This design comes from an exercise in tuning for small area on the open sky130 flow, not from production work.
Where RTL was checked, it was by simulation tests only, not by an equivalence proof against the original.
Not every run is shown, and edits may drop behaviour that the tests do not exercise.
No functional check of the RTL was part of run 5.
Power is estimated from default activity; no workload was simulated.

==> flow/design.v <==
`timescale 1ns / 1ps
module encoder16 (
    input   wire [15:0]  in,
    output  reg  [3 :0]  out
);
    always @(*) begin
        case (in)
        16'b0000_0000_0000_0000: out = 4'd0; 
        16'b0000_0000_0000_0010: out = 4'd1; 
        16'b0000_0000_0000_0100: out = 4'd2; 
        16'b0000_0000_0000_1000: out = 4'd3; 
        16'b0000_0000_0001_0000: out = 4'd4; 
        16'b0000_0000_0010_0000: out = 4'd5; 
        16'b0000_0000_0100_0000: out = 4'd6; 
        16'b0000_0000_1000_0000: out = 4'd7; 
        16'b0000_0001_0000_0000: out = 4'd8; 
        16'b0000_0010_0000_0000: out = 4'd9; 
        16'b0000_0100_0000_0000: out = 4'd10; 
        16'b0000_1000_0000_0000: out = 4'd11; 
        16'b0001_0000_0000_0000: out = 4'd12; 
        16'b0010_0000_0000_0000: out = 4'd13; 
        16'b0100_0000_0000_0000: out = 4'd14; 
        16'b1000_0000_0000_0000: out = 4'd15; 
        default: out = 4'd0;     
        endcase
    end
endmodule
`timescale 1ns / 1ps
module tlb #(
    parameter TLBNUM = 16
    ) (
    input   wire                        clk,
    input   wire [              18:0]   s_vpn_1,
    input   wire                        s_odd_1,
    input   wire [              7 :0]   s_asid_1,
    output  wire                        s_found_1,
    output  wire [$clog2(TLBNUM)-1:0]   s_index_1,
    output  wire [              19:0]   s_pfn_1,
    output  wire [              2 :0]   s_c_1,
    output  wire                        s_d_1,
    output  wire                        s_v_1,
    input   wire [              18:0]   s_vpn_2,
    input   wire                        s_odd_2,
    input   wire [              7 :0]   s_asid_2,
    output  wire                        s_found_2,
    output  wire [$clog2(TLBNUM)-1:0]   s_index_2,
    output  wire [              19:0]   s_pfn_2,
    output  wire [              2 :0]   s_c_2,
    output  wire                        s_d_2,
    output  wire                        s_v_2,
    input   wire                        we,
    input   wire [$clog2(TLBNUM)-1:0]   w_index,
    input   wire [              18:0]   w_vpn,
    input   wire [              7 :0]   w_asid,
    input   wire                        w_g,
    input   wire [              19:0]   w_pfn0,
    input   wire [              2 :0]   w_c0,
    input   wire                        w_d0,
    input   wire                        w_v0,
    input   wire [              19:0]   w_pfn1,
    input   wire [              2 :0]   w_c1,
    input   wire                        w_d1,
    input   wire                        w_v1,
    input   wire [$clog2(TLBNUM)-1:0]   r_index,
    output  wire [              18:0]   r_vpn,
    output  wire [              7 :0]   r_asid,
    output  wire                        r_g,
    output  wire [              19:0]   r_pfn0,
    output  wire [              2 :0]   r_c0,
    output  wire                        r_d0,
    output  wire                        r_v0,
    output  wire [              19:0]   r_pfn1,
    output  wire [              2 :0]   r_c1,
    output  wire                        r_d1,
    output  wire                        r_v1
);
    reg     [               18:0]   tlb_vpn     [TLBNUM-1:0];
    reg     [               7 :0]   tlb_asid    [TLBNUM-1:0];
    reg                             tlb_g       [TLBNUM-1:0];
    reg     [               19:0]   tlb_pfn0    [TLBNUM-1:0];
    reg     [               2 :0]   tlb_c0      [TLBNUM-1:0];
    reg                             tlb_d0      [TLBNUM-1:0];
    reg                             tlb_v0      [TLBNUM-1:0];
    reg     [               19:0]   tlb_pfn1    [TLBNUM-1:0];
    reg     [               2 :0]   tlb_c1      [TLBNUM-1:0];
    reg                             tlb_d1      [TLBNUM-1:0];
    reg                             tlb_v1      [TLBNUM-1:0];
    always @(posedge clk) begin
        if (we) begin
            tlb_vpn  [w_index]  <= w_vpn;
            tlb_asid [w_index]  <= w_asid;    
            tlb_g    [w_index]  <= w_g;
            tlb_pfn0 [w_index]  <= w_pfn0;    
            tlb_c0   [w_index]  <= w_c0;
            tlb_d0   [w_index]  <= w_d0;
            tlb_v0   [w_index]  <= w_v0;
            tlb_pfn1 [w_index]  <= w_pfn1;    
            tlb_c1   [w_index]  <= w_c1;
            tlb_d1   [w_index]  <= w_d1;
            tlb_v1   [w_index]  <= w_v1;
        end
    end
    assign r_vpn  = tlb_vpn  [r_index];
    assign r_asid = tlb_asid [r_index];
    assign r_g    = tlb_g    [r_index];
    assign r_pfn0 = tlb_pfn0 [r_index];
    assign r_c0   = tlb_c0   [r_index];
    assign r_d0   = tlb_d0   [r_index];
    assign r_v0   = tlb_v0   [r_index];
    assign r_pfn1 = tlb_pfn1 [r_index];
    assign r_c1   = tlb_c1   [r_index];
    assign r_d1   = tlb_d1   [r_index];
    assign r_v1   = tlb_v1   [r_index];
    wire    [TLBNUM-1:0]   tlb_match_1;
    assign tlb_match_1[ 0] = (s_vpn_1 == tlb_vpn[ 0]) && ((s_asid_1 == tlb_asid[ 0]) || tlb_g[ 0]);
    assign tlb_match_1[ 1] = (s_vpn_1 == tlb_vpn[ 1]) && ((s_asid_1 == tlb_asid[ 1]) || tlb_g[ 1]);
    assign tlb_match_1[ 2] = (s_vpn_1 == tlb_vpn[ 2]) && ((s_asid_1 == tlb_asid[ 2]) || tlb_g[ 2]);
    assign tlb_match_1[ 3] = (s_vpn_1 == tlb_vpn[ 3]) && ((s_asid_1 == tlb_asid[ 3]) || tlb_g[ 3]);
    assign tlb_match_1[ 4] = (s_vpn_1 == tlb_vpn[ 4]) && ((s_asid_1 == tlb_asid[ 4]) || tlb_g[ 4]);
    assign tlb_match_1[ 5] = (s_vpn_1 == tlb_vpn[ 5]) && ((s_asid_1 == tlb_asid[ 5]) || tlb_g[ 5]);
    assign tlb_match_1[ 6] = (s_vpn_1 == tlb_vpn[ 6]) && ((s_asid_1 == tlb_asid[ 6]) || tlb_g[ 6]);
    assign tlb_match_1[ 7] = (s_vpn_1 == tlb_vpn[ 7]) && ((s_asid_1 == tlb_asid[ 7]) || tlb_g[ 7]);
    assign tlb_match_1[ 8] = (s_vpn_1 == tlb_vpn[ 8]) && ((s_asid_1 == tlb_asid[ 8]) || tlb_g[ 8]);
    assign tlb_match_1[ 9] = (s_vpn_1 == tlb_vpn[ 9]) && ((s_asid_1 == tlb_asid[ 9]) || tlb_g[ 9]);
    assign tlb_match_1[10] = (s_vpn_1 == tlb_vpn[10]) && ((s_asid_1 == tlb_asid[10]) || tlb_g[10]);
    assign tlb_match_1[11] = (s_vpn_1 == tlb_vpn[11]) && ((s_asid_1 == tlb_asid[11]) || tlb_g[11]);
    assign tlb_match_1[12] = (s_vpn_1 == tlb_vpn[12]) && ((s_asid_1 == tlb_asid[12]) || tlb_g[12]);
    assign tlb_match_1[13] = (s_vpn_1 == tlb_vpn[13]) && ((s_asid_1 == tlb_asid[13]) || tlb_g[13]);
    assign tlb_match_1[14] = (s_vpn_1 == tlb_vpn[14]) && ((s_asid_1 == tlb_asid[14]) || tlb_g[14]);
    assign tlb_match_1[15] = (s_vpn_1 == tlb_vpn[15]) && ((s_asid_1 == tlb_asid[15]) || tlb_g[15]);
    assign s_found_1     = |tlb_match_1;
    encoder16 en0 (
        .in     (tlb_match_1),
        .out    (s_index_1)
    );
    assign s_pfn_1       = 
        {20{tlb_match_1[ 0] & ~s_odd_1}} & tlb_pfn0[ 0] |
        {20{tlb_match_1[ 0] &  s_odd_1}} & tlb_pfn1[ 0] |
        {20{tlb_match_1[ 1] & ~s_odd_1}} & tlb_pfn0[ 1] |
        {20{tlb_match_1[ 1] &  s_odd_1}} & tlb_pfn1[ 1] |
        {20{tlb_match_1[ 2] & ~s_odd_1}} & tlb_pfn0[ 2] |
        {20{tlb_match_1[ 2] &  s_odd_1}} & tlb_pfn1[ 2] |
        {20{tlb_match_1[ 3] & ~s_odd_1}} & tlb_pfn0[ 3] |
        {20{tlb_match_1[ 3] &  s_odd_1}} & tlb_pfn1[ 3] |
        {20{tlb_match_1[ 4] & ~s_odd_1}} & tlb_pfn0[ 4] |
        {20{tlb_match_1[ 4] &  s_odd_1}} & tlb_pfn1[ 4] |
        {20{tlb_match_1[ 5] & ~s_odd_1}} & tlb_pfn0[ 5] |
        {20{tlb_match_1[ 5] &  s_odd_1}} & tlb_pfn1[ 5] |
        {20{tlb_match_1[ 6] & ~s_odd_1}} & tlb_pfn0[ 6] |
        {20{tlb_match_1[ 6] &  s_odd_1}} & tlb_pfn1[ 6] |
        {20{tlb_match_1[ 7] & ~s_odd_1}} & tlb_pfn0[ 7] |
        {20{tlb_match_1[ 7] &  s_odd_1}} & tlb_pfn1[ 7] |
        {20{tlb_match_1[ 8] & ~s_odd_1}} & tlb_pfn0[ 8] |
        {20{tlb_match_1[ 8] &  s_odd_1}} & tlb_pfn1[ 8] |
        {20{tlb_match_1[ 9] & ~s_odd_1}} & tlb_pfn0[ 9] |
        {20{tlb_match_1[ 9] &  s_odd_1}} & tlb_pfn1[ 9] |
        {20{tlb_match_1[10] & ~s_odd_1}} & tlb_pfn0[10] |
        {20{tlb_match_1[10] &  s_odd_1}} & tlb_pfn1[10] |
        {20{tlb_match_1[11] & ~s_odd_1}} & tlb_pfn0[11] |
        {20{tlb_match_1[11] &  s_odd_1}} & tlb_pfn1[11] |
        {20{tlb_match_1[12] & ~s_odd_1}} & tlb_pfn0[12] |
        {20{tlb_match_1[12] &  s_odd_1}} & tlb_pfn1[12] |
        {20{tlb_match_1[13] & ~s_odd_1}} & tlb_pfn0[13] |
        {20{tlb_match_1[13] &  s_odd_1}} & tlb_pfn1[13] |
        {20{tlb_match_1[14] & ~s_odd_1}} & tlb_pfn0[14] |
        {20{tlb_match_1[14] &  s_odd_1}} & tlb_pfn1[14] |
        {20{tlb_match_1[15] & ~s_odd_1}} & tlb_pfn0[15] |
        {20{tlb_match_1[15] &  s_odd_1}} & tlb_pfn1[15] ;
    assign s_c_1         =
        {20{tlb_match_1[ 0] & ~s_odd_1}} & tlb_c0[ 0]   |
        {20{tlb_match_1[ 0] &  s_odd_1}} & tlb_c1[ 0]   |
        {20{tlb_match_1[ 1] & ~s_odd_1}} & tlb_c0[ 1]   |
        {20{tlb_match_1[ 1] &  s_odd_1}} & tlb_c1[ 1]   |
        {20{tlb_match_1[ 2] & ~s_odd_1}} & tlb_c0[ 2]   |
        {20{tlb_match_1[ 2] &  s_odd_1}} & tlb_c1[ 2]   |
        {20{tlb_match_1[ 3] & ~s_odd_1}} & tlb_c0[ 3]   |
        {20{tlb_match_1[ 3] &  s_odd_1}} & tlb_c1[ 3]   |
        {20{tlb_match_1[ 4] & ~s_odd_1}} & tlb_c0[ 4]   |
        {20{tlb_match_1[ 4] &  s_odd_1}} & tlb_c1[ 4]   |
        {20{tlb_match_1[ 5] & ~s_odd_1}} & tlb_c0[ 5]   |
        {20{tlb_match_1[ 5] &  s_odd_1}} & tlb_c1[ 5]   |
        {20{tlb_match_1[ 6] & ~s_odd_1}} & tlb_c0[ 6]   |
        {20{tlb_match_1[ 6] &  s_odd_1}} & tlb_c1[ 6]   |
        {20{tlb_match_1[ 7] & ~s_odd_1}} & tlb_c0[ 7]   |
        {20{tlb_match_1[ 7] &  s_odd_1}} & tlb_c1[ 7]   |
        {20{tlb_match_1[ 8] & ~s_odd_1}} & tlb_c0[ 8]   |
        {20{tlb_match_1[ 8] &  s_odd_1}} & tlb_c1[ 8]   |
        {20{tlb_match_1[ 9] & ~s_odd_1}} & tlb_c0[ 9]   |
        {20{tlb_match_1[ 9] &  s_odd_1}} & tlb_c1[ 9]   |
        {20{tlb_match_1[10] & ~s_odd_1}} & tlb_c0[10]   |
        {20{tlb_match_1[10] &  s_odd_1}} & tlb_c1[10]   |
        {20{tlb_match_1[11] & ~s_odd_1}} & tlb_c0[11]   |
        {20{tlb_match_1[11] &  s_odd_1}} & tlb_c1[11]   |
        {20{tlb_match_1[12] & ~s_odd_1}} & tlb_c0[12]   |
        {20{tlb_match_1[12] &  s_odd_1}} & tlb_c1[12]   |
        {20{tlb_match_1[13] & ~s_odd_1}} & tlb_c0[13]   |
        {20{tlb_match_1[13] &  s_odd_1}} & tlb_c1[13]   |
        {20{tlb_match_1[14] & ~s_odd_1}} & tlb_c0[14]   |
        {20{tlb_match_1[14] &  s_odd_1}} & tlb_c1[14]   |
        {20{tlb_match_1[15] & ~s_odd_1}} & tlb_c0[15]   |
        {20{tlb_match_1[15] &  s_odd_1}} & tlb_c1[15]   ;
    assign s_d_1         =
        {20{tlb_match_1[ 0] & ~s_odd_1}} & tlb_d0[ 0]   |
        {20{tlb_match_1[ 0] &  s_odd_1}} & tlb_d1[ 0]   |
        {20{tlb_match_1[ 1] & ~s_odd_1}} & tlb_d0[ 1]   |
        {20{tlb_match_1[ 1] &  s_odd_1}} & tlb_d1[ 1]   |
        {20{tlb_match_1[ 2] & ~s_odd_1}} & tlb_d0[ 2]   |
        {20{tlb_match_1[ 2] &  s_odd_1}} & tlb_d1[ 2]   |
        {20{tlb_match_1[ 3] & ~s_odd_1}} & tlb_d0[ 3]   |
        {20{tlb_match_1[ 3] &  s_odd_1}} & tlb_d1[ 3]   |
        {20{tlb_match_1[ 4] & ~s_odd_1}} & tlb_d0[ 4]   |
        {20{tlb_match_1[ 4] &  s_odd_1}} & tlb_d1[ 4]   |
        {20{tlb_match_1[ 5] & ~s_odd_1}} & tlb_d0[ 5]   |
        {20{tlb_match_1[ 5] &  s_odd_1}} & tlb_d1[ 5]   |
        {20{tlb_match_1[ 6] & ~s_odd_1}} & tlb_d0[ 6]   |
        {20{tlb_match_1[ 6] &  s_odd_1}} & tlb_d1[ 6]   |
        {20{tlb_match_1[ 7] & ~s_odd_1}} & tlb_d0[ 7]   |
        {20{tlb_match_1[ 7] &  s_odd_1}} & tlb_d1[ 7]   |
        {20{tlb_match_1[ 8] & ~s_odd_1}} & tlb_d0[ 8]   |
        {20{tlb_match_1[ 8] &  s_odd_1}} & tlb_d1[ 8]   |
        {20{tlb_match_1[ 9] & ~s_odd_1}} & tlb_d0[ 9]   |
        {20{tlb_match_1[ 9] &  s_odd_1}} & tlb_d1[ 9]   |
        {20{tlb_match_1[10] & ~s_odd_1}} & tlb_d0[10]   |
        {20{tlb_match_1[10] &  s_odd_1}} & tlb_d1[10]   |
        {20{tlb_match_1[11] & ~s_odd_1}} & tlb_d0[11]   |
        {20{tlb_match_1[11] &  s_odd_1}} & tlb_d1[11]   |
        {20{tlb_match_1[12] & ~s_odd_1}} & tlb_d0[12]   |
        {20{tlb_match_1[12] &  s_odd_1}} & tlb_d1[12]   |
        {20{tlb_match_1[13] & ~s_odd_1}} & tlb_d0[13]   |
        {20{tlb_match_1[13] &  s_odd_1}} & tlb_d1[13]   |
        {20{tlb_match_1[14] & ~s_odd_1}} & tlb_d0[14]   |
        {20{tlb_match_1[14] &  s_odd_1}} & tlb_d1[14]   |
        {20{tlb_match_1[15] & ~s_odd_1}} & tlb_d0[15]   |
        {20{tlb_match_1[15] &  s_odd_1}} & tlb_d1[15]   ;
    assign s_v_1         =
        {20{tlb_match_1[ 0] & ~s_odd_1}} & tlb_v0[ 0]   |
        {20{tlb_match_1[ 0] &  s_odd_1}} & tlb_v1[ 0]   |
        {20{tlb_match_1[ 1] & ~s_odd_1}} & tlb_v0[ 1]   |
        {20{tlb_match_1[ 1] &  s_odd_1}} & tlb_v1[ 1]   |
        {20{tlb_match_1[ 2] & ~s_odd_1}} & tlb_v0[ 2]   |
        {20{tlb_match_1[ 2] &  s_odd_1}} & tlb_v1[ 2]   |
        {20{tlb_match_1[ 3] & ~s_odd_1}} & tlb_v0[ 3]   |
        {20{tlb_match_1[ 3] &  s_odd_1}} & tlb_v1[ 3]   |
        {20{tlb_match_1[ 4] & ~s_odd_1}} & tlb_v0[ 4]   |
        {20{tlb_match_1[ 4] &  s_odd_1}} & tlb_v1[ 4]   |
        {20{tlb_match_1[ 5] & ~s_odd_1}} & tlb_v0[ 5]   |
        {20{tlb_match_1[ 5] &  s_odd_1}} & tlb_v1[ 5]   |
        {20{tlb_match_1[ 6] & ~s_odd_1}} & tlb_v0[ 6]   |
        {20{tlb_match_1[ 6] &  s_odd_1}} & tlb_v1[ 6]   |
        {20{tlb_match_1[ 7] & ~s_odd_1}} & tlb_v0[ 7]   |
        {20{tlb_match_1[ 7] &  s_odd_1}} & tlb_v1[ 7]   |
        {20{tlb_match_1[ 8] & ~s_odd_1}} & tlb_v0[ 8]   |
        {20{tlb_match_1[ 8] &  s_odd_1}} & tlb_v1[ 8]   |
        {20{tlb_match_1[ 9] & ~s_odd_1}} & tlb_v0[ 9]   |
        {20{tlb_match_1[ 9] &  s_odd_1}} & tlb_v1[ 9]   |
        {20{tlb_match_1[10] & ~s_odd_1}} & tlb_v0[10]   |
        {20{tlb_match_1[10] &  s_odd_1}} & tlb_v1[10]   |
        {20{tlb_match_1[11] & ~s_odd_1}} & tlb_v0[11]   |
        {20{tlb_match_1[11] &  s_odd_1}} & tlb_v1[11]   |
        {20{tlb_match_1[12] & ~s_odd_1}} & tlb_v0[12]   |
        {20{tlb_match_1[12] &  s_odd_1}} & tlb_v1[12]   |
        {20{tlb_match_1[13] & ~s_odd_1}} & tlb_v0[13]   |
        {20{tlb_match_1[13] &  s_odd_1}} & tlb_v1[13]   |
        {20{tlb_match_1[14] & ~s_odd_1}} & tlb_v0[14]   |
        {20{tlb_match_1[14] &  s_odd_1}} & tlb_v1[14]   |
        {20{tlb_match_1[15] & ~s_odd_1}} & tlb_v0[15]   |
        {20{tlb_match_1[15] &  s_odd_1}} & tlb_v1[15]   ;
    wire    [TLBNUM-1:0]   tlb_match_2;
    assign tlb_match_2[ 0] = (s_vpn_2 == tlb_vpn[ 0]) && ((s_asid_2 == tlb_asid[ 0]) || tlb_g[ 0]);
    assign tlb_match_2[ 1] = (s_vpn_2 == tlb_vpn[ 1]) && ((s_asid_2 == tlb_asid[ 1]) || tlb_g[ 1]);
    assign tlb_match_2[ 2] = (s_vpn_2 == tlb_vpn[ 2]) && ((s_asid_2 == tlb_asid[ 2]) || tlb_g[ 2]);
    assign tlb_match_2[ 3] = (s_vpn_2 == tlb_vpn[ 3]) && ((s_asid_2 == tlb_asid[ 3]) || tlb_g[ 3]);
    assign tlb_match_2[ 4] = (s_vpn_2 == tlb_vpn[ 4]) && ((s_asid_2 == tlb_asid[ 4]) || tlb_g[ 4]);
    assign tlb_match_2[ 5] = (s_vpn_2 == tlb_vpn[ 5]) && ((s_asid_2 == tlb_asid[ 5]) || tlb_g[ 5]);
    assign tlb_match_2[ 6] = (s_vpn_2 == tlb_vpn[ 6]) && ((s_asid_2 == tlb_asid[ 6]) || tlb_g[ 6]);
    assign tlb_match_2[ 7] = (s_vpn_2 == tlb_vpn[ 7]) && ((s_asid_2 == tlb_asid[ 7]) || tlb_g[ 7]);
    assign tlb_match_2[ 8] = (s_vpn_2 == tlb_vpn[ 8]) && ((s_asid_2 == tlb_asid[ 8]) || tlb_g[ 8]);
    assign tlb_match_2[ 9] = (s_vpn_2 == tlb_vpn[ 9]) && ((s_asid_2 == tlb_asid[ 9]) || tlb_g[ 9]);
    assign tlb_match_2[10] = (s_vpn_2 == tlb_vpn[10]) && ((s_asid_2 == tlb_asid[10]) || tlb_g[10]);
    assign tlb_match_2[11] = (s_vpn_2 == tlb_vpn[11]) && ((s_asid_2 == tlb_asid[11]) || tlb_g[11]);
    assign tlb_match_2[12] = (s_vpn_2 == tlb_vpn[12]) && ((s_asid_2 == tlb_asid[12]) || tlb_g[12]);
    assign tlb_match_2[13] = (s_vpn_2 == tlb_vpn[13]) && ((s_asid_2 == tlb_asid[13]) || tlb_g[13]);
    assign tlb_match_2[14] = (s_vpn_2 == tlb_vpn[14]) && ((s_asid_2 == tlb_asid[14]) || tlb_g[14]);
    assign tlb_match_2[15] = (s_vpn_2 == tlb_vpn[15]) && ((s_asid_2 == tlb_asid[15]) || tlb_g[15]);
    assign s_found_2     = |tlb_match_2;
    encoder16 en1 (
        .in     (tlb_match_2),
        .out    (s_index_2)
    );
    assign s_pfn_2       = 
        {20{tlb_match_2[ 0] & ~s_odd_2}} & tlb_pfn0[ 0] |
        {20{tlb_match_2[ 0] &  s_odd_2}} & tlb_pfn1[ 0] |
        {20{tlb_match_2[ 1] & ~s_odd_2}} & tlb_pfn0[ 1] |
        {20{tlb_match_2[ 1] &  s_odd_2}} & tlb_pfn1[ 1] |
        {20{tlb_match_2[ 2] & ~s_odd_2}} & tlb_pfn0[ 2] |
        {20{tlb_match_2[ 2] &  s_odd_2}} & tlb_pfn1[ 2] |
        {20{tlb_match_2[ 3] & ~s_odd_2}} & tlb_pfn0[ 3] |
        {20{tlb_match_2[ 3] &  s_odd_2}} & tlb_pfn1[ 3] |
        {20{tlb_match_2[ 4] & ~s_odd_2}} & tlb_pfn0[ 4] |
        {20{tlb_match_2[ 4] &  s_odd_2}} & tlb_pfn1[ 4] |
        {20{tlb_match_2[ 5] & ~s_odd_2}} & tlb_pfn0[ 5] |
        {20{tlb_match_2[ 5] &  s_odd_2}} & tlb_pfn1[ 5] |
        {20{tlb_match_2[ 6] & ~s_odd_2}} & tlb_pfn0[ 6] |
        {20{tlb_match_2[ 6] &  s_odd_2}} & tlb_pfn1[ 6] |
        {20{tlb_match_2[ 7] & ~s_odd_2}} & tlb_pfn0[ 7] |
        {20{tlb_match_2[ 7] &  s_odd_2}} & tlb_pfn1[ 7] |
        {20{tlb_match_2[ 8] & ~s_odd_2}} & tlb_pfn0[ 8] |
        {20{tlb_match_2[ 8] &  s_odd_2}} & tlb_pfn1[ 8] |
        {20{tlb_match_2[ 9] & ~s_odd_2}} & tlb_pfn0[ 9] |
        {20{tlb_match_2[ 9] &  s_odd_2}} & tlb_pfn1[ 9] |
        {20{tlb_match_2[10] & ~s_odd_2}} & tlb_pfn0[10] |
        {20{tlb_match_2[10] &  s_odd_2}} & tlb_pfn1[10] |
        {20{tlb_match_2[11] & ~s_odd_2}} & tlb_pfn0[11] |
        {20{tlb_match_2[11] &  s_odd_2}} & tlb_pfn1[11] |
        {20{tlb_match_2[12] & ~s_odd_2}} & tlb_pfn0[12] |
        {20{tlb_match_2[12] &  s_odd_2}} & tlb_pfn1[12] |
        {20{tlb_match_2[13] & ~s_odd_2}} & tlb_pfn0[13] |
        {20{tlb_match_2[13] &  s_odd_2}} & tlb_pfn1[13] |
        {20{tlb_match_2[14] & ~s_odd_2}} & tlb_pfn0[14] |
        {20{tlb_match_2[14] &  s_odd_2}} & tlb_pfn1[14] |
        {20{tlb_match_2[15] & ~s_odd_2}} & tlb_pfn0[15] |
        {20{tlb_match_2[15] &  s_odd_2}} & tlb_pfn1[15] ;
    assign s_c_2         =
        {20{tlb_match_2[ 0] & ~s_odd_2}} & tlb_c0[ 0]   |
        {20{tlb_match_2[ 0] &  s_odd_2}} & tlb_c1[ 0]   |
        {20{tlb_match_2[ 1] & ~s_odd_2}} & tlb_c0[ 1]   |
        {20{tlb_match_2[ 1] &  s_odd_2}} & tlb_c1[ 1]   |
        {20{tlb_match_2[ 2] & ~s_odd_2}} & tlb_c0[ 2]   |
        {20{tlb_match_2[ 2] &  s_odd_2}} & tlb_c1[ 2]   |
        {20{tlb_match_2[ 3] & ~s_odd_2}} & tlb_c0[ 3]   |
        {20{tlb_match_2[ 3] &  s_odd_2}} & tlb_c1[ 3]   |
        {20{tlb_match_2[ 4] & ~s_odd_2}} & tlb_c0[ 4]   |
        {20{tlb_match_2[ 4] &  s_odd_2}} & tlb_c1[ 4]   |
        {20{tlb_match_2[ 5] & ~s_odd_2}} & tlb_c0[ 5]   |
        {20{tlb_match_2[ 5] &  s_odd_2}} & tlb_c1[ 5]   |
        {20{tlb_match_2[ 6] & ~s_odd_2}} & tlb_c0[ 6]   |
        {20{tlb_match_2[ 6] &  s_odd_2}} & tlb_c1[ 6]   |
        {20{tlb_match_2[ 7] & ~s_odd_2}} & tlb_c0[ 7]   |
        {20{tlb_match_2[ 7] &  s_odd_2}} & tlb_c1[ 7]   |
        {20{tlb_match_2[ 8] & ~s_odd_2}} & tlb_c0[ 8]   |
        {20{tlb_match_2[ 8] &  s_odd_2}} & tlb_c1[ 8]   |
        {20{tlb_match_2[ 9] & ~s_odd_2}} & tlb_c0[ 9]   |
        {20{tlb_match_2[ 9] &  s_odd_2}} & tlb_c1[ 9]   |
        {20{tlb_match_2[10] & ~s_odd_2}} & tlb_c0[10]   |
        {20{tlb_match_2[10] &  s_odd_2}} & tlb_c1[10]   |
        {20{tlb_match_2[11] & ~s_odd_2}} & tlb_c0[11]   |
        {20{tlb_match_2[11] &  s_odd_2}} & tlb_c1[11]   |
        {20{tlb_match_2[12] & ~s_odd_2}} & tlb_c0[12]   |
        {20{tlb_match_2[12] &  s_odd_2}} & tlb_c1[12]   |
        {20{tlb_match_2[13] & ~s_odd_2}} & tlb_c0[13]   |
        {20{tlb_match_2[13] &  s_odd_2}} & tlb_c1[13]   |
        {20{tlb_match_2[14] & ~s_odd_2}} & tlb_c0[14]   |
        {20{tlb_match_2[14] &  s_odd_2}} & tlb_c1[14]   |
        {20{tlb_match_2[15] & ~s_odd_2}} & tlb_c0[15]   |
        {20{tlb_match_2[15] &  s_odd_2}} & tlb_c1[15]   ;
    assign s_d_2         =
        {20{tlb_match_2[ 0] & ~s_odd_2}} & tlb_d0[ 0]   |
        {20{tlb_match_2[ 0] &  s_odd_2}} & tlb_d1[ 0]   |
        {20{tlb_match_2[ 1] & ~s_odd_2}} & tlb_d0[ 1]   |
        {20{tlb_match_2[ 1] &  s_odd_2}} & tlb_d1[ 1]   |
        {20{tlb_match_2[ 2] & ~s_odd_2}} & tlb_d0[ 2]   |
        {20{tlb_match_2[ 2] &  s_odd_2}} & tlb_d1[ 2]   |
        {20{tlb_match_2[ 3] & ~s_odd_2}} & tlb_d0[ 3]   |
        {20{tlb_match_2[ 3] &  s_odd_2}} & tlb_d1[ 3]   |
        {20{tlb_match_2[ 4] & ~s_odd_2}} & tlb_d0[ 4]   |
        {20{tlb_match_2[ 4] &  s_odd_2}} & tlb_d1[ 4]   |
        {20{tlb_match_2[ 5] & ~s_odd_2}} & tlb_d0[ 5]   |
        {20{tlb_match_2[ 5] &  s_odd_2}} & tlb_d1[ 5]   |
        {20{tlb_match_2[ 6] & ~s_odd_2}} & tlb_d0[ 6]   |
        {20{tlb_match_2[ 6] &  s_odd_2}} & tlb_d1[ 6]   |
        {20{tlb_match_2[ 7] & ~s_odd_2}} & tlb_d0[ 7]   |
        {20{tlb_match_2[ 7] &  s_odd_2}} & tlb_d1[ 7]   |
        {20{tlb_match_2[ 8] & ~s_odd_2}} & tlb_d0[ 8]   |
        {20{tlb_match_2[ 8] &  s_odd_2}} & tlb_d1[ 8]   |
        {20{tlb_match_2[ 9] & ~s_odd_2}} & tlb_d0[ 9]   |
        {20{tlb_match_2[ 9] &  s_odd_2}} & tlb_d1[ 9]   |
        {20{tlb_match_2[10] & ~s_odd_2}} & tlb_d0[10]   |
        {20{tlb_match_2[10] &  s_odd_2}} & tlb_d1[10]   |
        {20{tlb_match_2[11] & ~s_odd_2}} & tlb_d0[11]   |
        {20{tlb_match_2[11] &  s_odd_2}} & tlb_d1[11]   |
        {20{tlb_match_2[12] & ~s_odd_2}} & tlb_d0[12]   |
        {20{tlb_match_2[12] &  s_odd_2}} & tlb_d1[12]   |
        {20{tlb_match_2[13] & ~s_odd_2}} & tlb_d0[13]   |
        {20{tlb_match_2[13] &  s_odd_2}} & tlb_d1[13]   |
        {20{tlb_match_2[14] & ~s_odd_2}} & tlb_d0[14]   |
        {20{tlb_match_2[14] &  s_odd_2}} & tlb_d1[14]   |
        {20{tlb_match_2[15] & ~s_odd_2}} & tlb_d0[15]   |
        {20{tlb_match_2[15] &  s_odd_2}} & tlb_d1[15]   ;
    assign s_v_2         =
        {20{tlb_match_2[ 0] & ~s_odd_2}} & tlb_v0[ 0]   |
        {20{tlb_match_2[ 0] &  s_odd_2}} & tlb_v1[ 0]   |
        {20{tlb_match_2[ 1] & ~s_odd_2}} & tlb_v0[ 1]   |
        {20{tlb_match_2[ 1] &  s_odd_2}} & tlb_v1[ 1]   |
        {20{tlb_match_2[ 2] & ~s_odd_2}} & tlb_v0[ 2]   |
        {20{tlb_match_2[ 2] &  s_odd_2}} & tlb_v1[ 2]   |
        {20{tlb_match_2[ 3] & ~s_odd_2}} & tlb_v0[ 3]   |
        {20{tlb_match_2[ 3] &  s_odd_2}} & tlb_v1[ 3]   |
        {20{tlb_match_2[ 4] & ~s_odd_2}} & tlb_v0[ 4]   |
        {20{tlb_match_2[ 4] &  s_odd_2}} & tlb_v1[ 4]   |
        {20{tlb_match_2[ 5] & ~s_odd_2}} & tlb_v0[ 5]   |
        {20{tlb_match_2[ 5] &  s_odd_2}} & tlb_v1[ 5]   |
        {20{tlb_match_2[ 6] & ~s_odd_2}} & tlb_v0[ 6]   |
        {20{tlb_match_2[ 6] &  s_odd_2}} & tlb_v1[ 6]   |
        {20{tlb_match_2[ 7] & ~s_odd_2}} & tlb_v0[ 7]   |
        {20{tlb_match_2[ 7] &  s_odd_2}} & tlb_v1[ 7]   |
        {20{tlb_match_2[ 8] & ~s_odd_2}} & tlb_v0[ 8]   |
        {20{tlb_match_2[ 8] &  s_odd_2}} & tlb_v1[ 8]   |
        {20{tlb_match_2[ 9] & ~s_odd_2}} & tlb_v0[ 9]   |
        {20{tlb_match_2[ 9] &  s_odd_2}} & tlb_v1[ 9]   |
        {20{tlb_match_2[10] & ~s_odd_2}} & tlb_v0[10]   |
        {20{tlb_match_2[10] &  s_odd_2}} & tlb_v1[10]   |
        {20{tlb_match_2[11] & ~s_odd_2}} & tlb_v0[11]   |
        {20{tlb_match_2[11] &  s_odd_2}} & tlb_v1[11]   |
        {20{tlb_match_2[12] & ~s_odd_2}} & tlb_v0[12]   |
        {20{tlb_match_2[12] &  s_odd_2}} & tlb_v1[12]   |
        {20{tlb_match_2[13] & ~s_odd_2}} & tlb_v0[13]   |
        {20{tlb_match_2[13] &  s_odd_2}} & tlb_v1[13]   |
        {20{tlb_match_2[14] & ~s_odd_2}} & tlb_v0[14]   |
        {20{tlb_match_2[14] &  s_odd_2}} & tlb_v1[14]   |
        {20{tlb_match_2[15] & ~s_odd_2}} & tlb_v0[15]   |
        {20{tlb_match_2[15] &  s_odd_2}} & tlb_v1[15]   ;
endmodule
==> flow/run.sh <==
#!/bin/bash
# synth_recipe.tcl (not shown) runs the flow's synth.tcl, then flattens the netlist and writes it again
# the make line also repeats each setting of config.mk as NAME=value (left out here)
make -C /OpenROAD-flow-scripts/flow DESIGN_CONFIG=/design/flow/config.mk WORK_HOME=/design/flow/orfs CLKGATE_MAP_FILE= SYNTH_SCRIPT=/design/flow/synth_recipe.tcl finish
==> flow/config.mk <==
export PLATFORM = sky130hd
export DESIGN_NAME = tlb
export DESIGN_NICKNAME = tlb
export VERILOG_FILES = /design/flow/design.v
export SDC_FILE = /design/flow/constraint.sdc
export NUM_CORES = 8
export LEC_CHECK = 0
export CAP_MARGIN = 20
export CORE_MARGIN = 2
export CORE_UTILIZATION = 35
export PLACE_DENSITY = 0.5
export SETUP_SLACK_MARGIN = 0.3
export SLEW_MARGIN = 20
==> flow/constraint.sdc <==
create_clock -name core_clock -period 10.0 [get_ports {clk}]
set_input_delay 2.0000 -clock core_clock [delete_from_list [all_inputs] [get_ports {clk}]]
set_output_delay 2.0000 -clock core_clock [all_outputs]
set_load 0.01 [all_outputs]
### Placement view, run 1

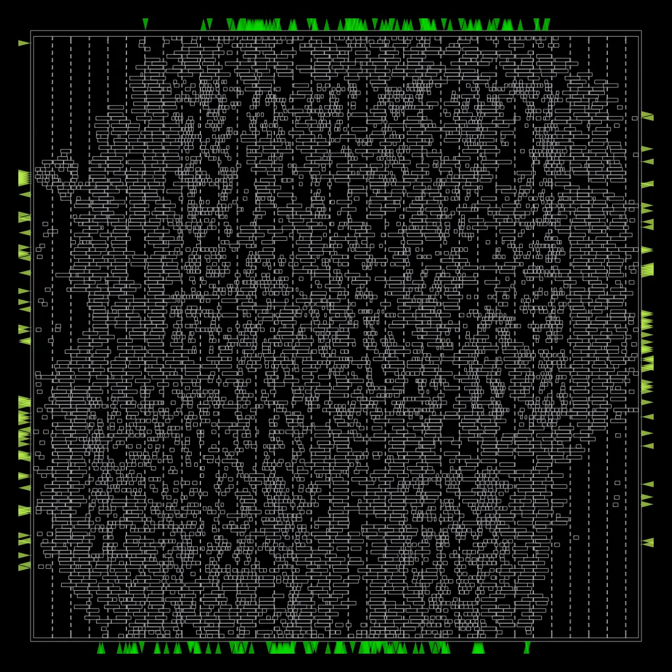
fin util: 0.4152
placeable core area: 202500 sq um

### Clock tree after CTS, run 1

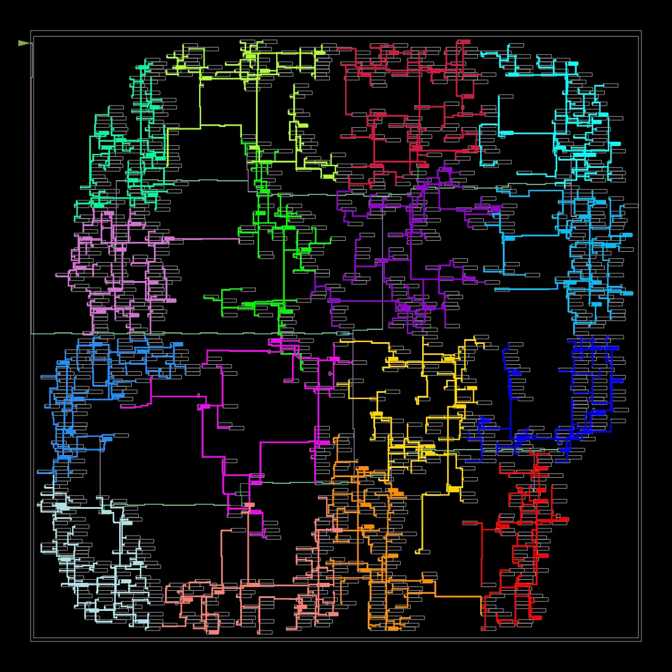
cts bufs inserted: 145
Root Driver: clkbuf_16
num sequential: 1248

==> flow_summary.toml, run 1 <==
[logic_synthesis]
synthSimpleGateAreaFrac = 0.1374
synth_cell_types = 84
synth_top_area_share = 0.5245
synth-compound-area-share = 0.06264
synth-seq-area-share = 0.5245
async_reset_ff_frac = 0
synthTopCellsByArea = "edfxtp_1 (52%), mux4_2 (12%), xor2_1 (9.1%)"
synth_top_family_by_area = "simple AND/OR/NAND/NOR gates"
synth_adder_area_share = 0
synth-seq-cells = 1248
synth_xor_area_frac = 0.1080
synth_warnings = 2
synth-edff-count = 1248
ys.flop_type = "edfxtp_1"
synth_area_leader_cell = "edfxtp_1"
syn_area_sq_um = 71450
synth_cells = 5305
synth.area.mux_share = 0.1340
syn_nets = 5449
syn_area_per_cell_sq_um = 13.47

[timing]
fmax_mhz = 105.9
whs_ns = 2.094
worstMarginPinSlew_ns = 1.225
tns_ns = 0
hold_viol_final = 0
period_needed_ns = 9.445
maxSlewHeadroom = 0.1834
slew_violations = 0
finalCritPeriodShare = 0.9445
setup_viol = 0
grt_setup_unrepaired = "false"

[grt]
grtUsageTotal = 0.4153
grt_pass1_wl_um = 577100
grt_pass1_vias = 58690
grt_max_degree = 124
grt-ovfl-total = 0
antenna_found_initial = 60

[final_layout]
area_growth_pct = 17.70
layout-drive-gt1-share = 0.2014
nets = 5742
final_cells = 8461
layout_commonest_cell = "edfxtp_1"
mostFrequentLayoutCells = "edfxtp_1 (1248), xor2_1 (746), nand4_1 (636)"

[worst_setup_path]
cp_data_required_time_ns = 8.00
cp_slowest_stage_delay_ns = 1.01
crit_slowest_cell = "clkdlybuf4s50_1"
startpoint_type = "input pin"
path_common_cell = "nand4_1"
crit_type = "in -> out"
cp_cell_sequence = "clkdlybuf4s50_1, buf_4, xor2_1, nor4_1, nand3_1, nor2_4, buf_4, nand4_1, nand4_1, nor4_1, nand4_1, clkdlybuf4s50_1"
end_kind = "output port"
path_max_fanout = 11
cp.arrival_ns = 7.44

[floorplanning]
dieArea_sq_um = 207800
placementRows = 165
io_pins = 282
fp.dieH_um = 455.8
die_w_um = 455.8
initial_core_util = 0.3528

[clock_network]
cts_hold_buf = 0
clock_path_buffers = 3
clock-sinks = 1248
cts_tree = "built"
cts_resized = 0
htree_num_levels = 4
cts_setup_buffers = 0
path_clk_slew_ns = 0.06

[placement]
io_buffers = 281
placedCellCount = 8123
hpwl_um = 294000
routabilityCongestion = 1.043

[route]
vias = 64530
vias_per_cell = 7.626
ant_nets = 0
drc_errors = 0
wl_per_cell_um = 52.62
routed_wl_um = 445200
drt_iter0_drc = 14300
dr.pass1.iters = 12

[flow_run]
cap_violations = 0

[pwr]
worst_ir_drop_vdd_uv = 201.0
leakage_uw = 0.02727
power_per_cell_area_nw_per_um2 = 153.0
power_uw = 12870

[min_path]
hold_class = "in -> reg"

[status]
status = "no timing/DRC/antenna violations"
### Metal 2, run 1

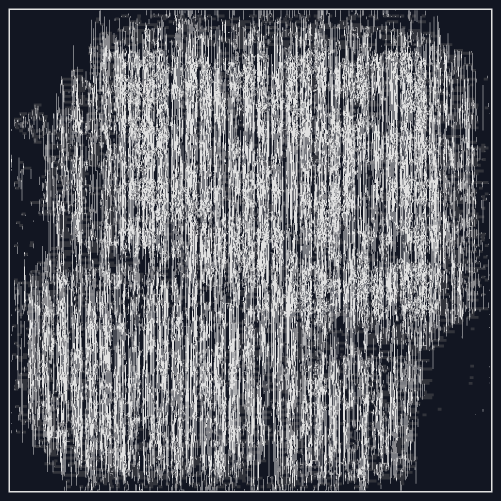
The layer holds 39% of the routed length. The longest straight run is 150 um. The wires run mostly vertical.

run 1: cells in the mapped netlist (13+ instances only):
master        n
or4_1        22
buf_1        67
nand4_1     636
and4_1       33
a31oi_1      13
mux4_2      390
a21oi_1      41
a2111oi_0    18
nor2b_1      34
buf_4        68
nand2_1     159
nor3_1       55
buf_2        93
nand3_1     218
o21ai_0      15
a22oi_1      63
a222oi_1     37
xor2_1      746
nor2_1      102
a22o_1       42
nor4_1      198
clkbuf_1    252
a32oi_1      65
o211ai_1     15
a41o_1       14
mux2i_1      35
and2_1       31
xnor2_1     135
and3_1       98
edfxtp_1   1248
a221oi_1     61
nor3b_1      16
buf_6        14
a32o_1       40
mux2_2       39
run 1: per-stage QoR:
stage | area [sq um] | utilization | setup slack, ns
detailed placement | 79110 | 0.3906 | 0.7106
global placement | 79110 | 0.3906 | 0.6959
floorplan | 71450 | - | 1.586
global route | 83940 | 0.4145 | 0.7443
finish | 84100 | 0.4152 | 0.5554
CTS | 83910 | 0.4143 | 0.6919
run 1: layer usage:
metal  vias up  part of all wire  wire length (um)  GRT usage
li1      22450                 -                 -          -
met1     32770              0.37            165700     0.5418
met2      7225              0.39            175600     0.5632
met3      2043              0.15             67090     0.1775
met4        36             0.081             36220     0.2563
met5         -            0.0012               553    0.01079
run 1: logic make-up after synthesis:
kind of cell | Yosys count
mux | 464
xor+xnor | 881
simple gates | 1669
flops | 1248
buf+inv | 505
compound gates | 538
run 1: worst max-delay path: cells and delay by family:
family	cells	cell delay, ns
AND/OR/NAND/NOR	7	2.99
XOR/XNOR	1	0.11
buffers and inverters	4	2.29
run 1: area by class of cell:
type,instances,area (sq um)
Inverter,9,43.79
Clock inverter,87,937.1
Sequential cell,1248,37480
Clock buffer,177,3855
Tap cell,2672,3343
Fill cell,18500,118400
Multi-Input combinational cell,3552,32280
Timing Repair Buffer,642,5978
Antenna cell,74,185.2
run 1: final timing paths:
| kind | start | end | depth (start not counted) |
|---|---|---|---|
| setup / recovery | s_vpn_2[13] | s_pfn_2[4] | 12 |
| hold / removal | w_vpn[8] | tlb_vpn[11][8]$_DFFE_PP_ | 1 |
run 1: report_power, final:
| group | switching (uW) | internal (uW) |
|---|---|---|
| clock network | 2350 | 3170 |
| registers | 139 | 5880 |
| logic | 839 | 496 |
| total | 3330 | 9540 |
run 1: registers in the layout, summed over array words and instances, names as in the netlist:
signal and count:
tlb_asid 128, tlb_c0 48, tlb_c1 48, tlb_d0 16, tlb_d1 16, tlb_g 16
tlb_pfn0 320, tlb_pfn1 320, tlb_v0 16, tlb_v1 16, tlb_vpn 304
### Met3 routing, run 1

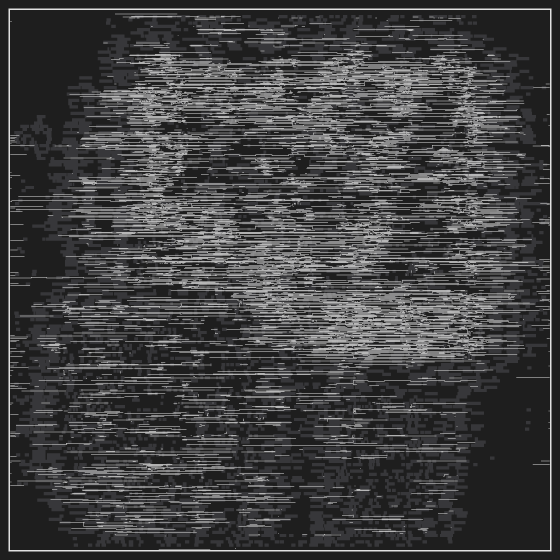

==> run 2: a larger rewrite; changed files in full <==
removed: flow/run.sh
==> flow/design.v <==
`timescale 1ns / 1ps
module encoder16 (
    input   wire [15:0]  in,
    output  wire [3 :0]  out
);
    assign out[0] = |(in & 16'b1010_1010_1010_1010);
    assign out[1] = |(in & 16'b1100_1100_1100_1100);
    assign out[2] = |(in & 16'b1111_0000_1111_0000);
    assign out[3] = |(in & 16'b1111_1111_0000_0000);
endmodule
`timescale 1ns / 1ps
module tlb #(
    parameter TLBNUM = 16
    ) (
    input   wire                        clk,
    input   wire [              18:0]   s_vpn_1,
    input   wire                        s_odd_1,
    input   wire [              7 :0]   s_asid_1,
    output  wire                        s_found_1,
    output  wire [$clog2(TLBNUM)-1:0]   s_index_1,
    output  wire [              19:0]   s_pfn_1,
    output  wire [              2 :0]   s_c_1,
    output  wire                        s_d_1,
    output  wire                        s_v_1,
    input   wire [              18:0]   s_vpn_2,
    input   wire                        s_odd_2,
    input   wire [              7 :0]   s_asid_2,
    output  wire                        s_found_2,
    output  wire [$clog2(TLBNUM)-1:0]   s_index_2,
    output  wire [              19:0]   s_pfn_2,
    output  wire [              2 :0]   s_c_2,
    output  wire                        s_d_2,
    output  wire                        s_v_2,
    input   wire                        we,
    input   wire [$clog2(TLBNUM)-1:0]   w_index,
    input   wire [              18:0]   w_vpn,
    input   wire [              7 :0]   w_asid,
    input   wire                        w_g,
    input   wire [              19:0]   w_pfn0,
    input   wire [              2 :0]   w_c0,
    input   wire                        w_d0,
    input   wire                        w_v0,
    input   wire [              19:0]   w_pfn1,
    input   wire [              2 :0]   w_c1,
    input   wire                        w_d1,
    input   wire                        w_v1,
    input   wire [$clog2(TLBNUM)-1:0]   r_index,
    output  wire [              18:0]   r_vpn,
    output  wire [              7 :0]   r_asid,
    output  wire                        r_g,
    output  wire [              19:0]   r_pfn0,
    output  wire [              2 :0]   r_c0,
    output  wire                        r_d0,
    output  wire                        r_v0,
    output  wire [              19:0]   r_pfn1,
    output  wire [              2 :0]   r_c1,
    output  wire                        r_d1,
    output  wire                        r_v1
);
    localparam W = 78;
    reg     [W-1:0]     ent [TLBNUM-1:0];
    always @(posedge clk) begin
        if (we)
            ent[w_index] <= {w_vpn, w_asid, w_g, w_pfn0, w_c0, w_d0, w_v0,
                             w_pfn1, w_c1, w_d1, w_v1};
    end
    wire    [TLBNUM-1:0]    rsel;
    wire    [W-1:0]         rd;
    genvar i, b;
    generate
        for (i = 0; i < TLBNUM; i = i + 1) begin : g_rsel
            assign rsel[i] = (r_index == i);
        end
        for (b = 0; b < W; b = b + 1) begin : g_rd
            sel16 u_rd (
                .s(rsel),
                .d({ent[15][b], ent[14][b], ent[13][b], ent[12][b],
                    ent[11][b], ent[10][b], ent[9][b],  ent[8][b],
                    ent[7][b],  ent[6][b],  ent[5][b],  ent[4][b],
                    ent[3][b],  ent[2][b],  ent[1][b],  ent[0][b]}),
                .y(rd[b])
            );
        end
    endgenerate
    assign {r_vpn, r_asid, r_g, r_pfn0, r_c0, r_d0, r_v0,
            r_pfn1, r_c1, r_d1, r_v1} = rd;
    wire    [TLBNUM-1:0]    m1, m2;
    wire    [2*TLBNUM-1:0]  q1, q2;      
    wire    [24:0]          o1, o2;
    generate
        for (i = 0; i < TLBNUM; i = i + 1) begin : g_match
            wire [18:0] vpn  = ent[i][77:59];
            wire [7:0]  asid = ent[i][58:51];
            wire        g    = ent[i][50];
            assign m1[i] = (s_vpn_1 == vpn) && (g || (s_asid_1 == asid));
            assign m2[i] = (s_vpn_2 == vpn) && (g || (s_asid_2 == asid));
            assign q1[i]          = m1[i] & ~s_odd_1;
            assign q1[TLBNUM + i] = m1[i] &  s_odd_1;
            assign q2[i]          = m2[i] & ~s_odd_2;
            assign q2[TLBNUM + i] = m2[i] &  s_odd_2;
        end
        for (b = 0; b < 25; b = b + 1) begin : g_so
            wire [2*TLBNUM-1:0] d = {
                ent[15][b], ent[14][b], ent[13][b], ent[12][b],
                ent[11][b], ent[10][b], ent[9][b],  ent[8][b],
                ent[7][b],  ent[6][b],  ent[5][b],  ent[4][b],
                ent[3][b],  ent[2][b],  ent[1][b],  ent[0][b],
                ent[15][25+b], ent[14][25+b], ent[13][25+b], ent[12][25+b],
                ent[11][25+b], ent[10][25+b], ent[9][25+b],  ent[8][25+b],
                ent[7][25+b],  ent[6][25+b],  ent[5][25+b],  ent[4][25+b],
                ent[3][25+b],  ent[2][25+b],  ent[1][25+b],  ent[0][25+b]};
            sel32 u_o1 (.s(q1), .d(d), .y(o1[b]));
            sel32 u_o2 (.s(q2), .d(d), .y(o2[b]));
        end
    endgenerate
    assign s_found_1 = |m1;
    assign s_found_2 = |m2;
    assign {s_pfn_1, s_c_1, s_d_1, s_v_1} = o1;
    assign {s_pfn_2, s_c_2, s_d_2, s_v_2} = o2;
    encoder16 en0 (.in(m1), .out(s_index_1));
    encoder16 en1 (.in(m2), .out(s_index_2));
endmodule
module sel16 (
    input   wire [15:0] s,
    input   wire [15:0] d,
    output  wire        y
);
    wire [5:0] x;
    aoi222 a0 (.a(s[2:0]),   .b(d[2:0]),   .y(x[0]));
    aoi222 a1 (.a(s[5:3]),   .b(d[5:3]),   .y(x[1]));
    aoi222 a2 (.a(s[8:6]),   .b(d[8:6]),   .y(x[2]));
    aoi222 a3 (.a(s[11:9]),  .b(d[11:9]),  .y(x[3]));
    aoi222 a4 (.a(s[14:12]), .b(d[14:12]), .y(x[4]));
    nand2g n5 (.a(s[15]), .b(d[15]), .y(x[5]));
    wire t;
    and4g  g0 (.a(x[0]), .b(x[1]), .c(x[2]), .d(x[3]), .y(t));
    nand3g g1 (.a(t), .b(x[4]), .c(x[5]), .y(y));
endmodule
module sel32 (
    input   wire [31:0] s,
    input   wire [31:0] d,
    output  wire        y
);
    wire [11:0] x;
    genvar k;
    generate
        for (k = 0; k < 10; k = k + 1) begin : g_a
            aoi222 a (.a(s[3*k+2:3*k]), .b(d[3*k+2:3*k]), .y(x[k]));
        end
    endgenerate
    nand2g n10 (.a(s[30]), .b(d[30]), .y(x[10]));
    nand2g n11 (.a(s[31]), .b(d[31]), .y(x[11]));
    wire [2:0] t;
    nand4g n0 (.a(x[0]), .b(x[1]), .c(x[2]),  .d(x[3]),  .y(t[0]));
    nand4g n1 (.a(x[4]), .b(x[5]), .c(x[6]),  .d(x[7]),  .y(t[1]));
    nand4g n2 (.a(x[8]), .b(x[9]), .c(x[10]), .d(x[11]), .y(t[2]));
    assign y = |t;
endmodule
module aoi222 (
    input   wire [2:0]  a,
    input   wire [2:0]  b,
    output  wire        y
);
    assign y = ~|(a & b);
endmodule
module nand2g (input wire a, input wire b, output wire y);
    assign y = ~(a & b);
endmodule
module nand3g (input wire a, input wire b, input wire c, output wire y);
    assign y = ~(a & b & c);
endmodule
module nand4g (input wire a, input wire b, input wire c, input wire d, output wire y);
    assign y = ~(a & b & c & d);
endmodule
module and4g (input wire a, input wire b, input wire c, input wire d, output wire y);
    assign y = a & b & c & d;
endmodule
==> flow/flow/run.sh <==
#!/bin/bash
# Standard ORFS layout with three changes after the standard synthesis: port buffers use the
# smallest buffer, buffering and repair may not use the large buffers and inverters, and the
# clock tree uses small buffers and no dummy loads. Each tool's log stays under orfs/logs/;
# make's own output goes to synth_make.log and flow_make.log in the work folder.
set -euo pipefail
cd "$(dirname "$0")/.."
bash standard.sh synth > synth_make.log 2>&1
P=sky130_fd_sc_hd__
DU="${P}probe_p_8 ${P}probec_p_8 ${P}lpflow_bleeder_1 ${P}lpflow_clkbufkapwr_1 ${P}lpflow_clkbufkapwr_16 ${P}lpflow_clkbufkapwr_2 ${P}lpflow_clkbufkapwr_4 ${P}lpflow_clkbufkapwr_8 ${P}lpflow_clkinvkapwr_1 ${P}lpflow_clkinvkapwr_16 ${P}lpflow_clkinvkapwr_2 ${P}lpflow_clkinvkapwr_4 ${P}lpflow_clkinvkapwr_8 ${P}lpflow_decapkapwr_12 ${P}lpflow_decapkapwr_3 ${P}lpflow_decapkapwr_4 ${P}lpflow_decapkapwr_6 ${P}lpflow_decapkapwr_8 ${P}lpflow_inputiso0n_1 ${P}lpflow_inputiso0p_1 ${P}lpflow_inputiso1n_1 ${P}lpflow_inputiso1p_1 ${P}lpflow_inputisolatch_1 ${P}lpflow_isobufsrc_1 ${P}lpflow_isobufsrc_16 ${P}lpflow_isobufsrc_2 ${P}lpflow_isobufsrc_4 ${P}lpflow_isobufsrc_8 ${P}lpflow_isobufsrckapwr_16 ${P}lpflow_lsbuf_lh_hl_isowell_tap_1 ${P}lpflow_lsbuf_lh_hl_isowell_tap_2 ${P}lpflow_lsbuf_lh_hl_isowell_tap_4 ${P}lpflow_lsbuf_lh_isowell_4 ${P}lpflow_lsbuf_lh_isowell_tap_1 ${P}lpflow_lsbuf_lh_isowell_tap_2 ${P}lpflow_lsbuf_lh_isowell_tap_4"
BIG="${P}buf_4 ${P}buf_6 ${P}buf_8 ${P}buf_12 ${P}buf_16 ${P}bufbuf_8 ${P}bufbuf_16 ${P}bufinv_8 ${P}bufinv_16 ${P}inv_6 ${P}inv_8 ${P}inv_12 ${P}inv_16 ${P}clkinv_8 ${P}clkinv_16"
CTS="-sink_clustering_enable -repair_clock_nets -dont_use_dummy_load -buf_list ${P}clkbuf_4 -sink_clustering_size 8 -sink_clustering_max_diameter 40"
bash standard.sh \
  "DONT_USE_CELLS=$DU $BIG" \
  "BUFFER_PORTS_ARGS=-buffer_cell ${P}buf_1" \
  "CTS_ARGS=$CTS" \
  finish > flow_make.log 2>&1
==> flow/standard.sh <==
#!/bin/bash
# synth_recipe.tcl (not shown) runs the flow's synth.tcl, then flattens the netlist and writes it again
# the make line also repeats each setting of config.mk as NAME=value (left out here)
make -C /OpenROAD-flow-scripts/flow DESIGN_CONFIG=/design/flow/config.mk WORK_HOME=/design/flow/orfs CLKGATE_MAP_FILE= SYNTH_SCRIPT=/design/flow/synth_recipe.tcl "${@:-finish}"
==> flow/config.mk <==
export PLATFORM = sky130hd
export DESIGN_NAME = tlb
export DESIGN_NICKNAME = tlb
export VERILOG_FILES = /design/flow/design.v
export SDC_FILE = /design/flow/constraint.sdc
export NUM_CORES = 8
export LEC_CHECK = 0
export CAP_MARGIN = 20
export CORE_MARGIN = 2
export CORE_UTILIZATION = 45
export PLACE_DENSITY = 0.6
export SETUP_SLACK_MARGIN = 0.0
export SLEW_MARGIN = 20
export SYNTH_HIERARCHICAL = 1
### Met3 routing, run 2

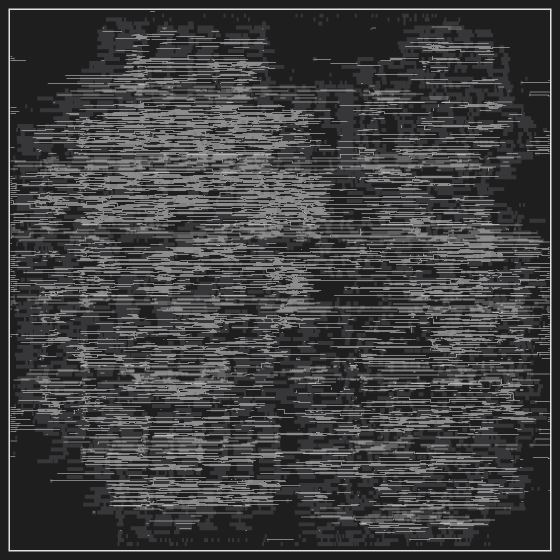
The wires run mostly horizontal. 1366 nets have wire on it. The longest straight run is 173 um.

### Clock tree after CTS, run 2

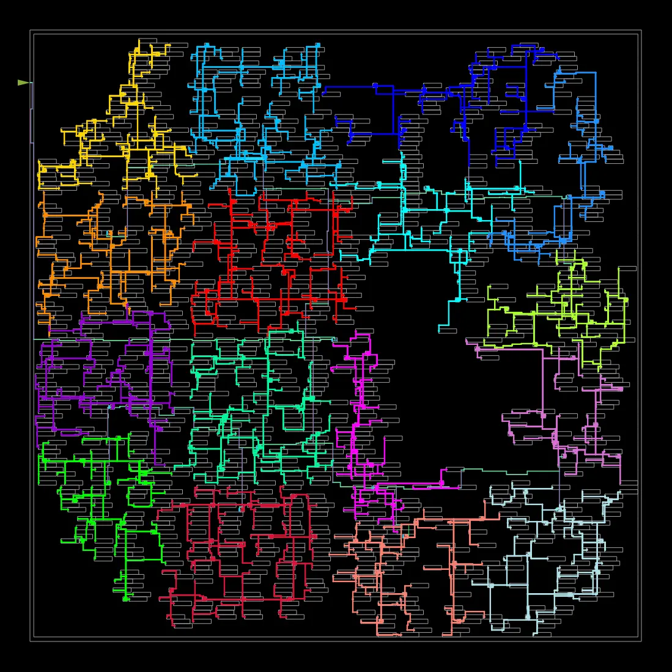
clock sink count: 1248
cts bufs inserted: 204
CTS H-tree lvls: 4
Root Driver: clkbuf_4

### Placement view, run 2

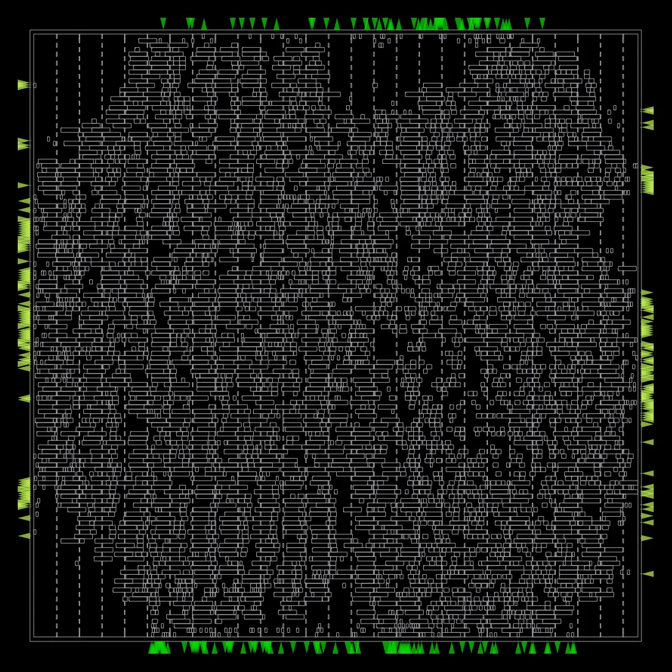
Layout Cells excl Fill: 6591
# fillers: 11820
placeable core area: 135100 sq um

### Metal 2, run 2

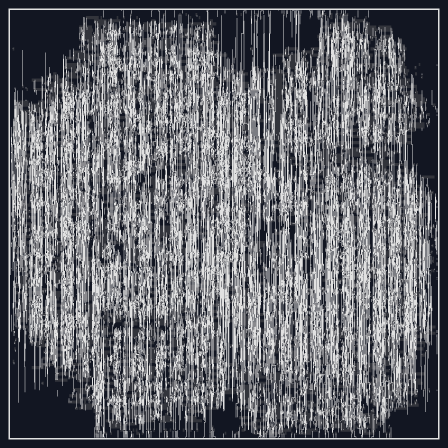
The layer holds 41% of the routed length. The longest straight run is 124 um.

==> run 2 against run 1 <==
Net effect:
- sequential share of layout area grew 12 points
- first-iteration DRC count grew 11%
- sequential cell count did not move
- hold slack worse by 0.97 ns
- synthesized area fell by 15%
- critical path depth shrank 2
- synthesized cell count shrank 23%
- cell count down 22%
- design area down 21%
- non-clock buffer count fell by 59
- clock power is 51% lower
- highest routed layer unchanged
==> flow_summary.toml, run 2 <==
[worst_setup_path]
endpoint = "s_pfn_1[14]"
cp_data_required_time_ns = 8.00
cp.arrival_ns = 7.22
startpoint = "s_vpn_1[13]"
path_max_fanout = 11
end_kind = "output port"
startpoint_type = "input pin"
crit_type = "in -> out"

[timing]
worstMarginPinSlew_ns = 1.366
maxSlewHeadroom = 0.08915
tns_ns = 0
fmax_mhz = 108.4
grt_setup_unrepaired = "false"
slew_violations = 0
whs_ns = 1.125
setup_viol = 0
period_needed_ns = 9.223
hold_viol_final = 0

[logic_synthesis]
syn_nets = 4255
synth-seq-cells = 1248
synth_warnings = 7
synthTopCellsByArea = "edfxtp_1 (61%), a222oi_1 (15%), xor2_1 (11%)"
synth_cell_types = 26
synth_area_leader_cell = "edfxtp_1"
syn_area_per_cell_sq_um = 14.86
synth_most_common_cell = "edfxtp_1"
async_reset_ff_frac = 0
synth_top_area_share = 0.6135
syn_area_sq_um = 61080
synth-seq-area-share = 0.6135
ys.flop_type = "edfxtp_1"
synth-edff-count = 1248
synth_cells = 4111
synthTopCellsByCount = "edfxtp_1 (1248), a222oi_1 (890), xor2_1 (768)"

[floorplanning]
die_w_um = 372.4
fp.dieH_um = 372.4
dieArea_sq_um = 138700
placementRows = 135
io_pins = 282

[route]
dr.pass1.iters = 17
vias_per_cell = 8.055
routed_wl_um = 304900
drt_iter0_drc = 15830
drc_errors = 0
ant_nets = 0
vias = 53090

[pwr]
seqPwrFrac = 0.622
power_switching_uw = 2568
p_clk_frac = 0.283
internal_power_uw = 7025
worst_ir_drop_vdd_uv = 114.6
leakage_uw = 0.02073
combPwrFrac = 0.095
power_per_cell_area_nw_per_um2 = 143.9
power_uw = 9594
p_sw_frac = 0.2677

[final_layout]
nets = 4930
top_regs = "ent (1248)"
mostFrequentLayoutCells = "edfxtp_1 (1248), a222oi_1 (890), xor2_1 (768)"
top_register = "ent"
layout-drive-gt1-share = 0.1131
largest_reg_flops = 1248
layout_commonest_cell = "edfxtp_1"
area_growth_pct = 9.113

[placement]
io_buffers = 281
hpwl_um = 210100
routabilityCongestion = 1.160

[min_path]
worstHoldStart = "w_pfn1[19]"
hold_class = "in -> reg"

[grt]
grt-ovfl-total = 0
grt_pass1_wl_um = 406500
grt_max_degree = 33
antenna_found_initial = 24
grtUsageTotal = 0.4279
grt_pass1_vias = 48990

[flow_run]
cap_violations = 0

[status]
status = "no timing/DRC/antenna violations"

[clock_network]
path_clk_slew_ns = 0.09
cts_resized = 0
clock_path_buffers = 3
cts_hold_buf = 0
cts_setup_buffers = 0
cts_tree = "built"
-- run 2: cell count changes after synthesis, sizes merged, moves of 47 or more --
| cell | delta |
|---|---|
| a222oi | +853 |
| nand4 | -452 |
| mux4 | -390 |
| clkbuf | -247 |
| buf | -135 |
| nand3 | -107 |
| and3 | -98 |
| nor2 | -83 |
| a32oi | -65 |
| a22oi | -63 |
| a221oi | -61 |
| or3 | +47 |
-- run 2: final cells by class --
| cell class | count | area [sq um] |
|---|---|---|
| fill | 11820 | 68480 |
| sequential | 1248 | 37480 |
| multi-input combinational | 2749 | 22910 |
| timing repair buffer | 583 | 2442 |
| tap | 1781 | 2228 |
| clock buffer | 204 | 1531 |
| antenna | 26 | 65.06 |
-- run 2: cells by family after synthesis --
group           count (synthesis)  share of synthesized area
flops                        1248                     0.6135
buf+inv                       114                    0.02075
simple gates                  963                    0.09330
compound gates                922                     0.1485
xor+xnor                      864                     0.1239
-- run 2: per-module statistics from Yosys, one instance, submodules excluded, excerpt --
module	cell area (sq um)	copies in the design	cells
nand3g	5.005	78	1
and4g	8.758	78	1
nand4g	6.256	150	1
tlb	49050	1	2665
nand2g	3.754	178	1
aoi222	10.01	890	1
encoder16	65.06	2	11
sel32	6.256	50	1
-- run 2: per-stage QoR --
stage | util | area (sq um) | cells | setup WS, ns
6_report | 0.4932 | 66650 | 6591 | 0.7775
4_1_cts | 0.4924 | 66540 | 6564 | 1.225
3_5_place_dp | 0.4811 | 65010 | 6360 | 1.245
5_1_grt | 0.4929 | 66610 | 6576 | 1.093
3_3_place_gp | 0.4803 | 64910 | 6356 | 0.9161
2_1_floorplan | - | 61090 | 4111 | 1.062
-- run 2: routing by layer --
metal	track usage	part of all wire	wire [um]	vias to the layer above
met2	0.6158	0.41	126300	6037
met3	0.1525	0.17	50580	1427
met4	0.2847	0.086	26350	18
met5	0	0.00055	167	-
li1	-	-	-	19810
met1	0.5422	0.33	101500	25800
-- run 2: worst min-delay path by stage --
stage / to / slack, ns / depth (start not counted)
global placement: ent[14][21]$_DFFE_PP_ / 2.50 / 1
detailed placement: ent[15][4]$_DFFE_PP_ / 2.51 / 1
finish: ent[1][24]$_DFFE_PP_ / 1.13 / 1
CTS: ent[3][7]$_DFFE_PP_ / 1.11 / 1
floorplan: ent[0][0]$_DFFE_PP_ / 2.10 / 0
global route: ent[7][22]$_DFFE_PP_ / 1.14 / 1
-- run 2: power by group through the flow --
stage | logic (uW) | registers (uW) | clock network (uW)
2_1_floorplan | 466 | 6050 | 0
3_3_place_gp | 870 | 6080 | 0
3_5_place_dp | 868 | 6080 | 0
4_1_cts | 873 | 5960 | 2710
5_1_grt | 927 | 5970 | 2910
6_report | 915 | 5970 | 2710
-- run 2: critical path, cell delays in order --
cell and delay (ns):
buf_1 0.56, xor2_1 0.15, nor4_1 1.08, nand4_1 0.58
nor4_2 0.72, buf_1 0.79, a222oi_1 0.27, nand4_1 0.41
or3_1 0.43, buf_1 0.20
### Signal wires by layer, run 2

Only two layers are drawn.
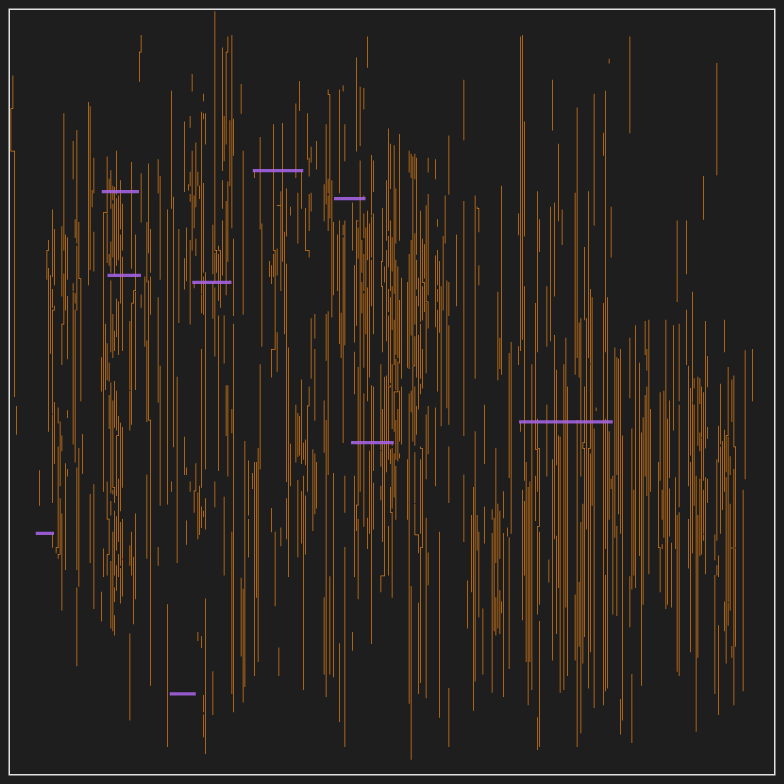

==> run 2 -> run 3 <==
==> flow/run.sh (new file) <==
#!/bin/bash
# synth_recipe.tcl (not shown) runs the flow's synth.tcl, then flattens the netlist and writes it again
# the make line also repeats each setting of config.mk as NAME=value (left out here)
make -C /OpenROAD-flow-scripts/flow DESIGN_CONFIG=/design/flow/config.mk WORK_HOME=/design/flow/orfs CLKGATE_MAP_FILE= SYNTH_SCRIPT=/design/flow/synth_recipe.tcl finish
--- a/flow/config.mk
+++ b/flow/config.mk
@@ -8,7 +8,7 @@
 export CAP_MARGIN = 20
 export CORE_MARGIN = 2
-export CORE_UTILIZATION = 45
-export PLACE_DENSITY = 0.6
-export SETUP_SLACK_MARGIN = 0.0
+export CORE_UTILIZATION = 35
+export PLACE_DENSITY = 0.5
+export SETUP_SLACK_MARGIN = 0.3
 export SLEW_MARGIN = 20
 export SYNTH_HIERARCHICAL = 1
removed: flow/flow/run.sh
removed: flow/standard.sh
### Signal wires by layer, run 3

Only two layers are drawn.
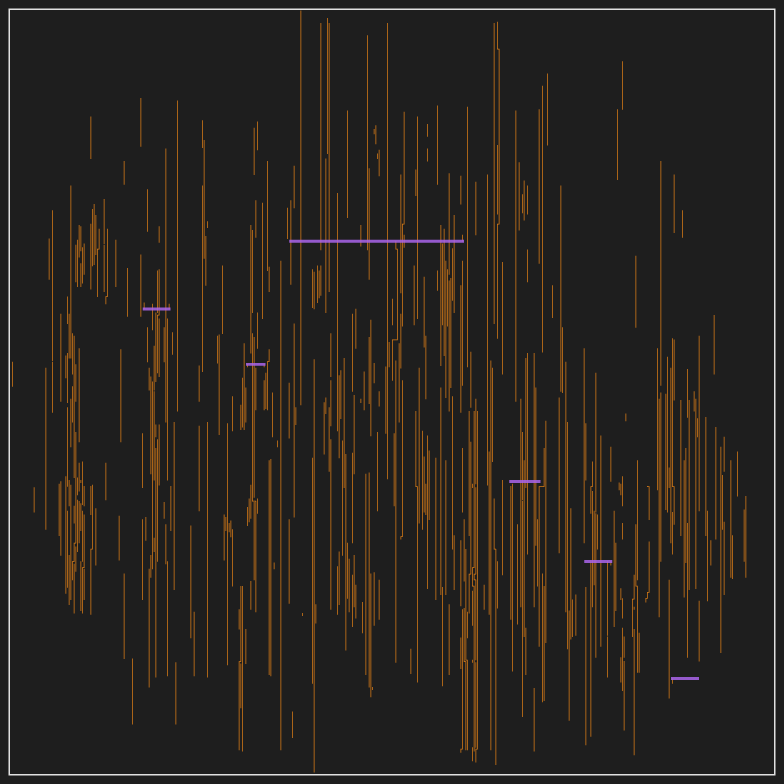
Key: orange = metal 4 [wire length 21.5 mm]; purple = metal 5 [wire length 161 um]

### Metal 2, run 3

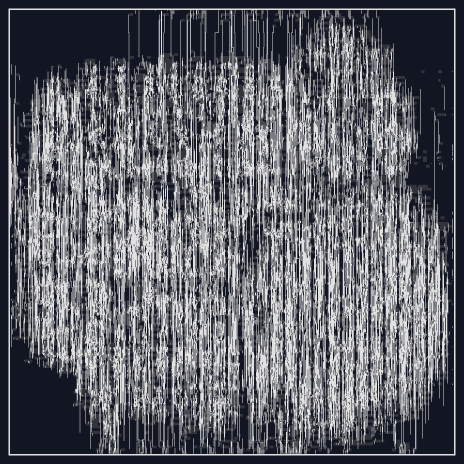
The longest straight run is 154 um. 4325 nets have wire on it. The layer carries 142 mm of wire. The layer holds 44% of the routed length.

==> run 3 against run 2 <==
Net effect:
- cell count up 7.8%
- global-route usage down 8.0 points
- largest power group unchanged
- fmax down 1.3%
==> flow_summary.toml, run 3 <==
[pwr]
leakage_uw = 0.02297
worst_ir_drop_vdd_uv = 156.2
power_uw = 12480
power_per_cell_area_nw_per_um2 = 170.8

[final_layout]
largest_reg_flops = 1248
area_growth_pct = 19.65
fin_util = 0.4209
nets = 4797
final_cells = 7108
top_regs = "ent (1248)"
seqCellArea_sq_um = 37480
multi_input_area_sq_um = 22800
layout_commonest_cell = "edfxtp_1"
mostFrequentLayoutCells = "edfxtp_1 (1248), a222oi_1 (890), xor2_1 (768)"
top_register = "ent"
layout-drive-gt1-share = 0.1205
fillers = 15920

[worst_setup_path]
path_max_fanout = 21
path_buf_inv = 2
cp_slowest_stage_delay_ns = 1.02
crit_slowest_cell = "clkdlybuf4s50_1"
startpoint_type = "input pin"
cp_data_required_time_ns = 8.00
crit_family = "simple AND/OR/NAND/NOR gates"
cp.arrival_ns = 7.34
crit_type = "in -> out"

[logic_synthesis]
ys.flop_type = "edfxtp_1"
synth_top_area_share = 0.6135
syn_area_sq_um = 61080
syn_nets = 4255
synth-edff-count = 1248
synth_warnings = 7
synth_top_family_by_area = "compound AO/OA/AOI/OAI gates"
synthTopCellsByArea = "edfxtp_1 (61%), a222oi_1 (15%), xor2_1 (11%)"
synth.area.mux_share = 0
synth_area_leader_cell = "edfxtp_1"
synth-seq-cells = 1248
async_reset_ff_frac = 0
synth_cell_types = 26
synth-compound-area-share = 0.1485
synth_xor_area_frac = 0.1239
synth-seq-area-share = 0.6135
synth_adder_area_share = 0
syn_area_per_cell_sq_um = 14.86
synthTopCellsByCount = "edfxtp_1 (1248), a222oi_1 (890), xor2_1 (768)"
synth_cells = 4111

[placement]
placedCellCount = 6832
io_buffers = 281
post_dp_cell_area_sq_um = 68260
routabilityCongestion = 1.035
hpwl_um = 203300

[grt]
grt-ovfl-total = 0
grt_pass1_wl_um = 427300
grt_max_degree = 79
grt_pass1_vias = 48410
antenna_found_initial = 22

[flow_run]
cap_violations = 0

[route]
vias = 51510
drt_iter0_drc = 14510
wl_per_cell_um = 45.33
dr.pass1.iters = 15
ant_nets = 0
drc_errors = 0
vias_per_cell = 7.247
routed_wl_um = 322200

[clock_network]
clock_path_buffers = 3
clock-sinks = 1248
cts_setup_buffers = 0
path_clk_slew_ns = 0.06
htree_num_levels = 4
cts_hold_buf = 0
cts_resized = 0
cts_tree = "built"

[floorplanning]
coreArea_sq_um = 173600
die_w_um = 421.8
dieArea_sq_um = 177900
placementRows = 153
io_pins = 282
fp.dieH_um = 421.8

[timing]
worstMarginPinSlew_ns = 1.269
maxSlewHeadroom = 0.1523
fmax_mhz = 107.1
tns_ns = 0
setup_viol = 0
hold_viol_final = 0
grt_setup_unrepaired = "false"
slew_violations = 0
finalCritPeriodShare = 0.9340
period_needed_ns = 9.340

[status]
status = "no timing/DRC/antenna violations"

[min_path]
hold_class = "in -> reg"
### Met3 routing, run 3

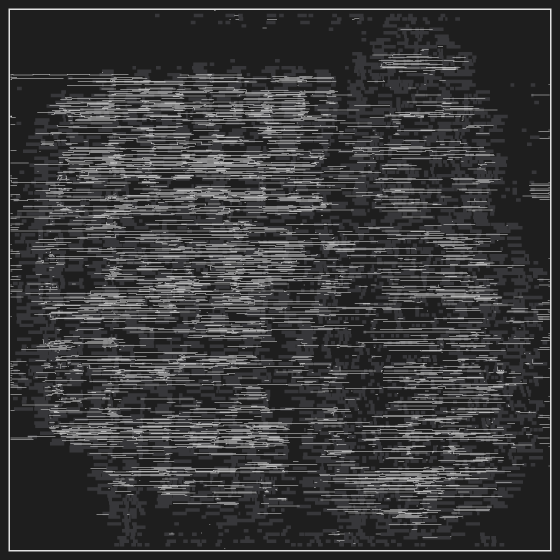
The longest straight run is 115 um. The layer carries 43.4 mm of wire.

### Clock tree after CTS, run 3

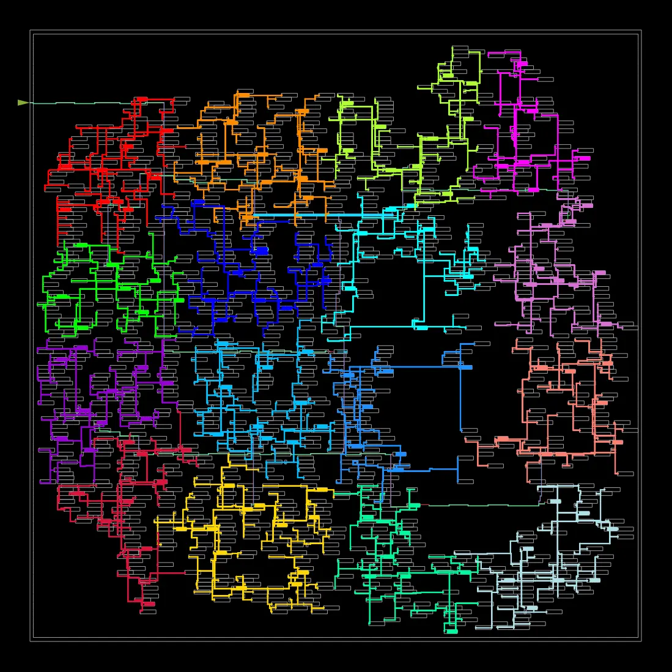
cts bufs inserted: 144
Root Driver: clkbuf_16

[run 3: cell counts after synthesis]
Identical to the previous run, type by type.
[run 3: path summary, 6_finish.rpt]
kind                         from               endpoint  slack [ns]  cells after the start
worst max-delay path  s_vpn_2[14]             s_pfn_2[1]        0.66                     10
worst min-delay path    w_pfn1[6]  ent[14][11]$_DFFE_PP_        2.12                      1
[run 3: stage by stage]
step           worst slack (ns)  hold slack [ns]
2_1_floorplan             1.062            2.099
3_3_place_gp             0.8469            2.941
3_5_place_dp             0.8347            2.931
4_1_cts                  0.8301            2.079
5_1_grt                  0.7302            2.148
6_report                 0.6600            2.116
[run 3: kinds of logic after synthesis]
logic type,Yosys count
and+or+nand+nor,963
buffers and inverters,114
AOI/OAI and AO/OA,922
xor gates and xnor gates,864
DFF,1248
[run 3: area by class of cell]
class | count | area share
sequential | 1248 | 0.5128
multi-input combinational | 2749 | 0.3120
timing repair buffer | 510 | 0.06939
clock buffer | 170 | 0.05093
tap | 2325 | 0.03980
clock inverter | 93 | 0.01464
antenna | 13 | 0.0004451
[run 3: power by group]
| group | total, uW | switching (uW) | internal [uW] |
|---|---|---|---|
| clock | 5480 | 2340 | 3140 |
| combinational | 1030 | 685 | 340 |
| sequential | 5980 | 100 | 5880 |
[run 3: per-layer routing]
metal / routed length (um) / up-vias / global-route usage
li1: - / 19600 / -
met1: 115400 / 25920 / 0.4511
met2: 141700 / 5012 / 0.5293
met3: 43400 / 969 / 0.09121
met4: 21540 / 13 / 0.1951
met5: 161 / - / 0
[run 3: per-module statistics from Yosys (local to each module, per instance), excerpt]
module / flip-flops and latches / area [sq um] / cells / copies in the design
nand3g: 0 / 5.005 / 1 / 78
and4g: 0 / 8.758 / 1 / 78
aoi222: 0 / 10.01 / 1 / 890
sel32: 0 / 6.256 / 1 / 50
encoder16: 0 / 65.06 / 11 / 2
nand4g: 0 / 6.256 / 1 / 150
nand2g: 0 / 3.754 / 1 / 178
tlb: 1248 / 49050 / 2665 / 1
### Placement view, run 3

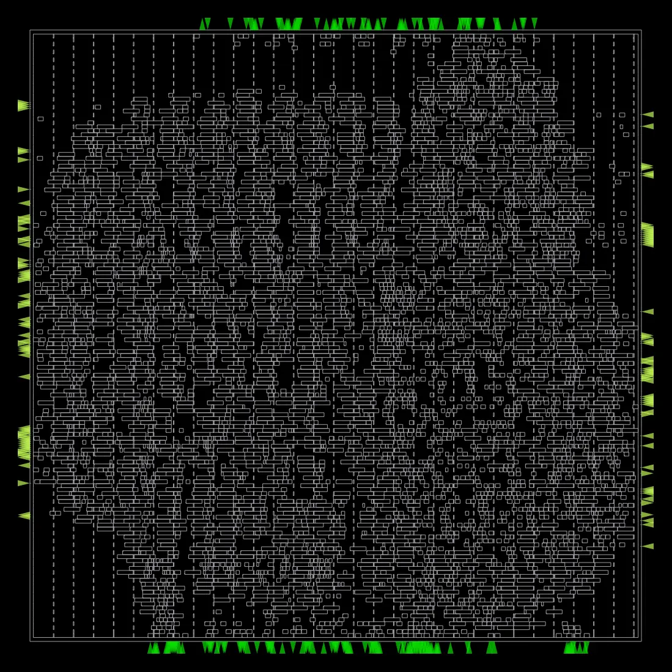

==> run 3 -> run 4 <==
==> flow/flow/run.sh (new file) <==
#!/bin/bash
# Standard ORFS layout, with two changes: port buffers use the smallest buffer, and the clock
# tree uses small buffers and no dummy loads. Each tool's log stays under orfs/logs/; make's
# own output goes to flow_make.log in the work folder.
set -euo pipefail
cd "$(dirname "$0")/.."
CTS="-sink_clustering_enable -repair_clock_nets -dont_use_dummy_load -buf_list sky130_fd_sc_hd__clkbuf_4 -sink_clustering_size 8 -sink_clustering_max_diameter 40"
bash standard.sh \
  "BUFFER_PORTS_ARGS=-buffer_cell sky130_fd_sc_hd__buf_1" \
  "CTS_ARGS=$CTS" \
  finish > flow_make.log 2>&1
==> flow/standard.sh (new file) <==
#!/bin/bash
# synth_recipe.tcl (not shown) runs the flow's synth.tcl, then flattens the netlist and writes it again
# the make line also repeats each setting of config.mk as NAME=value (left out here)
make -C /OpenROAD-flow-scripts/flow DESIGN_CONFIG=/design/flow/config.mk WORK_HOME=/design/flow/orfs CLKGATE_MAP_FILE= SYNTH_SCRIPT=/design/flow/synth_recipe.tcl "${@:-finish}"
--- a/flow/config.mk
+++ b/flow/config.mk
@@ -8,7 +8,7 @@
 export CAP_MARGIN = 20
 export CORE_MARGIN = 2
-export CORE_UTILIZATION = 35
-export PLACE_DENSITY = 0.5
-export SETUP_SLACK_MARGIN = 0.3
+export CORE_UTILIZATION = 45
+export PLACE_DENSITY = 0.6
+export SETUP_SLACK_MARGIN = 0.0
 export SLEW_MARGIN = 20
 export SYNTH_HIERARCHICAL = 1
removed: flow/run.sh
### Placement view, run 4

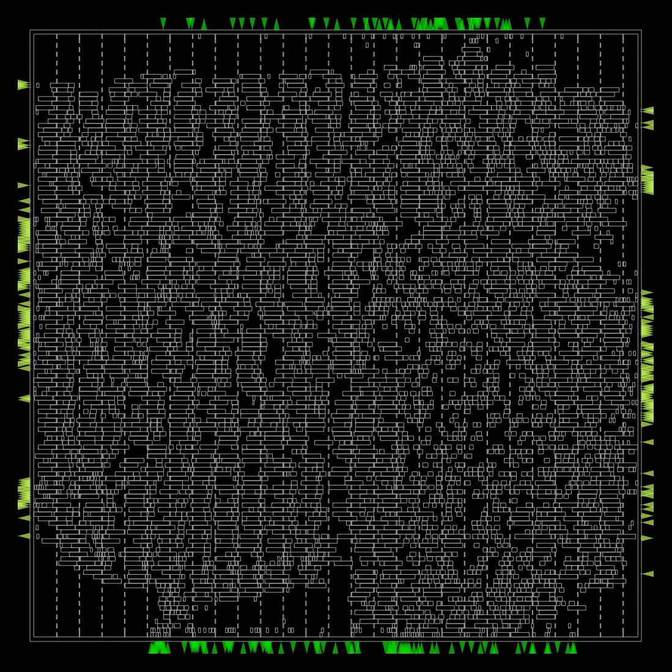
fin util: 0.4920
Tap Cells: 1781
Layout Cells excl Fill: 6445

### Clock tree after CTS, run 4

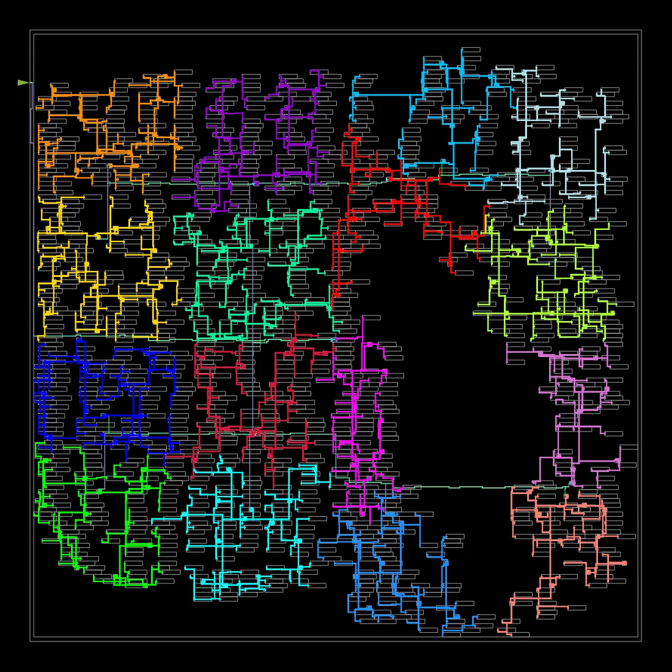
Root Driver: clkbuf_4
cts bufs inserted: 204

==> run 4 against run 3 <==
Net effect:
- synthesized cell count did not move
- cell count fell by 9.3%
- via count rose by 0.78%
- fmax rose by 4.9%
- highest routed layer unchanged
==> flow_summary.toml, run 4 <==
[status]
status = "no timing/DRC/antenna violations"

[worst_setup_path]
cp.arrival_ns = 6.90
cp_cell_sequence = "buf_1, xor2_1, nor4_1, nand4_1, nor3_2, and2_2, buf_4, nand2_1, nand4_1, or3_1, buf_1"
startpoint_type = "input pin"
crit_slowest_cell = "buf_1"
end_kind = "output port"
cp_slowest_stage_delay_ns = 0.82
crit_type = "in -> out"
cp_data_required_time_ns = 8.00
path_max_fanout = 16
startpoint = "s_vpn_2[18]"

[final_layout]
mostFrequentLayoutCells = "edfxtp_1 (1248), a222oi_1 (890), xor2_1 (768)"
top_regs = "ent (1248)"
layout_commonest_cell = "edfxtp_1"
top_register = "ent"
layout-drive-gt1-share = 0.1063
largest_reg_flops = 1248
nets = 4784
area_growth_pct = 8.851

[route]
vias_per_cell = 8.055
ant_nets = 0
routed_wl_um = 298500
dr.pass1.iters = 17
vias = 51920
drc_errors = 0
wl_per_cell_um = 46.32
drt_iter0_drc = 15070

[grt]
grt_pass1_vias = 48780
antenna_found_initial = 30
grt_max_degree = 79
grt_pass1_wl_um = 398100
grtUsageTotal = 0.4180
grt-ovfl-total = 0

[logic_synthesis]
synthTopCellsByCount = "edfxtp_1 (1248), a222oi_1 (890), xor2_1 (768)"
async_reset_ff_frac = 0
synthTopCellsByArea = "edfxtp_1 (61%), a222oi_1 (15%), xor2_1 (11%)"
syn_nets = 4255
synth-seq-cells = 1248
synth-edff-count = 1248
synth_top_area_share = 0.6135
synth_cells = 4111
syn_area_sq_um = 61080
synth_area_leader_cell = "edfxtp_1"
synth_most_common_cell = "edfxtp_1"
ys.flop_type = "edfxtp_1"
synth_warnings = 7
synth_cell_types = 26
syn_area_per_cell_sq_um = 14.86
synth-seq-area-share = 0.6135

[placement]
hpwl_um = 183400
routabilityCongestion = 1.078
io_buffers = 281

[timing]
period_needed_ns = 8.900
finalCritPeriodShare = 0.8900
tns_ns = 0
maxSlewHeadroom = 0.09522
setup_viol = 0
worstMarginPinSlew_ns = 1.357
grt_setup_unrepaired = "false"
whs_ns = 1.199
fmax_mhz = 112.4
slew_violations = 0
hold_viol_final = 0

[floorplanning]
placementRows = 135
io_pins = 282
fp.dieH_um = 372.4
coreArea_sq_um = 135100
initial_core_util = 0.4520
die_w_um = 372.4
dieArea_sq_um = 138700

[min_path]
hold_class = "in -> reg"
worstHoldStart = "w_c1[0]"

[clock_network]
clock-sinks = 1248
cts_tree = "built"
cts_setup_buffers = 0
path_clk_slew_ns = 0.09
htree_num_levels = 4
cts_hold_buf = 0
clock_path_buffers = 3
cts_resized = 0

[flow_run]
cap_violations = 0

[pwr]
leakage_uw = 0.02038
worst_ir_drop_vdd_uv = 114.0
power_per_cell_area_nw_per_um2 = 143.5
### Metal 2, run 4

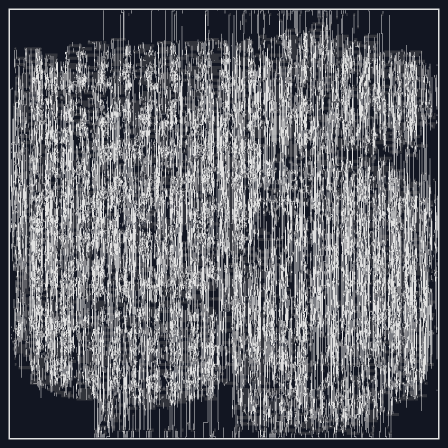
The layer holds 41% of the routed length. 4303 nets have wire on it. The layer carries 122 mm of wire. The wires run mostly vertical. The longest straight run is 120 um.

### Met3 routing, run 4

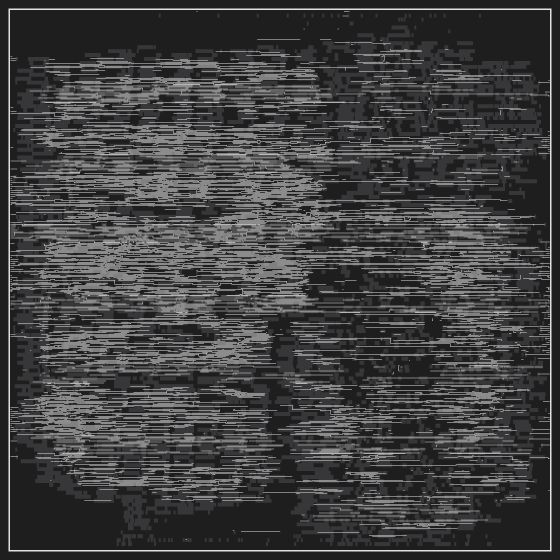
The layer carries 51.8 mm of wire. The longest straight run is 214 um.

==> run 4: cell counts after synthesis <==
Identical to the previous run, type by type.
==> run 4: stage by stage <==
stage	power [uW]	worst slack, ns	cells	area, sq um
CTS	9503	1.466	6419	66420
finish	9543	1.100	6445	66490
floorplan	6517	1.062	4111	61090
detailed placement	6933	1.491	6215	64890
global route	9775	1.294	6434	66460
global placement	6931	1.418	6214	64870
==> run 4: cell families (layout without fill, tap and decap cells) <==
group                     Yosys count  after routing  share of synthesized area
DFF                              1248           1248                     0.6135
other                               0             26                          0
AOI/OAI and AO/OA                 922            922                     0.1485
and+or+nand+nor                   963            963                    0.09330
xor gates and xnor gates          864            864                     0.1239
buffers and inverters             114            641                    0.02075
==> run 4: modules after synthesis (local to each module, per instance), a selection <==
module,times used,cells inside,flops+latches
nand3g,78,1,0
tlb,1,2665,1248
and4g,78,1,0
aoi222,890,1,0
nand4g,150,1,0
encoder16,2,11,0
nand2g,178,1,0
sel32,50,1,0
==> run 4: critical path: cells and delay by family <==
| family | cells | cell delay, ns |
|---|---|---|
| and+or+nand+nor | 7 | 3.30 |
| buffers and inverters | 3 | 1.40 |
| xor gates and xnor gates | 1 | 0.14 |
==> run 4: area by class of cell <==
type / count / area (sq um)
tap: 1781 / 2228
sequential: 1248 / 37480
timing repair buffer: 437 / 2391
fill: 11790 / 68640
clock buffer: 204 / 1531
multi-input combinational: 2749 / 22800
antenna: 26 / 65.06
==> run 4: worst paths after layout <==
| kind | endpoint | cells after the start |
|---|---|---|
| worst max-delay path | s_pfn_2[9] | 11 |
| worst min-delay path | ent[3][2]$_DFFE_PP_ | 1 |
==> run 4: layer usage <==
layer	track usage	vias to the layer above	share of wire
met5	0.001748	-	0.00031
met4	0.2498	10	0.076
met3	0.1570	1219	0.17
met2	0.5930	5927	0.41
met1	0.5432	25240	0.34
li1	-	19520	-
==> run 4: where the power goes <==
part           switching, uW  internal (uW)  leakage, uW  total [uW]
logic                    646            242      0.00816         888
clock network           1760            925     0.000939        2690
registers                101           5870       0.0113        5970
total                   2510           7030       0.0204        9540
### Signal wires by layer, run 4

Only two layers are drawn.
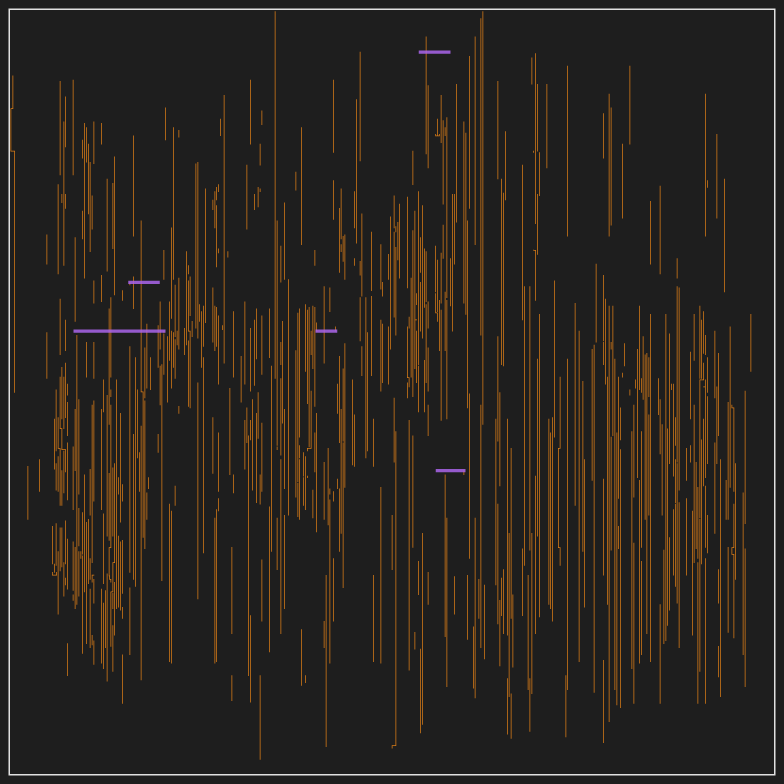

==> run 4 -> run 5 <==
--- a/flow/design.v
+++ b/flow/design.v
@@ -93,10 +93,10 @@
             wire [7:0]  asid = ent[i][58:51];
             wire        g    = ent[i][50];
-            assign m1[i] = (s_vpn_1 == vpn) && (g || (s_asid_1 == asid));
-            assign m2[i] = (s_vpn_2 == vpn) && (g || (s_asid_2 == asid));
-            assign q1[i]          = m1[i] & ~s_odd_1;
-            assign q1[TLBNUM + i] = m1[i] &  s_odd_1;
-            assign q2[i]          = m2[i] & ~s_odd_2;
-            assign q2[TLBNUM + i] = m2[i] &  s_odd_2;
+            match_ent u_m1 (.kv(s_vpn_1), .ka(s_asid_1), .odd(s_odd_1),
+                            .ev(vpn), .ea(asid), .g(g),
+                            .m(m1[i]), .me(q1[i]), .mo(q1[TLBNUM + i]));
+            match_ent u_m2 (.kv(s_vpn_2), .ka(s_asid_2), .odd(s_odd_2),
+                            .ev(vpn), .ea(asid), .g(g),
+                            .m(m2[i]), .me(q2[i]), .mo(q2[TLBNUM + i]));
         end
         for (b = 0; b < 25; b = b + 1) begin : g_so
@@ -121,4 +121,34 @@
     encoder16 en1 (.in(m2), .out(s_index_2));
 endmodule
+module match_ent (
+    input   wire [18:0] kv,
+    input   wire [7:0]  ka,
+    input   wire        odd,
+    input   wire [18:0] ev,
+    input   wire [7:0]  ea,
+    input   wire        g,
+    output  wire        m,
+    output  wire        me,
+    output  wire        mo
+);
+    wire [18:0] xv = kv ^ ev;        
+    wire [7:0]  xa = ka ^ ea;        
+    wire [3:0]  pv;                  
+    wire        pvn;                 
+    wire [1:0]  pa;                  
+    wire        abad, nv;
+    assign pv[0] = ~|xv[3:0];
+    assign pv[1] = ~|xv[7:4];
+    assign pv[2] = ~|xv[11:8];
+    assign pv[3] = ~|xv[15:12];
+    assign pvn   = |xv[18:16];
+    assign pa[0] = ~|xa[3:0];
+    assign pa[1] = ~|xa[7:4];
+    assign abad  = ~((pa[0] & pa[1]) | g);
+    assign nv    = ~&pv;
+    assign m     = ~(nv | pvn | abad);
+    assign me    = ~(nv | pvn | abad | odd);
+    assign mo    = ~(nv | pvn | abad | ~odd);
+endmodule
 module sel16 (
     input   wire [15:0] s,
@@ -173,4 +203,16 @@
     assign y = ~(a & b & c & d);
 endmodule
+module nor4g (input wire a, input wire b, input wire c, input wire d, output wire y);
+    assign y = ~(a | b | c | d);
+endmodule
+module nor3g (input wire a, input wire b, input wire c, output wire y);
+    assign y = ~(a | b | c);
+endmodule
+module or3g (input wire a, input wire b, input wire c, output wire y);
+    assign y = a | b | c;
+endmodule
+module a21oig (input wire a1, input wire a2, input wire b, output wire y);
+    assign y = ~((a1 & a2) | b);
+endmodule
 module and4g (input wire a, input wire b, input wire c, input wire d, output wire y);
     assign y = a & b & c & d;
### Signal wires by layer, run 5

Only two layers are drawn.
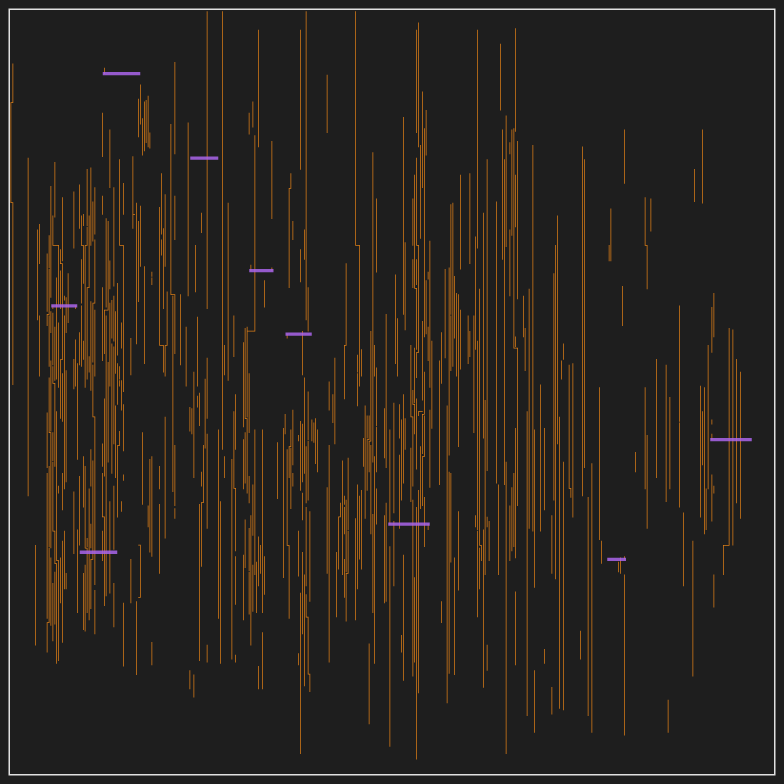
Key: purple = metal 5 [wire length 121 um]; orange = metal 4 [wire length 20.2 mm]

### Clock tree after CTS, run 5

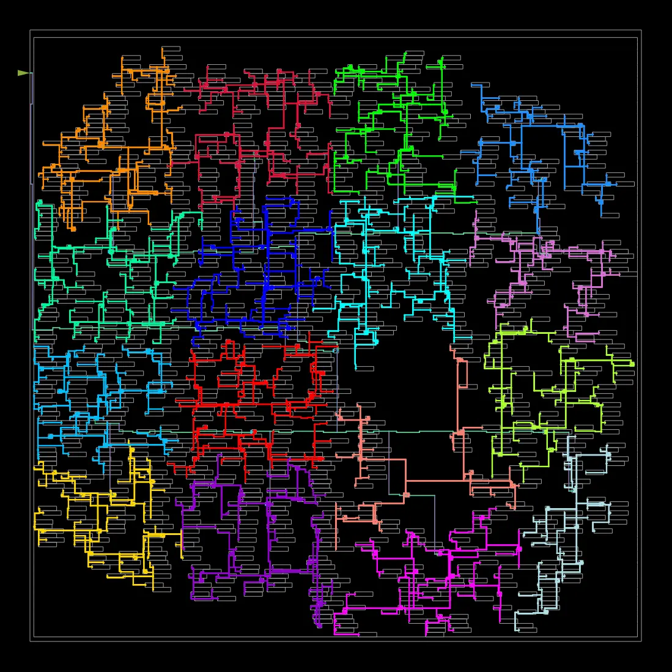

### Met3 routing, run 5

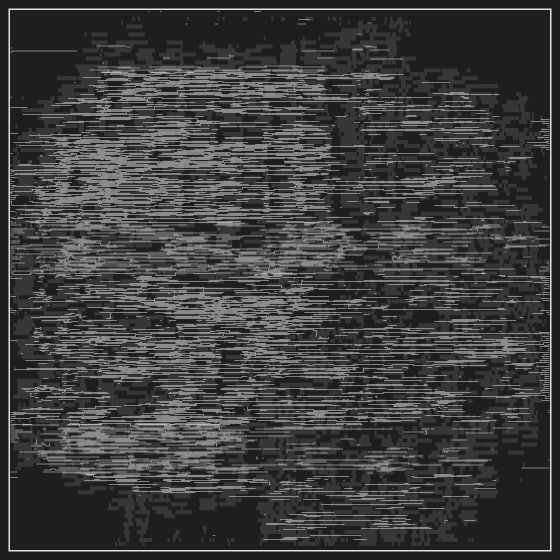
The layer carries 45.3 mm of wire. The wires run mostly horizontal. The longest straight run is 167 um.

### Metal 2, run 5

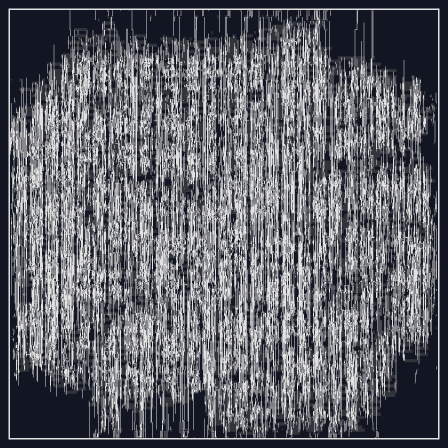
The layer holds 42% of the routed length. 4371 nets have wire on it.

==> run 5 against run 4 <==
Net effect:
- hold slack lost 0.064 ns
- setup slack better by 1.2 ns
- combinational power down 6.0%
- first-iteration DRC count shrank 2.8%
- critical path type unchanged
- critical endpoint is now s_pfn_2[15]
- largest cell class unchanged
==> flow_summary.toml, run 5 <==
[timing]
period_needed_ns = 7.743
tns_ns = 0
fmax_mhz = 129.2
setup_viol = 0
worstMarginPinSlew_ns = 1.204

[logic_synthesis]
synth_cells = 4093
synth_warnings = 7
synth_most_common_cell = "edfxtp_1"
syn_area_per_cell_sq_um = 14.65
synth-seq-area-share = 0.6250
async_reset_ff_frac = 0
synth_cell_types = 17
syn_area_sq_um = 59960
synth-edff-count = 1248
synth_top_area_share = 0.6250

[grt]
grt-busiest-layer = "met2"
grt_use_met1 = 0.5095
met2_usage = 0.5643
grt_max_degree = 79
grtUsageTotal = 0.3902

[worst_setup_path]
crit_type = "in -> out"
cp.arrival_ns = 5.74
cp_slowest_stage_delay_ns = 0.88
crit_family = "simple AND/OR/NAND/NOR gates"
cp_data_required_time_ns = 8.00
crit_slowest_cell = "nor4_1"
path_max_fanout = 25

[pwr]
power_uw = 9489
power_per_cell_area_nw_per_um2 = 141.6
leakage_uw = 0.02063

[final_layout]
layout_commonest_cell = "edfxtp_1"
area_growth_pct = 11.74
top_register = "ent"
largest_reg_flops = 1248

[clock_network]
clock-sinks = 1248
clock_path_buffers = 3
cts_root_buffer = "clkbuf_4"
cts_tree = "built"
path_clk_slew_ns = 0.09
cts_resized = 0
cts_made_buffers = 204
cts_setup_buffers = 0

[route]
wl_per_cell_um = 41.89
ant_nets = 0
vias_per_cell = 7.853
dr.pass1.iters = 22
drc_errors = 0
vias = 51380

[floorplanning]
initial_core_util = 0.4549
die_w_um = 369.0
fp.dieH_um = 369.0
coreArea_sq_um = 131800

[min_path]
min_path_cells = 1
hold_class = "in -> reg"
hold_end = "ent[11][23]$_DFFE_PP_"

[placement]
placedCellCount = 6313
hpwl_um = 161400
io_buffers = 281

[status]
status = "no timing/DRC/antenna violations"
run 5: cell count changes after synthesis, sizes merged, moves of 96 or more:
cell / delta
nand2: +96
xor2: +96
buf: -108
xnor2: -96
run 5: logic make-up (layout without fill, tap and decap cells):
family | Yosys count | in the layout | share of synthesized area
XOR/XNOR | 864 | 864 | 0.1262
buffers and inverters | 0 | 669 | 0
AND/OR/NAND/NOR | 1059 | 1059 | 0.09753
flip-flops | 1248 | 1248 | 0.6250
AO/OA/AOI/OAI | 922 | 922 | 0.1512
other | 0 | 25 | 0
run 5: area by class of cell:
type / instances / area, sq um
fill: 11350 / 64800
sequential: 1248 / 37480
multi-input combinational: 2845 / 23150
timing repair buffer: 465 / 2586
tap: 1755 / 2196
clock buffer: 204 / 1531
antenna: 25 / 62.56
run 5: Yosys stat by module (local to each module, per instance), excerpt:
module,flops+latches,area [sq um],cells
and4g,0,8.758,1
aoi222,0,10.01,1
encoder16,0,65.06,11
match_ent,0,317.8,42
nand2g,0,3.754,1
nand3g,0,5.005,1
nand4g,0,6.256,1
sel32,0,6.256,1
tlb,1248,37760,1303
run 5: where the power goes:
group          switching [uW]  internal, uW  total, uW  leakage (uW)
Sequential               87.9          5870       5950        0.0113
Combinational             599           235        835       0.00842
Clock                    1770           924       2700      0.000939
run 5: per-layer routing:
| layer | vias to the layer above | wire length, um |
|---|---|---|
| met5 | - | 121 |
| met2 | 5398 | 115200 |
| met1 | 24960 | 93260 |
| met4 | 18 | 20210 |
| li1 | 19890 | - |
| met3 | 1111 | 45270 |
run 5: stage by stage:
| step | setup WS (ns) | cell area, sq um |
|---|---|---|
| 5_1_grt | 2.343 | 66980 |
| 6_report | 2.257 | 67000 |
| 2_1_floorplan | 1.062 | 59970 |
| 3_5_place_dp | 2.534 | 65400 |
| 3_3_place_gp | 2.494 | 65370 |
| 4_1_cts | 2.507 | 66930 |
run 5: worst max path at each step:
stage | endpoint | depth (start not counted) | startpoint
3_3_place_gp | s_c_1[2] | 11 | s_vpn_1[1]
6_report | s_pfn_2[15] | 11 | s_asid_2[6]
5_1_grt | s_pfn_2[15] | 11 | s_asid_2[6]
2_1_floorplan | r_asid[0] | 5 | r_index[2]
4_1_cts | s_c_1[2] | 11 | s_asid_1[6]
3_5_place_dp | s_pfn_2[15] | 11 | s_asid_2[6]

## what the ideal ports hide
In the flow no input, the clock included, has a driving cell. The finished layouts below were timed again as built, in two steps. Step 1 sets driving cells, clkbuf_16 on the clock port and buf_2 on the other inputs (assumed; they add their load-dependent delay and slew). Step 2, shift: input delay + t, output delay - t, t = (earliest + latest rising clock arrival at the registers) / 2. This alone moves slack from input paths to output paths. a / b / c = ideal ports / drivers / drivers and shift; a / b = the first two.
run	shift t [ns]	setup WS [ns]	hold WS [ns]
run 1	0.921	0.555 / 0.526 / 0.526	2.094 / 2.026 / 2.947
run 2	1.406	0.777 / 0.750 / 0.750	1.125 / 1.078 / 2.485
run 3	0.893	0.660 / 0.636 / 0.636	2.116 / 2.075 / 2.968
run 4	1.307	1.100 / 1.072 / 1.072	1.199 / 1.154 / 2.461
run 5	1.344	2.257 / 2.233 / 2.233	1.135 / 1.102 / 2.446
After both steps every run listed still meets setup and hold. The setup slack of run 1, which loses most, moves by -0.029 ns with the drivers and by -0.029 ns with both steps.
